Source: an optimization exercise on an open RTL-to-GDS flow (aim: small area). Production flows keep margins and buffers that such runs may drop. Only simulation tests tie the RTL to the original design; equivalence was not proved. Some runs may be left out. An edit can pass the tests and still lose a function that they never use.

$ cat flow/config.mk
export PLATFORM = sky130hd
export DESIGN_NAME = FFT
export DESIGN_NICKNAME = FFT
export VERILOG_FILES = /design/flow/design.v
export SDC_FILE = /design/flow/constraint.sdc
export NUM_CORES = 4
export LEC_CHECK = 0
export CAP_MARGIN = 20
export CORE_MARGIN = 2
export CORE_UTILIZATION = 40
export SLEW_MARGIN = 20
$ cat flow/constraint.sdc
create_clock -name core_clock -period 10.0 [get_ports {clk}]
set_input_delay 2.0000 -clock core_clock [delete_from_list [all_inputs] [get_ports {clk}]]
set_output_delay 2.0000 -clock core_clock [all_outputs]
set_load 0.01 [all_outputs]
$ cat flow/design.v
module butterfly#(parameter WIDTH = 8,
                  parameter ROUND = 1)
                 (input clk,
                  input signed [WIDTH-1:0] in_a_re,
                  input signed [WIDTH-1:0] in_a_im,
                  input signed [WIDTH-1:0] in_b_re,
                  input signed [WIDTH-1:0] in_b_im,
                  output reg signed [WIDTH-1:0] out_a_re,
                  output reg signed [WIDTH-1:0] out_a_im,
                  output reg signed [WIDTH-1:0] out_b_re,
                  output reg signed [WIDTH-1:0] out_b_im);
    generate if (ROUND == 1) begin
    always @(posedge clk) begin
        out_a_re <= (in_a_re + in_b_re+ROUND) >>> 1;
        out_a_im <= (in_a_im + in_b_im+ROUND) >>> 1;
        out_b_re <= (in_a_re - in_b_re+ROUND) >>> 1;
        out_b_im <= (in_a_im - in_b_im+ROUND) >>> 1;
    end
    end else begin
    always @(posedge clk) begin
        out_a_re <= (in_a_re + in_b_re) >>> 1;
        out_a_im <= (in_a_im + in_b_im) >>> 1;
        out_b_re <= (in_a_re - in_b_re) >>> 1;
        out_b_im <= (in_a_im - in_b_im) >>> 1;
    end
    end
    endgenerate
endmodule
module delay#(parameter DEPTH = 32,
              parameter WIDTH = 8)
             (input clk,
              input signed [WIDTH-1:0] in_re,
              input signed [WIDTH-1:0] in_im,
              output reg signed [WIDTH-1:0] out_re,
              output reg signed [WIDTH-1:0] out_im);
    generate if (DEPTH > 1) begin
    integer i;
    localparam DEPTH_ = DEPTH <= 1 ? 1 : DEPTH - 1;
    reg signed [WIDTH-1:0] buffer_re[0:DEPTH_-1];
    reg signed [WIDTH-1:0] buffer_im[0:DEPTH_-1];
    always @(posedge clk) begin
        buffer_re[0] <= in_re;
        buffer_im[0] <= in_im;
        for(i = 1; i < DEPTH_; i = i + 1) begin
            buffer_re[i] <= buffer_re[i-1];
            buffer_im[i] <= buffer_im[i-1];
        end
        out_re <= buffer_re[DEPTH_-1];
        out_im <= buffer_im[DEPTH_-1];
    end
    end
    else begin
    always @(posedge clk) begin
        out_re <= in_re;
        out_im <= in_im;
    end
    end
    endgenerate
endmodule
module MulComplex#(parameter WIDTH = 8,
                   parameter ROUND = 1)
                  (input clk,
                   input signed [WIDTH-1:0] in_a_re,
                   input signed [WIDTH-1:0] in_a_im,
                   input signed [WIDTH-1:0] in_b_re,
                   input signed [WIDTH-1:0] in_b_im,
                   output reg signed [WIDTH-1:0] out_re,
                   output reg signed [WIDTH-1:0] out_im);
    reg signed [2 * WIDTH-1:0] out_re1;
    reg signed [2 * WIDTH-1:0] out_im1;
    reg signed [2 * WIDTH-1:0] out_re2;
    reg signed [2 * WIDTH-1:0] out_im2;
    generate if (ROUND == 0) begin
    always @(posedge clk) begin
        out_re1 <= (in_a_re * in_b_re+ (1 << (WIDTH-1)))>>>(WIDTH-1);
        out_re2 <= (in_a_im * in_b_im+ (1 << (WIDTH-1)))>>>(WIDTH-1);
        out_im1 <= (in_a_re * in_b_im+ (1 << (WIDTH-1)))>>>(WIDTH-1);
        out_im2 <= (in_a_im * in_b_re+ (1 << (WIDTH-1)))>>>(WIDTH-1);
    end
    end
    else begin
    always @(posedge clk) begin
        out_re1 <= (in_a_re * in_b_re)>>>(WIDTH-1);
        out_re2 <= (in_a_im * in_b_im)>>>(WIDTH-1);
        out_im1 <= (in_a_re * in_b_im)>>>(WIDTH-1);
        out_im2 <= (in_a_im * in_b_re)>>>(WIDTH-1);
    end
    end
    endgenerate
    always @(posedge clk) begin
        out_re <= out_re1 - out_re2;
        out_im <= out_im1 + out_im2;
    end
endmodule
module twiddlefactors#(parameter N = 64,
                       parameter ADDR_WIDTH =  ( $clog2(N) < 4 ) ? 4 : $clog2(N))
                      (input clk,
                       input [ADDR_WIDTH-1:0] addr,
                       output reg signed [15:0] twiddle_re,
                       output reg signed [15:0] twiddle_im);
    localparam WIDTH = 16;
    localparam signed [WIDTH-1:0] COS_SIN_PI_4 = (((32'h5A82799A<<1) >> (32-WIDTH)) + 1)>>>1;  
    localparam signed [WIDTH-1:0] SIN_PI_2 = (32'h80000000-1) >>> (32-WIDTH);  
    wire signed [WIDTH-1:0]  wn_re[0:(N>>3)-1]; 
    wire signed [WIDTH-1:0]  wn_im[0:(N>>3)-1]; 
    reg [ADDR_WIDTH-4:0]  select_addr;
    reg [2:0]  select_addr_m;
    generate if (N > 8) begin
    always @(posedge clk) begin
        select_addr_m <= addr[ADDR_WIDTH-1:ADDR_WIDTH-3];
        if(addr[ADDR_WIDTH-3]) begin
            select_addr <= -addr[ADDR_WIDTH-4:0];
        end
        else begin
            select_addr <= addr[ADDR_WIDTH-4:0];
        end
    end
    end
    else if (N == 8) begin
    always @(posedge clk) begin
        select_addr_m <= addr[2:0];
        select_addr <= 0;
    end
    end
    else begin
    end
    endgenerate
    always @(posedge clk) begin
        if(select_addr == 0) begin
            case(select_addr_m)
                3'b000: {twiddle_re, twiddle_im} <= { SIN_PI_2, {WIDTH{1'b0}} };
                3'b001: {twiddle_re, twiddle_im} <= { COS_SIN_PI_4, -COS_SIN_PI_4 };
                3'b010: {twiddle_re, twiddle_im} <= { {WIDTH{1'b0}}, -SIN_PI_2 };
                3'b011: {twiddle_re, twiddle_im} <= { -COS_SIN_PI_4, -COS_SIN_PI_4} ;
                default: {twiddle_re, twiddle_im} <= { {WIDTH{1'b0}}, {WIDTH{1'b0}} };
            endcase
        end
        else begin
            case(select_addr_m)
                3'b000: {twiddle_re, twiddle_im} <= { wn_re[select_addr], wn_im[select_addr] };
                3'b001: {twiddle_re, twiddle_im} <= { -wn_im[select_addr], -wn_re[select_addr] };
                3'b010: {twiddle_re, twiddle_im} <= { wn_im[select_addr], -wn_re[select_addr] };
                3'b011: {twiddle_re, twiddle_im} <= { -wn_re[select_addr], wn_im[select_addr] };
                3'b100: {twiddle_re, twiddle_im} <= { -wn_re[select_addr], -wn_im[select_addr] };
                3'b101: {twiddle_re, twiddle_im} <= { wn_im[select_addr], wn_re[select_addr] };
                default: {twiddle_re, twiddle_im} <= { {WIDTH{1'b0}}, {WIDTH{1'b0}} };
            endcase
        end
    end
    generate if (N == 8) begin
    assign wn_re[0] = 16'sd32768;assign wn_im[0] = -16'sd0;
    end
    else if (N == 16) begin
    assign wn_re[0] = 16'sd32768;assign wn_im[0] = -16'sd0;
    assign wn_re[1] = 16'sd30274;assign wn_im[1] = -16'sd12540;
    end
    else if (N == 32) begin
    assign wn_re[0] = 16'sd32768;assign wn_im[0] = -16'sd0;
    assign wn_re[1] = 16'sd32138;assign wn_im[1] = -16'sd6393;
    assign wn_re[2] = 16'sd30274;assign wn_im[2] = -16'sd12540;
    assign wn_re[3] = 16'sd27246;assign wn_im[3] = -16'sd18205;
    end
    else if (N == 64) begin
    assign wn_re[0] = 16'sd32768;assign wn_im[0] = -16'sd0;
    assign wn_re[1] = 16'sd32610;assign wn_im[1] = -16'sd3212;
    assign wn_re[2] = 16'sd32138;assign wn_im[2] = -16'sd6393;
    assign wn_re[3] = 16'sd31357;assign wn_im[3] = -16'sd9512;
    assign wn_re[4] = 16'sd30274;assign wn_im[4] = -16'sd12540;
    assign wn_re[5] = 16'sd28899;assign wn_im[5] = -16'sd15447;
    assign wn_re[6] = 16'sd27246;assign wn_im[6] = -16'sd18205;
    assign wn_re[7] = 16'sd25330;assign wn_im[7] = -16'sd20788;
    end
    else if (N == 128) begin
    assign wn_re[0] = 16'sd32768;assign wn_im[0] = -16'sd0;
    assign wn_re[1] = 16'sd32729;assign wn_im[1] = -16'sd1608;
    assign wn_re[2] = 16'sd32610;assign wn_im[2] = -16'sd3212;
    assign wn_re[3] = 16'sd32413;assign wn_im[3] = -16'sd4808;
    assign wn_re[4] = 16'sd32138;assign wn_im[4] = -16'sd6393;
    assign wn_re[5] = 16'sd31786;assign wn_im[5] = -16'sd7962;
    assign wn_re[6] = 16'sd31357;assign wn_im[6] = -16'sd9512;
    assign wn_re[7] = 16'sd30853;assign wn_im[7] = -16'sd11039;
    assign wn_re[8] = 16'sd30274;assign wn_im[8] = -16'sd12540;
    assign wn_re[9] = 16'sd29622;assign wn_im[9] = -16'sd14010;
    assign wn_re[10] = 16'sd28899;assign wn_im[10] = -16'sd15447;
    assign wn_re[11] = 16'sd28106;assign wn_im[11] = -16'sd16846;
    assign wn_re[12] = 16'sd27246;assign wn_im[12] = -16'sd18205;
    assign wn_re[13] = 16'sd26320;assign wn_im[13] = -16'sd19520;
    assign wn_re[14] = 16'sd25330;assign wn_im[14] = -16'sd20788;
    assign wn_re[15] = 16'sd24279;assign wn_im[15] = -16'sd22006;
    end
    else if (N == 256) begin
    assign wn_re[0] = 16'sd32768;assign wn_im[0] = -16'sd0;
    assign wn_re[1] = 16'sd32758;assign wn_im[1] = -16'sd804;
    assign wn_re[2] = 16'sd32729;assign wn_im[2] = -16'sd1608;
    assign wn_re[3] = 16'sd32679;assign wn_im[3] = -16'sd2411;
    assign wn_re[4] = 16'sd32610;assign wn_im[4] = -16'sd3212;
    assign wn_re[5] = 16'sd32522;assign wn_im[5] = -16'sd4011;
    assign wn_re[6] = 16'sd32413;assign wn_im[6] = -16'sd4808;
    assign wn_re[7] = 16'sd32286;assign wn_im[7] = -16'sd5602;
    assign wn_re[8] = 16'sd32138;assign wn_im[8] = -16'sd6393;
    assign wn_re[9] = 16'sd31972;assign wn_im[9] = -16'sd7180;
    assign wn_re[10] = 16'sd31786;assign wn_im[10] = -16'sd7962;
    assign wn_re[11] = 16'sd31581;assign wn_im[11] = -16'sd8740;
    assign wn_re[12] = 16'sd31357;assign wn_im[12] = -16'sd9512;
    assign wn_re[13] = 16'sd31114;assign wn_im[13] = -16'sd10279;
    assign wn_re[14] = 16'sd30853;assign wn_im[14] = -16'sd11039;
    assign wn_re[15] = 16'sd30572;assign wn_im[15] = -16'sd11793;
    assign wn_re[16] = 16'sd30274;assign wn_im[16] = -16'sd12540;
    assign wn_re[17] = 16'sd29957;assign wn_im[17] = -16'sd13279;
    assign wn_re[18] = 16'sd29622;assign wn_im[18] = -16'sd14010;
    assign wn_re[19] = 16'sd29269;assign wn_im[19] = -16'sd14733;
    assign wn_re[20] = 16'sd28899;assign wn_im[20] = -16'sd15447;
    assign wn_re[21] = 16'sd28511;assign wn_im[21] = -16'sd16151;
    assign wn_re[22] = 16'sd28106;assign wn_im[22] = -16'sd16846;
    assign wn_re[23] = 16'sd27684;assign wn_im[23] = -16'sd17531;
    assign wn_re[24] = 16'sd27246;assign wn_im[24] = -16'sd18205;
    assign wn_re[25] = 16'sd26791;assign wn_im[25] = -16'sd18868;
    assign wn_re[26] = 16'sd26320;assign wn_im[26] = -16'sd19520;
    assign wn_re[27] = 16'sd25833;assign wn_im[27] = -16'sd20160;
    assign wn_re[28] = 16'sd25330;assign wn_im[28] = -16'sd20788;
    assign wn_re[29] = 16'sd24812;assign wn_im[29] = -16'sd21403;
    assign wn_re[30] = 16'sd24279;assign wn_im[30] = -16'sd22006;
    assign wn_re[31] = 16'sd23732;assign wn_im[31] = -16'sd22595;
    end
    else if (N == 512) begin
    assign wn_re[0] = 16'sd32768;assign wn_im[0] = -16'sd0;
    assign wn_re[1] = 16'sd32766;assign wn_im[1] = -16'sd402;
    assign wn_re[2] = 16'sd32758;assign wn_im[2] = -16'sd804;
    assign wn_re[3] = 16'sd32746;assign wn_im[3] = -16'sd1206;
    assign wn_re[4] = 16'sd32729;assign wn_im[4] = -16'sd1608;
    assign wn_re[5] = 16'sd32706;assign wn_im[5] = -16'sd2009;
    assign wn_re[6] = 16'sd32679;assign wn_im[6] = -16'sd2411;
    assign wn_re[7] = 16'sd32647;assign wn_im[7] = -16'sd2811;
    assign wn_re[8] = 16'sd32610;assign wn_im[8] = -16'sd3212;
    assign wn_re[9] = 16'sd32568;assign wn_im[9] = -16'sd3612;
    assign wn_re[10] = 16'sd32522;assign wn_im[10] = -16'sd4011;
    assign wn_re[11] = 16'sd32470;assign wn_im[11] = -16'sd4410;
    assign wn_re[12] = 16'sd32413;assign wn_im[12] = -16'sd4808;
    assign wn_re[13] = 16'sd32352;assign wn_im[13] = -16'sd5205;
    assign wn_re[14] = 16'sd32286;assign wn_im[14] = -16'sd5602;
    assign wn_re[15] = 16'sd32214;assign wn_im[15] = -16'sd5998;
    assign wn_re[16] = 16'sd32138;assign wn_im[16] = -16'sd6393;
    assign wn_re[17] = 16'sd32058;assign wn_im[17] = -16'sd6787;
    assign wn_re[18] = 16'sd31972;assign wn_im[18] = -16'sd7180;
    assign wn_re[19] = 16'sd31881;assign wn_im[19] = -16'sd7571;
    assign wn_re[20] = 16'sd31786;assign wn_im[20] = -16'sd7962;
    assign wn_re[21] = 16'sd31686;assign wn_im[21] = -16'sd8351;
    assign wn_re[22] = 16'sd31581;assign wn_im[22] = -16'sd8740;
    assign wn_re[23] = 16'sd31471;assign wn_im[23] = -16'sd9127;
    assign wn_re[24] = 16'sd31357;assign wn_im[24] = -16'sd9512;
    assign wn_re[25] = 16'sd31238;assign wn_im[25] = -16'sd9896;
    assign wn_re[26] = 16'sd31114;assign wn_im[26] = -16'sd10279;
    assign wn_re[27] = 16'sd30986;assign wn_im[27] = -16'sd10660;
    assign wn_re[28] = 16'sd30853;assign wn_im[28] = -16'sd11039;
    assign wn_re[29] = 16'sd30715;assign wn_im[29] = -16'sd11417;
    assign wn_re[30] = 16'sd30572;assign wn_im[30] = -16'sd11793;
    assign wn_re[31] = 16'sd30425;assign wn_im[31] = -16'sd12167;
    assign wn_re[32] = 16'sd30274;assign wn_im[32] = -16'sd12540;
    assign wn_re[33] = 16'sd30118;assign wn_im[33] = -16'sd12910;
    assign wn_re[34] = 16'sd29957;assign wn_im[34] = -16'sd13279;
    assign wn_re[35] = 16'sd29792;assign wn_im[35] = -16'sd13646;
    assign wn_re[36] = 16'sd29622;assign wn_im[36] = -16'sd14010;
    assign wn_re[37] = 16'sd29448;assign wn_im[37] = -16'sd14373;
    assign wn_re[38] = 16'sd29269;assign wn_im[38] = -16'sd14733;
    assign wn_re[39] = 16'sd29086;assign wn_im[39] = -16'sd15091;
    assign wn_re[40] = 16'sd28899;assign wn_im[40] = -16'sd15447;
    assign wn_re[41] = 16'sd28707;assign wn_im[41] = -16'sd15800;
    assign wn_re[42] = 16'sd28511;assign wn_im[42] = -16'sd16151;
    assign wn_re[43] = 16'sd28311;assign wn_im[43] = -16'sd16500;
    assign wn_re[44] = 16'sd28106;assign wn_im[44] = -16'sd16846;
    assign wn_re[45] = 16'sd27897;assign wn_im[45] = -16'sd17190;
    assign wn_re[46] = 16'sd27684;assign wn_im[46] = -16'sd17531;
    assign wn_re[47] = 16'sd27467;assign wn_im[47] = -16'sd17869;
    assign wn_re[48] = 16'sd27246;assign wn_im[48] = -16'sd18205;
    assign wn_re[49] = 16'sd27020;assign wn_im[49] = -16'sd18538;
    assign wn_re[50] = 16'sd26791;assign wn_im[50] = -16'sd18868;
    assign wn_re[51] = 16'sd26557;assign wn_im[51] = -16'sd19195;
    assign wn_re[52] = 16'sd26320;assign wn_im[52] = -16'sd19520;
    assign wn_re[53] = 16'sd26078;assign wn_im[53] = -16'sd19841;
    assign wn_re[54] = 16'sd25833;assign wn_im[54] = -16'sd20160;
    assign wn_re[55] = 16'sd25583;assign wn_im[55] = -16'sd20475;
    assign wn_re[56] = 16'sd25330;assign wn_im[56] = -16'sd20788;
    assign wn_re[57] = 16'sd25073;assign wn_im[57] = -16'sd21097;
    assign wn_re[58] = 16'sd24812;assign wn_im[58] = -16'sd21403;
    assign wn_re[59] = 16'sd24548;assign wn_im[59] = -16'sd21706;
    assign wn_re[60] = 16'sd24279;assign wn_im[60] = -16'sd22006;
    assign wn_re[61] = 16'sd24008;assign wn_im[61] = -16'sd22302;
    assign wn_re[62] = 16'sd23732;assign wn_im[62] = -16'sd22595;
    assign wn_re[63] = 16'sd23453;assign wn_im[63] = -16'sd22884;
    end
    else if (N == 1024) begin
    assign wn_re[0] = 16'sd32768;assign wn_im[0] = -16'sd0;
    assign wn_re[1] = 16'sd32767;assign wn_im[1] = -16'sd201;
    assign wn_re[2] = 16'sd32766;assign wn_im[2] = -16'sd402;
    assign wn_re[3] = 16'sd32762;assign wn_im[3] = -16'sd603;
    assign wn_re[4] = 16'sd32758;assign wn_im[4] = -16'sd804;
    assign wn_re[5] = 16'sd32753;assign wn_im[5] = -16'sd1005;
    assign wn_re[6] = 16'sd32746;assign wn_im[6] = -16'sd1206;
    assign wn_re[7] = 16'sd32738;assign wn_im[7] = -16'sd1407;
    assign wn_re[8] = 16'sd32729;assign wn_im[8] = -16'sd1608;
    assign wn_re[9] = 16'sd32718;assign wn_im[9] = -16'sd1809;
    assign wn_re[10] = 16'sd32706;assign wn_im[10] = -16'sd2009;
    assign wn_re[11] = 16'sd32693;assign wn_im[11] = -16'sd2210;
    assign wn_re[12] = 16'sd32679;assign wn_im[12] = -16'sd2411;
    assign wn_re[13] = 16'sd32664;assign wn_im[13] = -16'sd2611;
    assign wn_re[14] = 16'sd32647;assign wn_im[14] = -16'sd2811;
    assign wn_re[15] = 16'sd32629;assign wn_im[15] = -16'sd3012;
    assign wn_re[16] = 16'sd32610;assign wn_im[16] = -16'sd3212;
    assign wn_re[17] = 16'sd32590;assign wn_im[17] = -16'sd3412;
    assign wn_re[18] = 16'sd32568;assign wn_im[18] = -16'sd3612;
    assign wn_re[19] = 16'sd32546;assign wn_im[19] = -16'sd3812;
    assign wn_re[20] = 16'sd32522;assign wn_im[20] = -16'sd4011;
    assign wn_re[21] = 16'sd32496;assign wn_im[21] = -16'sd4211;
    assign wn_re[22] = 16'sd32470;assign wn_im[22] = -16'sd4410;
    assign wn_re[23] = 16'sd32442;assign wn_im[23] = -16'sd4609;
    assign wn_re[24] = 16'sd32413;assign wn_im[24] = -16'sd4808;
    assign wn_re[25] = 16'sd32383;assign wn_im[25] = -16'sd5007;
    assign wn_re[26] = 16'sd32352;assign wn_im[26] = -16'sd5205;
    assign wn_re[27] = 16'sd32319;assign wn_im[27] = -16'sd5404;
    assign wn_re[28] = 16'sd32286;assign wn_im[28] = -16'sd5602;
    assign wn_re[29] = 16'sd32251;assign wn_im[29] = -16'sd5800;
    assign wn_re[30] = 16'sd32214;assign wn_im[30] = -16'sd5998;
    assign wn_re[31] = 16'sd32177;assign wn_im[31] = -16'sd6195;
    assign wn_re[32] = 16'sd32138;assign wn_im[32] = -16'sd6393;
    assign wn_re[33] = 16'sd32099;assign wn_im[33] = -16'sd6590;
    assign wn_re[34] = 16'sd32058;assign wn_im[34] = -16'sd6787;
    assign wn_re[35] = 16'sd32015;assign wn_im[35] = -16'sd6983;
    assign wn_re[36] = 16'sd31972;assign wn_im[36] = -16'sd7180;
    assign wn_re[37] = 16'sd31927;assign wn_im[37] = -16'sd7376;
    assign wn_re[38] = 16'sd31881;assign wn_im[38] = -16'sd7571;
    assign wn_re[39] = 16'sd31834;assign wn_im[39] = -16'sd7767;
    assign wn_re[40] = 16'sd31786;assign wn_im[40] = -16'sd7962;
    assign wn_re[41] = 16'sd31737;assign wn_im[41] = -16'sd8157;
    assign wn_re[42] = 16'sd31686;assign wn_im[42] = -16'sd8351;
    assign wn_re[43] = 16'sd31634;assign wn_im[43] = -16'sd8546;
    assign wn_re[44] = 16'sd31581;assign wn_im[44] = -16'sd8740;
    assign wn_re[45] = 16'sd31527;assign wn_im[45] = -16'sd8933;
    assign wn_re[46] = 16'sd31471;assign wn_im[46] = -16'sd9127;
    assign wn_re[47] = 16'sd31415;assign wn_im[47] = -16'sd9319;
    assign wn_re[48] = 16'sd31357;assign wn_im[48] = -16'sd9512;
    assign wn_re[49] = 16'sd31298;assign wn_im[49] = -16'sd9704;
    assign wn_re[50] = 16'sd31238;assign wn_im[50] = -16'sd9896;
    assign wn_re[51] = 16'sd31177;assign wn_im[51] = -16'sd10088;
    assign wn_re[52] = 16'sd31114;assign wn_im[52] = -16'sd10279;
    assign wn_re[53] = 16'sd31050;assign wn_im[53] = -16'sd10469;
    assign wn_re[54] = 16'sd30986;assign wn_im[54] = -16'sd10660;
    assign wn_re[55] = 16'sd30920;assign wn_im[55] = -16'sd10850;
    assign wn_re[56] = 16'sd30853;assign wn_im[56] = -16'sd11039;
    assign wn_re[57] = 16'sd30784;assign wn_im[57] = -16'sd11228;
    assign wn_re[58] = 16'sd30715;assign wn_im[58] = -16'sd11417;
    assign wn_re[59] = 16'sd30644;assign wn_im[59] = -16'sd11605;
    assign wn_re[60] = 16'sd30572;assign wn_im[60] = -16'sd11793;
    assign wn_re[61] = 16'sd30499;assign wn_im[61] = -16'sd11980;
    assign wn_re[62] = 16'sd30425;assign wn_im[62] = -16'sd12167;
    assign wn_re[63] = 16'sd30350;assign wn_im[63] = -16'sd12354;
    assign wn_re[64] = 16'sd30274;assign wn_im[64] = -16'sd12540;
    assign wn_re[65] = 16'sd30196;assign wn_im[65] = -16'sd12725;
    assign wn_re[66] = 16'sd30118;assign wn_im[66] = -16'sd12910;
    assign wn_re[67] = 16'sd30038;assign wn_im[67] = -16'sd13095;
    assign wn_re[68] = 16'sd29957;assign wn_im[68] = -16'sd13279;
    assign wn_re[69] = 16'sd29875;assign wn_im[69] = -16'sd13463;
    assign wn_re[70] = 16'sd29792;assign wn_im[70] = -16'sd13646;
    assign wn_re[71] = 16'sd29707;assign wn_im[71] = -16'sd13828;
    assign wn_re[72] = 16'sd29622;assign wn_im[72] = -16'sd14010;
    assign wn_re[73] = 16'sd29535;assign wn_im[73] = -16'sd14192;
    assign wn_re[74] = 16'sd29448;assign wn_im[74] = -16'sd14373;
    assign wn_re[75] = 16'sd29359;assign wn_im[75] = -16'sd14553;
    assign wn_re[76] = 16'sd29269;assign wn_im[76] = -16'sd14733;
    assign wn_re[77] = 16'sd29178;assign wn_im[77] = -16'sd14912;
    assign wn_re[78] = 16'sd29086;assign wn_im[78] = -16'sd15091;
    assign wn_re[79] = 16'sd28993;assign wn_im[79] = -16'sd15269;
    assign wn_re[80] = 16'sd28899;assign wn_im[80] = -16'sd15447;
    assign wn_re[81] = 16'sd28803;assign wn_im[81] = -16'sd15624;
    assign wn_re[82] = 16'sd28707;assign wn_im[82] = -16'sd15800;
    assign wn_re[83] = 16'sd28610;assign wn_im[83] = -16'sd15976;
    assign wn_re[84] = 16'sd28511;assign wn_im[84] = -16'sd16151;
    assign wn_re[85] = 16'sd28411;assign wn_im[85] = -16'sd16326;
    assign wn_re[86] = 16'sd28311;assign wn_im[86] = -16'sd16500;
    assign wn_re[87] = 16'sd28209;assign wn_im[87] = -16'sd16673;
    assign wn_re[88] = 16'sd28106;assign wn_im[88] = -16'sd16846;
    assign wn_re[89] = 16'sd28002;assign wn_im[89] = -16'sd17018;
    assign wn_re[90] = 16'sd27897;assign wn_im[90] = -16'sd17190;
    assign wn_re[91] = 16'sd27791;assign wn_im[91] = -16'sd17361;
    assign wn_re[92] = 16'sd27684;assign wn_im[92] = -16'sd17531;
    assign wn_re[93] = 16'sd27576;assign wn_im[93] = -16'sd17700;
    assign wn_re[94] = 16'sd27467;assign wn_im[94] = -16'sd17869;
    assign wn_re[95] = 16'sd27357;assign wn_im[95] = -16'sd18037;
    assign wn_re[96] = 16'sd27246;assign wn_im[96] = -16'sd18205;
    assign wn_re[97] = 16'sd27133;assign wn_im[97] = -16'sd18372;
    assign wn_re[98] = 16'sd27020;assign wn_im[98] = -16'sd18538;
    assign wn_re[99] = 16'sd26906;assign wn_im[99] = -16'sd18703;
    assign wn_re[100] = 16'sd26791;assign wn_im[100] = -16'sd18868;
    assign wn_re[101] = 16'sd26674;assign wn_im[101] = -16'sd19032;
    assign wn_re[102] = 16'sd26557;assign wn_im[102] = -16'sd19195;
    assign wn_re[103] = 16'sd26439;assign wn_im[103] = -16'sd19358;
    assign wn_re[104] = 16'sd26320;assign wn_im[104] = -16'sd19520;
    assign wn_re[105] = 16'sd26199;assign wn_im[105] = -16'sd19681;
    assign wn_re[106] = 16'sd26078;assign wn_im[106] = -16'sd19841;
    assign wn_re[107] = 16'sd25956;assign wn_im[107] = -16'sd20001;
    assign wn_re[108] = 16'sd25833;assign wn_im[108] = -16'sd20160;
    assign wn_re[109] = 16'sd25708;assign wn_im[109] = -16'sd20318;
    assign wn_re[110] = 16'sd25583;assign wn_im[110] = -16'sd20475;
    assign wn_re[111] = 16'sd25457;assign wn_im[111] = -16'sd20632;
    assign wn_re[112] = 16'sd25330;assign wn_im[112] = -16'sd20788;
    assign wn_re[113] = 16'sd25202;assign wn_im[113] = -16'sd20943;
    assign wn_re[114] = 16'sd25073;assign wn_im[114] = -16'sd21097;
    assign wn_re[115] = 16'sd24943;assign wn_im[115] = -16'sd21251;
    assign wn_re[116] = 16'sd24812;assign wn_im[116] = -16'sd21403;
    assign wn_re[117] = 16'sd24680;assign wn_im[117] = -16'sd21555;
    assign wn_re[118] = 16'sd24548;assign wn_im[118] = -16'sd21706;
    assign wn_re[119] = 16'sd24414;assign wn_im[119] = -16'sd21856;
    assign wn_re[120] = 16'sd24279;assign wn_im[120] = -16'sd22006;
    assign wn_re[121] = 16'sd24144;assign wn_im[121] = -16'sd22154;
    assign wn_re[122] = 16'sd24008;assign wn_im[122] = -16'sd22302;
    assign wn_re[123] = 16'sd23870;assign wn_im[123] = -16'sd22449;
    assign wn_re[124] = 16'sd23732;assign wn_im[124] = -16'sd22595;
    assign wn_re[125] = 16'sd23593;assign wn_im[125] = -16'sd22740;
    assign wn_re[126] = 16'sd23453;assign wn_im[126] = -16'sd22884;
    assign wn_re[127] = 16'sd23312;assign wn_im[127] = -16'sd23028;
    end
    else begin
    end
    endgenerate
endmodule
module sdf4 #(parameter N = 64,
              parameter S = 64,
              parameter WIDTH = 8)
             (input wire clk,
              input wire rst,
              input wire enable_in,
              input wire [WIDTH-1:0] in_re,
              input wire [WIDTH-1:0] in_im,
              output wire enable_out,
              output wire [WIDTH-1:0] out_re,
              output wire [WIDTH-1:0] out_im);
    localparam LOGN = $clog2(N);
    localparam LOGS = $clog2(S);
    reg [LOGN-1:0] in_cnt;
    wire S1_half;
    reg S1_half_d1;
    wire [WIDTH-1:0] delay1_in_re;
    wire [WIDTH-1:0] delay1_in_im;
    wire [WIDTH-1:0] delay1_out_re;
    wire [WIDTH-1:0] delay1_out_im;
    wire [WIDTH-1:0] butterfly1_out_a_re;
    wire [WIDTH-1:0] butterfly1_out_a_im;
    wire [WIDTH-1:0] butterfly1_out_b_re;
    wire [WIDTH-1:0] butterfly1_out_b_im;
    reg signed [WIDTH-1:0] delay1_out_re_last;
    reg signed [WIDTH-1:0] delay1_out_im_last;
    reg [LOGN-1:0] stage1_out_cnt;
    reg stage1_out_en;
    reg signed [WIDTH-1:0] stage1_out_re;
    reg signed [WIDTH-1:0] stage1_out_im;
    always @(posedge clk) begin
        if (rst) begin
            in_cnt <= 0;
        end
        else if (enable_in) begin
            in_cnt <= in_cnt + 1;
        end
        else begin
            in_cnt <= 0;
        end
    end
    assign S1_half = in_cnt[LOGS-1]; 
    always @(posedge clk) begin
        S1_half_d1 <= S1_half & ~rst;
    end
    assign delay1_in_re = S1_half ? butterfly1_out_b_re : in_re;
    assign delay1_in_im = S1_half ? butterfly1_out_b_im : in_im;
    delay #(.DEPTH((S>>1)), .WIDTH(WIDTH)) u_delay1(
    .clk    (clk),
    .in_re  (delay1_in_re),
    .in_im  (delay1_in_im),
    .out_re (delay1_out_re),
    .out_im (delay1_out_im)
    );
    butterfly#(.WIDTH(WIDTH)) u1_butterfly(
    .clk      (clk),
    .in_a_re  (delay1_out_re),
    .in_a_im  (delay1_out_im),
    .in_b_re  (in_re),
    .in_b_im  (in_im),
    .out_a_re (butterfly1_out_a_re),
    .out_a_im (butterfly1_out_a_im),
    .out_b_re (butterfly1_out_b_re),
    .out_b_im (butterfly1_out_b_im)
    );
    always @(posedge clk) begin
        if (~S1_half&&S1_half_d1)
        begin
            delay1_out_re_last <= butterfly1_out_b_re;
            delay1_out_im_last <= butterfly1_out_b_im;
        end
        else
        begin
            delay1_out_re_last <= delay1_out_re_last;
            delay1_out_im_last <= delay1_out_im_last;
        end
    end
    always @(posedge clk) begin
        if (rst)
        begin
            stage1_out_en <= 0;
        end
        else if (S1_half_d1)
        begin
            stage1_out_en <= 1;
        end
        else if (stage1_out_cnt == N - 1)
        begin
            stage1_out_en <= 0;
        end
        else
        begin
            stage1_out_en <= stage1_out_en;
        end
    end
    reg [LOGS-1:0] stage1_out_cnt_ad;
    always @(posedge clk) begin
        if (stage1_out_en && !rst)
        begin
            stage1_out_cnt <= stage1_out_cnt + 1;
            stage1_out_cnt_ad <= stage1_out_cnt+2;
        end
        else
        begin
            stage1_out_cnt <= 0;
            stage1_out_cnt_ad <= 0;
        end
    end
    always @(posedge clk) begin
        if (S1_half_d1)
        begin
            stage1_out_re <= butterfly1_out_a_re;
            stage1_out_im <= butterfly1_out_a_im;
        end
        else if (stage1_out_cnt[LOGS-1:0] == S - 2)
        begin
            stage1_out_re <= delay1_out_im_last;
            stage1_out_im <= -delay1_out_re_last;
        end
        else if(stage1_out_cnt_ad[LOGS-1:LOGS-2] == 2'b11)
        begin
            stage1_out_re <= delay1_out_im;
            stage1_out_im <= -delay1_out_re;
        end
        else
        begin
            stage1_out_re <= delay1_out_re;
            stage1_out_im <= delay1_out_im;
        end
    end
    wire S2_half;
    reg S2_half_d1;
    wire [WIDTH-1:0] delay2_in_re;
    wire [WIDTH-1:0] delay2_in_im;
    wire [WIDTH-1:0] delay2_out_re;
    wire [WIDTH-1:0] delay2_out_im;
    wire [WIDTH-1:0] butterfly2_out_a_re;
    wire [WIDTH-1:0] butterfly2_out_a_im;
    wire [WIDTH-1:0] butterfly2_out_b_re;
    wire [WIDTH-1:0] butterfly2_out_b_im;
    reg [WIDTH-1:0] delay2_out_re_last;
    reg [WIDTH-1:0] delay2_out_im_last;
    reg [LOGN-1:0] stage2_out_cnt;
    reg stage2_out_en;
    reg [WIDTH-1:0] stage2_out_re;
    reg [WIDTH-1:0] stage2_out_im;
    assign S2_half = stage1_out_cnt[LOGS-2]; 
    always @(posedge clk) begin
        S2_half_d1 <= S2_half & ~rst;
    end
    assign delay2_in_re = S2_half ? butterfly2_out_b_re : stage1_out_re;
    assign delay2_in_im = S2_half ? butterfly2_out_b_im : stage1_out_im;
    delay #(.DEPTH((S>>2)), .WIDTH(WIDTH)) u_delay2(
    .clk    (clk),
    .in_re  (delay2_in_re),
    .in_im  (delay2_in_im),
    .out_re (delay2_out_re),
    .out_im (delay2_out_im)
    );
    butterfly#(.WIDTH(WIDTH)) u2_butterfly(
    .clk      (clk),
    .in_a_re  (delay2_out_re),
    .in_a_im  (delay2_out_im),
    .in_b_re  (stage1_out_re),
    .in_b_im  (stage1_out_im),
    .out_a_re (butterfly2_out_a_re),
    .out_a_im (butterfly2_out_a_im),
    .out_b_re (butterfly2_out_b_re),
    .out_b_im (butterfly2_out_b_im)
    );
    always @(posedge clk) begin
        if (~S2_half&&S2_half_d1)
        begin
            delay2_out_re_last <= butterfly2_out_b_re;
            delay2_out_im_last <= butterfly2_out_b_im;
        end
        else
        begin
            delay2_out_re_last <= delay2_out_re_last;
            delay2_out_im_last <= delay2_out_im_last;
        end
    end
    always @(posedge clk) begin
        if (rst)
        begin
            stage2_out_en <= 0;
        end
        else if (S2_half_d1)
        begin
            stage2_out_en <= 1;
        end
        else if (stage2_out_cnt == N - 1)
        begin
            stage2_out_en <= 0;
        end
        else
        begin
            stage2_out_en <= stage2_out_en;
        end
    end
    always @(posedge clk) begin
        if (stage2_out_en && !rst)
        begin
            stage2_out_cnt <= stage2_out_cnt + 1;
        end
        else
        begin
            stage2_out_cnt <= 0;
        end
    end
    always @(posedge clk) begin
        if (S2_half_d1)
        begin
            stage2_out_re <= butterfly2_out_a_re;
            stage2_out_im <= butterfly2_out_a_im;
        end
        else if (stage2_out_cnt[LOGS-2:0] == (S>>1) - 2)
        begin
            stage2_out_re <= delay2_out_re_last;
            stage2_out_im <= delay2_out_im_last;
        end
        else
        begin
            stage2_out_re <= delay2_out_re;
            stage2_out_im <= delay2_out_im;
        end
    end
    generate if (LOGS>2) begin : g_mul
    wire [1:0] S2_bank;
    wire [WIDTH-1:0] twiddle_re;
    wire [WIDTH-1:0] twiddle_im;
    reg [LOGS-1:0] tw_addr;  
    reg tw_addr_syn_en;
    reg [LOGN-1:0] tw_addr_syn_cnt;
    always @(posedge clk) begin
        if (rst) begin
            tw_addr_syn_cnt <= 0;
            tw_addr_syn_en  <= 0;
        end
        else if (S2_half_d1&&~tw_addr_syn_en) begin
            tw_addr_syn_cnt <= 3;
            tw_addr_syn_en  <= 1;
        end
        else if (tw_addr_syn_cnt == N-1) begin
            tw_addr_syn_en <= 0;
            tw_addr_syn_cnt <= 0;
        end
            else if (tw_addr_syn_en)
            begin
            tw_addr_syn_cnt <= tw_addr_syn_cnt + 1;
            end
        else
        begin
            tw_addr_syn_cnt <= 0;
        end
    end
    assign S2_bank = {tw_addr_syn_cnt[LOGS-2], tw_addr_syn_cnt[LOGS-1]};
    always @(posedge clk) begin
        tw_addr <= S2_bank*tw_addr_syn_cnt[LOGS-3:0];
    end
    twiddlefactors #(.N(S)) u_twiddlefactors(
    .clk        (clk),
    .addr       (tw_addr),
    .twiddle_re (twiddle_re),
    .twiddle_im (twiddle_im)
    );
    MulComplex #(.WIDTH(WIDTH)) u_MulComplex(
    .clk     (clk),
    .in_a_re (stage2_out_re),
    .in_a_im (stage2_out_im),
    .in_b_re (twiddle_re),
    .in_b_im (twiddle_im),
    .out_re  (out_re),
    .out_im  (out_im)
    );
    reg stage2_out_en_d1;
    reg stage2_out_en_d2;
    always @(posedge clk) begin
        stage2_out_en_d1 <= stage2_out_en & ~rst;
        stage2_out_en_d2 <= stage2_out_en_d1 & ~rst;
    end
    assign enable_out = stage2_out_en_d2;
    end
    else
    begin
    assign out_re = stage2_out_re;
    assign out_im = stage2_out_im;
    assign enable_out = stage2_out_en;
    end
    endgenerate
endmodule
module FFT#(parameter N = 64,
            parameter WIDTH = 16)
           (input clk,
            input rst,
            input enable_in,
            input signed [WIDTH-1:0] in_re,
            input signed [WIDTH-1:0] in_im,
            output reg enable_out,
            output reg signed [WIDTH-1:0] out_re,
            output reg signed [WIDTH-1:0] out_im);
    generate
    localparam DEPTH_DATA = ($clog2(N)+1)>>1;
    localparam STAGE_NUM  = $clog2(N)>>1;
    reg [DEPTH_DATA-1:0] buffer_enable_in;
    reg [WIDTH-1:0] buffer_in_re[0:DEPTH_DATA-1];
    reg [WIDTH-1:0] buffer_in_im[0:DEPTH_DATA-1];
    wire [DEPTH_DATA-1:0] buffer_enable_out;
    wire [WIDTH-1:0] buffer_out_re[0:DEPTH_DATA-1];
    wire [WIDTH-1:0] buffer_out_im[0:DEPTH_DATA-1];
    always @(posedge clk) begin
        buffer_enable_in[0] <= enable_in & ~rst;
        buffer_in_re[0]     <= in_re;
        buffer_in_im[0]     <= in_im;
        enable_out          <= buffer_enable_out[DEPTH_DATA-1] & ~rst;
        out_re              <= buffer_out_re[DEPTH_DATA-1];
        out_im              <= buffer_out_im[DEPTH_DATA-1];
    end
    genvar i;
    for(i = 0; i < DEPTH_DATA-1; i = i + 1) begin
        always @(posedge clk) begin
            buffer_in_re[i+1]     <= buffer_out_re[i];
            buffer_in_im[i+1]     <= buffer_out_im[i];
            buffer_enable_in[i+1] <= buffer_enable_out[i] & ~rst;
        end
    end
    for(i = 0; i < STAGE_NUM; i = i + 1) begin : sdf4_gen
    sdf4 #(.N(N), .S(N>>(2*i)), .WIDTH(WIDTH)) u_sdf4(
    .clk        (clk),
    .rst        (rst),
    .enable_in  (buffer_enable_in[i]),
    .in_re      (buffer_in_re[i]),
    .in_im      (buffer_in_im[i]),
    .enable_out (buffer_enable_out[i]),
    .out_re     (buffer_out_re[i]),
    .out_im     (buffer_out_im[i])
    );
    end
    if (DEPTH_DATA!= STAGE_NUM) begin : sdf2_gen
    sdf2 #(.WIDTH(WIDTH)) u_sdf2(
    .clk        (clk),
    .enable_in  (buffer_enable_in[STAGE_NUM-1]),
    .in_re      (buffer_in_re[STAGE_NUM-1]),
    .in_im      (buffer_in_im[STAGE_NUM-1]),
    .enable_out (buffer_enable_out[STAGE_NUM]),
    .out_re     (buffer_out_re[STAGE_NUM]),
    .out_im     (buffer_out_im[STAGE_NUM])
    );
    end
    endgenerate
endmodule
$ cat flow/run.sh
#!/bin/bash
# synth_recipe.tcl (not shown) runs the flow's synth.tcl, then flattens the netlist and writes it again
# the make line also repeats each setting of config.mk as NAME=value (left out here)
make -C /OpenROAD-flow-scripts/flow DESIGN_CONFIG=/design/flow/config.mk WORK_HOME=/design/flow/orfs CLKGATE_MAP_FILE= SYNTH_SCRIPT=/design/flow/synth_recipe.tcl finish
### The clock network, run 1

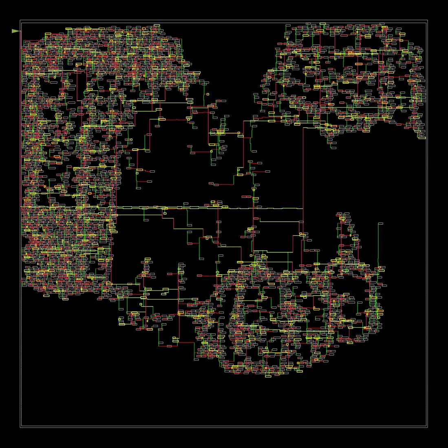
worst-case clock skew: 0.0564 ns

### Where the registers sit, run 1

Other sequential cells in the stronger grey, the rest of the logic in the fainter grey.
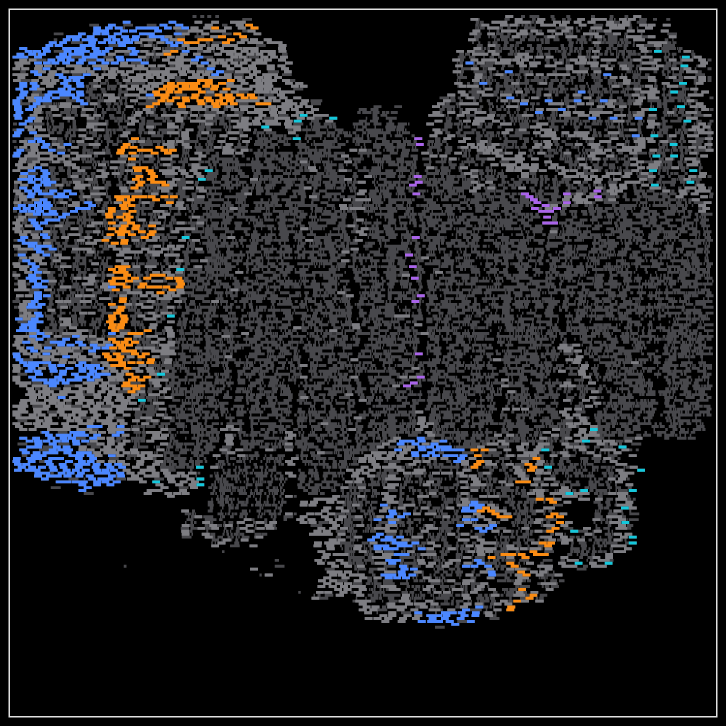
[`sdf4_gen.u_sdf4.u_delay1.genblk1.buffer_im`] blue | placed flops: 624
[`sdf4_gen.u_sdf4.g_mul.u_MulComplex.out_im2`] purple | placed flops: 32
[`sdf4_gen.u_sdf4.u_delay2.out_re`] cyan | placed flops: 48
[`sdf4_gen.u_sdf4.u_delay2.genblk1.buffer_im`] orange | placed flops: 288

### Worst path highlighted, run 1

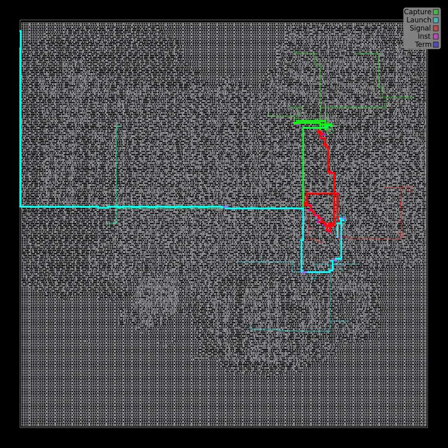
final critical-path required period: 7.66 ns
setup ws final: 2.34 ns
number of standard cells in the layout, taps in and fillers out: 22200
setup TNS: 0 ns

==> run summary, run 1 <==
| Parameter | Value |
|---|---|
| Weighted congestion reported at the end of routability-driven placement | 0.871 |
| Synthesized instance count | 16200 |
| Setup slack on the worst flop-to-flop path | 2.34 ns |
| Setup WS pre-CTS | 2.38 ns |
| Count of vias placed by the detailed router | 105000 |
| Outcome | timing/DRC/antenna clean |
| Largest net degree at the start of global routing | 66 |
| Buffering stage count on the worst path with inverters included | 5 |
| Register fraction of the total cell area | 35.3% |
| Clock network share of area | 5.94% |
| Sink of the worst hold path | sdf4_gen[0].u_sdf4.u_delay2.out_im[5] |
| Slew Viols, Final | 0 |
| Clk Tree Root Cell | sky130_fd_sc_hd__clkbuf_16 |
| Overflow left after global routing | 0 |
| Class of the worst hold path | register to register |
| Number of buffers created by CTS | 323 |
| Ratio of cells with drive above 1 in the final layout | 5.06% |
| Dominant register cell in the synthesized netlist | sky130_fd_sc_hd__dfxtp_1 |
| Number of synthesized flops with an enable pin | 192 |
| Kind of cell adding the most delay to the critical path | adder cells |
| Clock latency on the worst-skew pair | 0.96 ns |
| Critical path depth in cells | 23 |
| Worst rel slew slack | 21.0% |
| R2R cell count | 23 |
| Total routing usage reported by global routing | 17.5% |
| Busiest layer in global routing | met2 |
| Total of endpoints with negative setup slack in the final report | 0 |
| Post-detail-place hpwl | 286000 um |
| Initial DRT Pass Iterations | 6 |
| Main area contributors after synthesis | sky130_fd_sc_hd__dfxtp_1, sky130_fd_sc_hd__fa_1, sky130_fd_sc_hd__ha_1 |
| Clock buffer depth | 4 |
| WHS | 0.287 ns |
| Detailed-routed wire length on met2 | 186000 um |
| Comb_multi_in | 9531 |
| Total Wirelength | 375000 um |
| Number of sequential storage elements | 3268 |
| Non-clock buffer share of cell area | 0.973% |
| Most common library cells after synthesis | sky130_fd_sc_hd__dfxtp_1, sky130_fd_sc_hd__inv_1, sky130_fd_sc_hd__fa_1 |
| Cells traversed along the worst timing path | buf_4 > nand2_1 > fa_1 > fa_1 > fa_1 > inv_1 > fa_1 > fa_1 > inv_1 > fa_1 > inv_1 > ha_1 > a21o_1 > a21o_1 > a21o_1 > a31oi_1 > o21ai_1 > buf_4 > a221o_1 > o31a_1 > a211oi_1 > o21bai_1 > xnor2_1 |
| Post-Syn Area per Cell | 10.6 um2 |
| Starting density of the core | 40.2% |
| Vias per Instance | 4.71 |
| Main combinational cell family by area after synthesis | adder cells |
| Library cell with the highest instance count after synthesis | sky130_fd_sc_hd__dfxtp_1 |
| Portion of the clock cycle consumed by the worst path in the final layout | 76.6% |
| Combined flip-flop and latch cell area | 67400 um2 |
| Register bit count reported by yosys | 3268 |
| Summed area of non-filler cells in the final layout | 191000 um2 |
| Count of clock-net buffers in the final layout | 447 |
| RSZ-0062 raised after global routing | false |
| Mapped Nets | 19500 |
| Simple-gate area share of the yosys netlist | 10.1% |
| IO buf count | 67 |
| Hold violation total from the final report | 0 |
| Die Y | 660 um |
| Non-clock inverters | 2851 |
| Timing endpoint of the critical path | sdf4_gen[1].u_sdf4.g_mul.u_MulComplex.out_im2[15] |
| Final #Nets | 19500 |
| Capturing point of the worst reg2reg path | sdf4_gen[1].u_sdf4.g_mul.u_MulComplex.out_im2[15] |
### Nets reached from selected ports, run 1

Bar = 200 um.
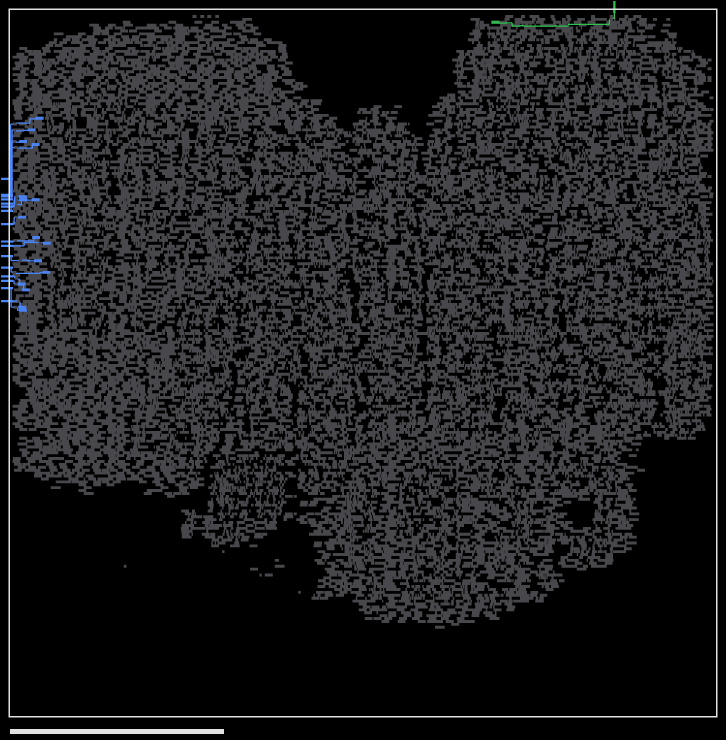

## Run 2: large edit since run 1, in outline
flow/design.v: 775 -> 2096 lines; modules unchanged: 0
  butterfly: edited, 28 -> 50 lines
  halfsum: new, 13 lines
  sub: new, 13 lines
  delay: edited, 31 -> 17 lines
  MulComplex: edited, 35 -> 1846 lines
  twiddlefactors: edited, 330 -> 97 lines
  sdf4: edited, 291 -> 32 lines
  FFT: edited, 60 -> 28 lines
==> module twiddlefactors as of run 2 <==
module twiddlefactors #(parameter S = 64)
                      (input [5:0] p,
                       output reg [51:0] w);
    generate if (S == 64) begin : g64
    always @(*) begin
        case (p[5:0])
        6'd0: w = 52'he000000018001;  
        6'd1: w = 52'he000000018001;  
        6'd2: w = 52'he000000018001;  
        6'd3: w = 52'he000000018001;  
        6'd4: w = 52'he000000018001;  
        6'd5: w = 52'he000000018001;  
        6'd6: w = 52'he000000018001;  
        6'd7: w = 52'he000000018001;  
        6'd8: w = 52'he000000018001;  
        6'd9: w = 52'he000000018001;  
        6'd10: w = 52'he000000018001;  
        6'd11: w = 52'he000000018001;  
        6'd12: w = 52'he000000018001;  
        6'd13: w = 52'he000000018001;  
        6'd14: w = 52'he000000018001;  
        6'd15: w = 52'he000000018001;  
        6'd16: w = 52'he000000018001;  
        6'd17: w = 52'hf5162112b9926;  
        6'd18: w = 52'h39000d251b14a;  
        6'd19: w = 52'hfa52493759964;  
        6'd20: w = 52'h7c149b03949b2;  
        6'd21: w = 52'h7899966122493;  
        6'd22: w = 52'h7a9b1484200d2;  
        6'd23: w = 52'h7959b24226211;  
        6'd24: w = 52'hf808001000000;  
        6'd25: w = 52'h7959b24516211;  
        6'd26: w = 52'h7a9b1489000d2;  
        6'd27: w = 52'h7899966a52493;  
        6'd28: w = 52'h7c149b0c149b0;  
        6'd29: w = 52'hfa52493899966;  
        6'd30: w = 52'h39000d2a9b148;  
        6'd31: w = 52'hf516211959b24;  
        6'd32: w = 52'he000000018001;  
        6'd33: w = 52'h3540876158d12;  
        6'd34: w = 52'hf5162112b9926;  
        6'd35: w = 52'h1ba46b8329823;  
        6'd36: w = 52'h39000d251b14a;  
        6'd37: w = 52'hf8e02ad458453;  
        6'd38: w = 52'hfa52493759964;  
        6'd39: w = 52'h3da00de55c136;  
        6'd40: w = 52'h7c149b03949b2;  
        6'd41: w = 52'h7a1c1340400de;  
        6'd42: w = 52'h7899966122493;  
        6'd43: w = 52'hf9284532102ad;  
        6'd44: w = 52'h7a9b1484200d2;  
        6'd45: w = 52'hf8998234642bc;  
        6'd46: w = 52'h7959b24226211;  
        6'd47: w = 52'h7898d102a0876;  
        6'd48: w = 52'he000000018001;  
        6'd49: w = 52'h1ba46b8329823;  
        6'd50: w = 52'hfa52493759964;  
        6'd51: w = 52'h7a1c1340400de;  
        6'd52: w = 52'h7a9b1484200d2;  
        6'd53: w = 52'h7898d102a0876;  
        6'd54: w = 52'h7959b24516211;  
        6'd55: w = 52'hf9284538e02ad;  
        6'd56: w = 52'h7c149b0c149b0;  
        6'd57: w = 52'hf8e02ad928453;  
        6'd58: w = 52'hf516211959b24;  
        6'd59: w = 52'h32a0876898d10;  
        6'd60: w = 52'h34200d2a9b148;  
        6'd61: w = 52'h30400dea1c134;  
        6'd62: w = 52'h7759964a52493;  
        6'd63: w = 52'hf329823ba46b8;  
        default: w = 52'h0;
        endcase
    end
    end else begin : g16
    always @(*) begin
        case (p[3:0])
        4'd0: w = 52'he000000018001;  
        4'd1: w = 52'he000000018001;  
        4'd2: w = 52'he000000018001;  
        4'd3: w = 52'he000000018001;  
        4'd4: w = 52'he000000018001;  
        4'd5: w = 52'h7c149b03949b2;  
        4'd6: w = 52'hf808001000000;  
        4'd7: w = 52'h7c149b0c149b0;  
        4'd8: w = 52'he000000018001;  
        4'd9: w = 52'h39000d251b14a;  
        4'd10: w = 52'h7c149b03949b2;  
        4'd11: w = 52'h7a9b1484200d2;  
        4'd12: w = 52'he000000018001;  
        4'd13: w = 52'h7a9b1484200d2;  
        4'd14: w = 52'h7c149b0c149b0;  
        4'd15: w = 52'h34200d2a9b148;  
        default: w = 52'h0;
        endcase
    end
    end endgenerate
endmodule
==> module butterfly as of run 2 <==
module butterfly #(parameter L = 32,
                   parameter ROT = 0,
                   parameter WIDTH = 16)
                  (input clk,
                   input rst,
                   input v_in,
                   input [5:0] cnt_in,
                   input [WIDTH-1:0] x_re,
                   input [WIDTH-1:0] x_im,
                   output reg v_out,
                   output reg [5:0] cnt_out,
                   output reg [WIDTH-1:0] y_re,
                   output reg [WIDTH-1:0] y_im);
    localparam LG = $clog2(L);
    wire ph  = cnt_in[LG];
    wire rot = (ROT != 0) && (L > 1) && cnt_in[LG] && cnt_in[(LG > 0) ? LG-1 : 0];
    wire [WIDTH-1:0] d_re, d_im;
    wire [WIDTH-1:0] a_re, a_im, b_re, b_im, nb_re;
    halfsum #(.WIDTH(WIDTH)) u_sr (.a(d_re), .b(x_re), .s(a_re));
    halfsum #(.WIDTH(WIDTH)) u_si (.a(d_im), .b(x_im), .s(a_im));
    sub     #(.WIDTH(WIDTH)) u_br (.a(a_re), .b(x_re), .s(b_re));
    sub     #(.WIDTH(WIDTH)) u_bi (.a(a_im), .b(x_im), .s(b_im));
    generate if (ROT != 0 && L > 1) begin : g_rot
        sub #(.WIDTH(WIDTH)) u_nb (.a(x_re), .b(a_re), .s(nb_re));
    end else begin : g_norot
        assign nb_re = b_re;
    end endgenerate
    delay #(.DEPTH(L), .WIDTH(WIDTH)) u_delay (
        .clk(clk),
        .in_re(ph ? (rot ? b_im : b_re) : x_re),
        .in_im(ph ? (rot ? nb_re : b_im) : x_im),
        .out_re(d_re),
        .out_im(d_im));
    always @(posedge clk) begin
        y_re <= ph ? a_re : d_re;
        y_im <= ph ? a_im : d_im;
    end
    always @(posedge clk) begin
        if (rst)
            v_out <= 1'b0;
        else if (v_in && cnt_in == L)
            v_out <= 1'b1;
        else if (cnt_out == 6'd63)
            v_out <= 1'b0;
        if (rst || !v_out)
            cnt_out <= 6'd0;
        else
            cnt_out <= cnt_out + 1'b1;
    end
endmodule
==> module sub as of run 2 <==
module sub #(parameter WIDTH = 16)
           (input [WIDTH-1:0] a,
            input [WIDTH-1:0] b,
            output [WIDTH-1:0] s);
    wire [WIDTH:0] c;
    wire [WIDTH-1:0] nb = ~b;
    assign c[0] = 1'b1;
    genvar i;
    for (i = 0; i < WIDTH; i = i + 1) begin : g
        assign s[i] = a[i] ^ nb[i] ^ c[i];
        assign c[i+1] = (a[i] & nb[i]) | (a[i] & c[i]) | (nb[i] & c[i]);
    end
endmodule
==> module delay as of run 2 <==
module delay #(parameter DEPTH = 32,
               parameter WIDTH = 16)
              (input clk,
               input [WIDTH-1:0] in_re,
               input [WIDTH-1:0] in_im,
               output [WIDTH-1:0] out_re,
               output [WIDTH-1:0] out_im);
    reg [2*WIDTH-1:0] buffer [0:DEPTH-1];
    integer i;
    always @(posedge clk) begin
        buffer[0] <= {in_re, in_im};
        for (i = 1; i < DEPTH; i = i + 1)
            buffer[i] <= buffer[i-1];
    end
    assign out_re = buffer[DEPTH-1][2*WIDTH-1:WIDTH];
    assign out_im = buffer[DEPTH-1][WIDTH-1:0];
endmodule
==> module sdf4 as of run 2 <==
module sdf4 #(parameter S = 64,
              parameter WIDTH = 16)
             (input clk,
              input rst,
              input v_in,
              input [5:0] cnt_in,
              input [WIDTH-1:0] x_re,
              input [WIDTH-1:0] x_im,
              output v_out,
              output [5:0] cnt_out,
              output [WIDTH-1:0] y_re,
              output [WIDTH-1:0] y_im);
    wire va, vb;
    wire [5:0] ca, cb;
    wire [WIDTH-1:0] ar, ai, br, bi;
    butterfly #(.L(S/2), .ROT(1), .WIDTH(WIDTH)) u_bf1 (
        .clk(clk), .rst(rst), .v_in(v_in), .cnt_in(cnt_in), .x_re(x_re), .x_im(x_im),
        .v_out(va), .cnt_out(ca), .y_re(ar), .y_im(ai));
    butterfly #(.L(S/4), .ROT(0), .WIDTH(WIDTH)) u_bf2 (
        .clk(clk), .rst(rst), .v_in(va), .cnt_in(ca), .x_re(ar), .x_im(ai),
        .v_out(vb), .cnt_out(cb), .y_re(br), .y_im(bi));
    generate if (S > 4) begin : g_mul
        MulComplex #(.S(S), .WIDTH(WIDTH)) u_mul (
            .clk(clk), .rst(rst), .v_in(vb), .cnt_in(cb), .x_re(br), .x_im(bi),
            .v_out(v_out), .cnt_out(cnt_out), .y_re(y_re), .y_im(y_im));
    end else begin : g_nomul
        assign v_out = vb;
        assign cnt_out = cb;
        assign y_re = br;
        assign y_im = bi;
    end endgenerate
endmodule
==> module halfsum as of run 2 <==
module halfsum #(parameter WIDTH = 16)
               (input [WIDTH-1:0] a,
                input [WIDTH-1:0] b,
                output [WIDTH-1:0] s);
    wire [WIDTH:0] c;
    assign c[1] = a[0] | b[0];
    genvar i;
    for (i = 1; i < WIDTH; i = i + 1) begin : g
        assign s[i-1] = a[i] ^ b[i] ^ c[i];
        assign c[i+1] = (a[i] & b[i]) | (a[i] & c[i]) | (b[i] & c[i]);
    end
    assign s[WIDTH-1] = a[WIDTH-1] ^ b[WIDTH-1] ^ c[WIDTH];
endmodule
==> module FFT as of run 2 <==
module FFT #(parameter N = 64,
             parameter WIDTH = 16)
            (input clk,
             input rst,
             input enable_in,
             input signed [WIDTH-1:0] in_re,
             input signed [WIDTH-1:0] in_im,
             output enable_out,
             output signed [WIDTH-1:0] out_re,
             output signed [WIDTH-1:0] out_im);
    reg [5:0] cnt0;
    always @(posedge clk) begin
        if (rst | ~enable_in) cnt0 <= 0;
        else                  cnt0 <= cnt0 + 1'b1;
    end
    wire v1, v2;
    wire [5:0] c1, c2, c3;
    wire [WIDTH-1:0] r1, i1, r2, i2;
    sdf4 #(.S(64), .WIDTH(WIDTH)) u_s1 (
        .clk(clk), .rst(rst), .v_in(enable_in), .cnt_in(cnt0), .x_re(in_re), .x_im(in_im),
        .v_out(v1), .cnt_out(c1), .y_re(r1), .y_im(i1));
    sdf4 #(.S(16), .WIDTH(WIDTH)) u_s2 (
        .clk(clk), .rst(rst), .v_in(v1), .cnt_in(c1), .x_re(r1), .x_im(i1),
        .v_out(v2), .cnt_out(c2), .y_re(r2), .y_im(i2));
    sdf4 #(.S(4), .WIDTH(WIDTH)) u_s3 (
        .clk(clk), .rst(rst), .v_in(v2), .cnt_in(c2), .x_re(r2), .x_im(i2),
        .v_out(enable_out), .cnt_out(c3), .y_re(out_re), .y_im(out_im));
endmodule
### Nets reached from selected ports, run 2

Bar = 200 um.
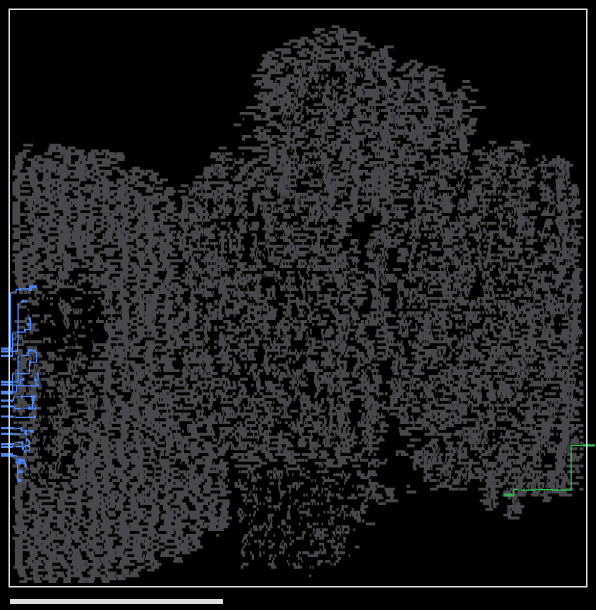
[`enable_out`] green | bits: 1 | direction: output | edge: east | end cells: 1 | buffers: 1 | wire: 116 um
[`in_im`] blue | bits: 16 | direction: input | edge: west | end cells: 42 | buffers: 18 | wire: 572 um

### Sequential cells coloured by instance or generate block, run 2

Other sequential cells in the stronger grey, the rest of the logic in the fainter grey.
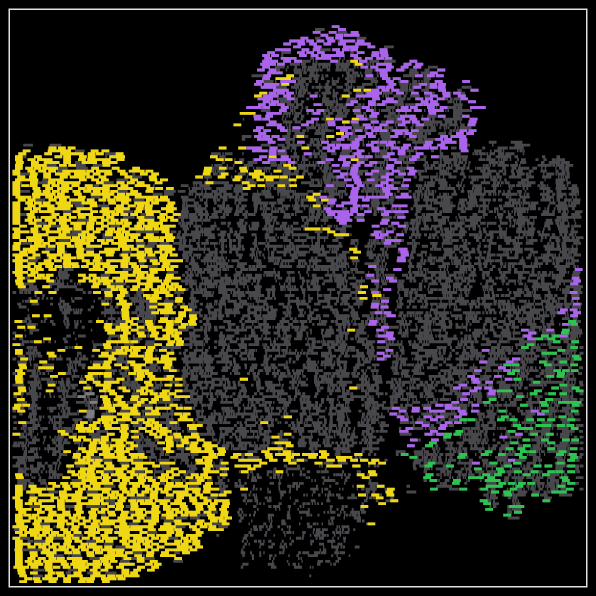
[`u_s2`] purple | placed flops: 579
[`u_s1`] yellow | placed flops: 1760
[`u_s3`] green | placed flops: 174 | where: south-east
not coloured: 6

### The clock network, run 2

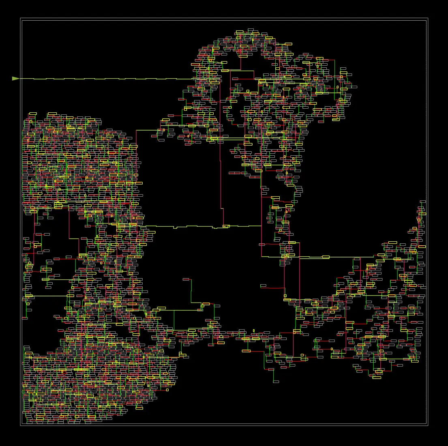
count of clock-net buffers in the final layout: 318
number of sequential storage elements: 2519

### Where the registers sit, run 2

Other sequential cells in the stronger grey, the rest of the logic in the fainter grey.
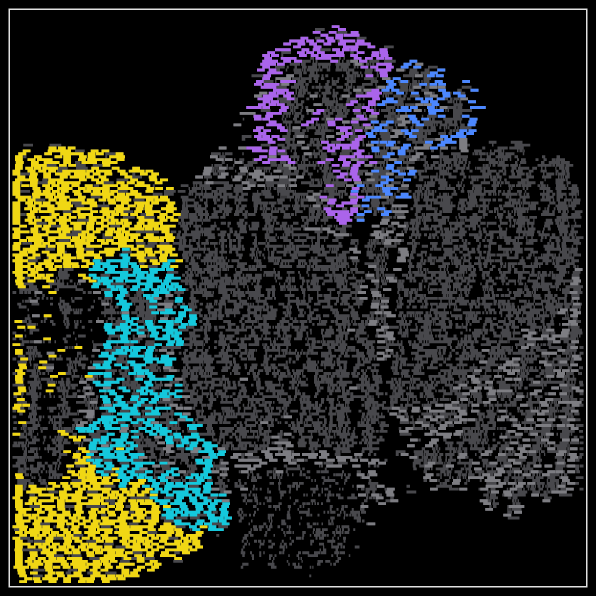
[`u_s2.u_bf1.u_delay.buffer`] purple | placed flops: 256 | where: north
[`u_s1.u_bf2.u_delay.buffer`] cyan | placed flops: 512
[`u_s2.u_bf2.u_delay.buffer`] blue | placed flops: 128
[`u_s1.u_bf1.u_delay.buffer`] yellow | placed flops: 1024 | where: a column on the left
not coloured: 599

==> run 2 against run 1 <==
Against the previous run:
- wire length shrank 22%
- first-iteration DRC count grew 9.6%
- critical path type is now input port to register
==> run summary, run 2 <==
| Parameter | Value | Delta |
|---|---|---|
| Outcome | timing/DRC/antenna clean |  |
| Via count of the first global-routing pass | 79100 |  |
| Post-Place Cell Area | 120000 um2 |  |
| Met3 routing resource usage after global routing | 3.01% |  |
| Main combinational cell family by area after synthesis | adder cells |  |
| CP Max Fanout | 3 |  |
| Chip Width | 542 um |  |
| Worst rel slew slack | 21.6% | +0.62 points |
| Clock buffer depth | 4 | unchanged |
| RSZ-0062 raised after global routing | false |  |
| Multi-input gate share of the layout cell area | 43.9% |  |
| Non-clock buffer share of cell area | 1.59% | +0.62 points |
| Element type at the critical path end | register |  |
| Summed area of non-filler cells in the final layout | 129000 um2 | -33% |
| Buffering stage count on the worst path with inverters included | 3 | -2 |
| Count of vias placed by the detailed router | 74900 | -28% |
| Starting density of the core | 40.2% | -0.044 points |
| Post-Syn Area per Cell | 10.5 um2 | -1.4% |
| Critical path depth in cells | 23 | unchanged |
| Io pins | 68 |  |
| R2R cell count | 22 | -4.3% |
| Setup ws final | 0.264 ns | -2.08 ns |
| Mapped Nets | 12500 | -36% |
| Die Y | 542 um | -18% |
| DRT antenna net count | 0 |  |
| Largest reg by FF count | u_s1.u_bf1.u_delay.buffer |  |
| DIE AREA | 294000 um2 |  |
| Syn-to-layout area delta | 11.1% |  |
| Number of hold-repair buffers added at the cts stage | 0 |  |
| Setup slack on the worst flop-to-flop path | 1.49 ns | -0.85 ns |
| Clock network share of area | 6.65% | +0.71 points |
| Sequential fraction of the synthesis area | 43.6% |  |
| Most common library cells after synthesis | sky130_fd_sc_hd__dfxtp_1, sky130_fd_sc_hd__inv_1, sky130_fd_sc_hd__fa_1 |  |
| Main area contributors after synthesis | sky130_fd_sc_hd__dfxtp_1, sky130_fd_sc_hd__fa_1, sky130_fd_sc_hd__inv_1 |  |
| Register bit count reported by yosys | 2519 | -23% |
| Total routing usage reported by global routing | 19.8% | +2.3 points |
| Overflow left after global routing | 0 | unchanged |
| Slew Viols, Final | 0 | unchanged |
| Largest net degree at the start of global routing | 103 | +56% |
| Clock latency on the worst-skew pair | 0.93 ns | -0.03 ns |
| Final critical-path required period | 9.74 ns | +2.08 ns |
| Dominant register cell in the synthesized netlist | sky130_fd_sc_hd__dfxtp_1 |  |
| Worst r2r src | u_s1.u_bf1.y_re[0] |  |
| Clk Tree Root Cell | sky130_fd_sc_hd__clkbuf_16 |  |
| Timing endpoint of the critical path | u_s1.u_bf1.u_delay.buffer[0][31] |  |
| Core ar. | 288000 um2 |  |
| Synthesized instance count | 11000 | -32% |
| Post-detail-place hpwl | 200000 um | -30% |
| Initial DRT Pass Iterations | 6 | unchanged |
| Class of the worst hold path | register to register |  |
| Library cell with the highest instance count after synthesis | sky130_fd_sc_hd__dfxtp_1 |  |
| Kind of cell adding the most delay to the critical path | adder cells |  |
| Register fraction of the total cell area | 39.3% | +3.9 points |
| Number of inserted diodes | 4 |  |
| Setup TNS | 0 ns | unchanged |
| Comb_multi_in | 6156 | -35% |
| Global-route track usage on met1 | 25.3% |  |
| Critical path startpoint | in_re[1] |  |
| Cells on Worst Hold Path | 0 |  |
| Total Wirelength | 291000 um | -22% |
| Total of endpoints with negative setup slack in the final report | 0 | unchanged |
| Non-clock inverters | 1669 | -41% |
| Number of standard cells in the layout, taps in and fillers out | 14800 | -33% |
| Async set-or-reset flop fraction in the synthesized netlist | 0% |  |
| Ratio of cells with drive above 1 in the final layout | 6.55% | +1.5 points |
| CTS tree | done |  |
| Number of synthesized flops with an enable pin | 0 | -100% |
| Combined flip-flop and latch cell area | 50500 um2 | -25% |
| Busiest layer in global routing | met2 |  |
| Hold violation total from the final report | 0 | unchanged |
| Routed length on met3 | 19700 um |  |
| WHS | 0.258 ns | -0.0291 ns |
| Weighted congestion reported at the end of routability-driven placement | 0.910 | +4.5% |
| Highest-count cells in the layout ignoring fill and taps | sky130_fd_sc_hd__dfxtp_1, sky130_fd_sc_hd__inv_1, sky130_fd_sc_hd__fa_1 |  |
| Tap cell count | 3781 |  |
| Detailed-routed wire length on met2 | 137000 um | -27% |
| Clock Pin Slew Worst Setup and Hold Paths | 0.06 ns |  |
| Worst-case clock skew | 0.131 ns | +0.0744 ns |
| Simple-gate area share of the yosys netlist | 6.17% | -3.9 points |
| Number of buffers created by CTS | 236 | -27% |
| Vias per Instance | 5.06 | +7.3% |
| FMAX | 103 MHz |  |
| Cells traversed along the worst timing path | clkdlybuf4s50_1 > inv_1 > fa_1 > fa_1 > fa_1 > fa_1 > fa_1 > fa_1 > fa_1 > fa_1 > fa_1 > fa_1 > fa_1 > fa_1 > fa_1 > fa_1 > fa_1 > inv_1 > ha_1 > a311oi_2 > xor2_1 > mux2i_1 > o221ai_1 |  |
| IO buf count | 67 | unchanged |
| Setup WS pre-CTS | -0.691 ns | -3.07 ns |
| Post-synthesis cell type count | 78 |  |
| Post-synthesis share of cell area spent on full adders, half adders and majority gates | 23.7% |  |
| Final #Nets | 12300 | -37% |
| Capturing point of the worst reg2reg path | u_s1.u_bf2.u_delay.buffer[0][31] |  |
| Portion of the clock cycle consumed by the worst path in the final layout | 97.4% | +21 points |
| Sink of the worst hold path | u_s1.u_bf1.u_delay.buffer[25][29] |  |
| Most prevalent standard cell on the critical path | sky130_fd_sc_hd__fa_1 |  |

## re-timing with driven ports
The results above use ideal ports. As a check the final layouts listed here were re-extracted and re-timed, cells and wires unchanged. Step 1, drivers: a clkbuf_16 drives clk and a buf_2 each remaining input, both assumed. Step 2 also shifts input and output timing later by t, the mid clock arrival at the registers, as if the neighbouring blocks saw the same clock. a / b / c = ideal / step 1 / step 2; a / b = the first two.
run | t, ns | slack for setup (ns) | clock arrival spread, ns
run 1 | 1.032 | 2.343 / 2.343 / 2.343 | 0.087 / 0.087
run 2 | 0.975 | 0.264 / 0.329 / -0.646 | 0.168 / 0.168
With both steps, setup timing fails in run 2, where it was met with ideal ports. The setup slack of run 2, which loses most, moves by +0.065 ns with the drivers and by -0.910 ns with both steps.
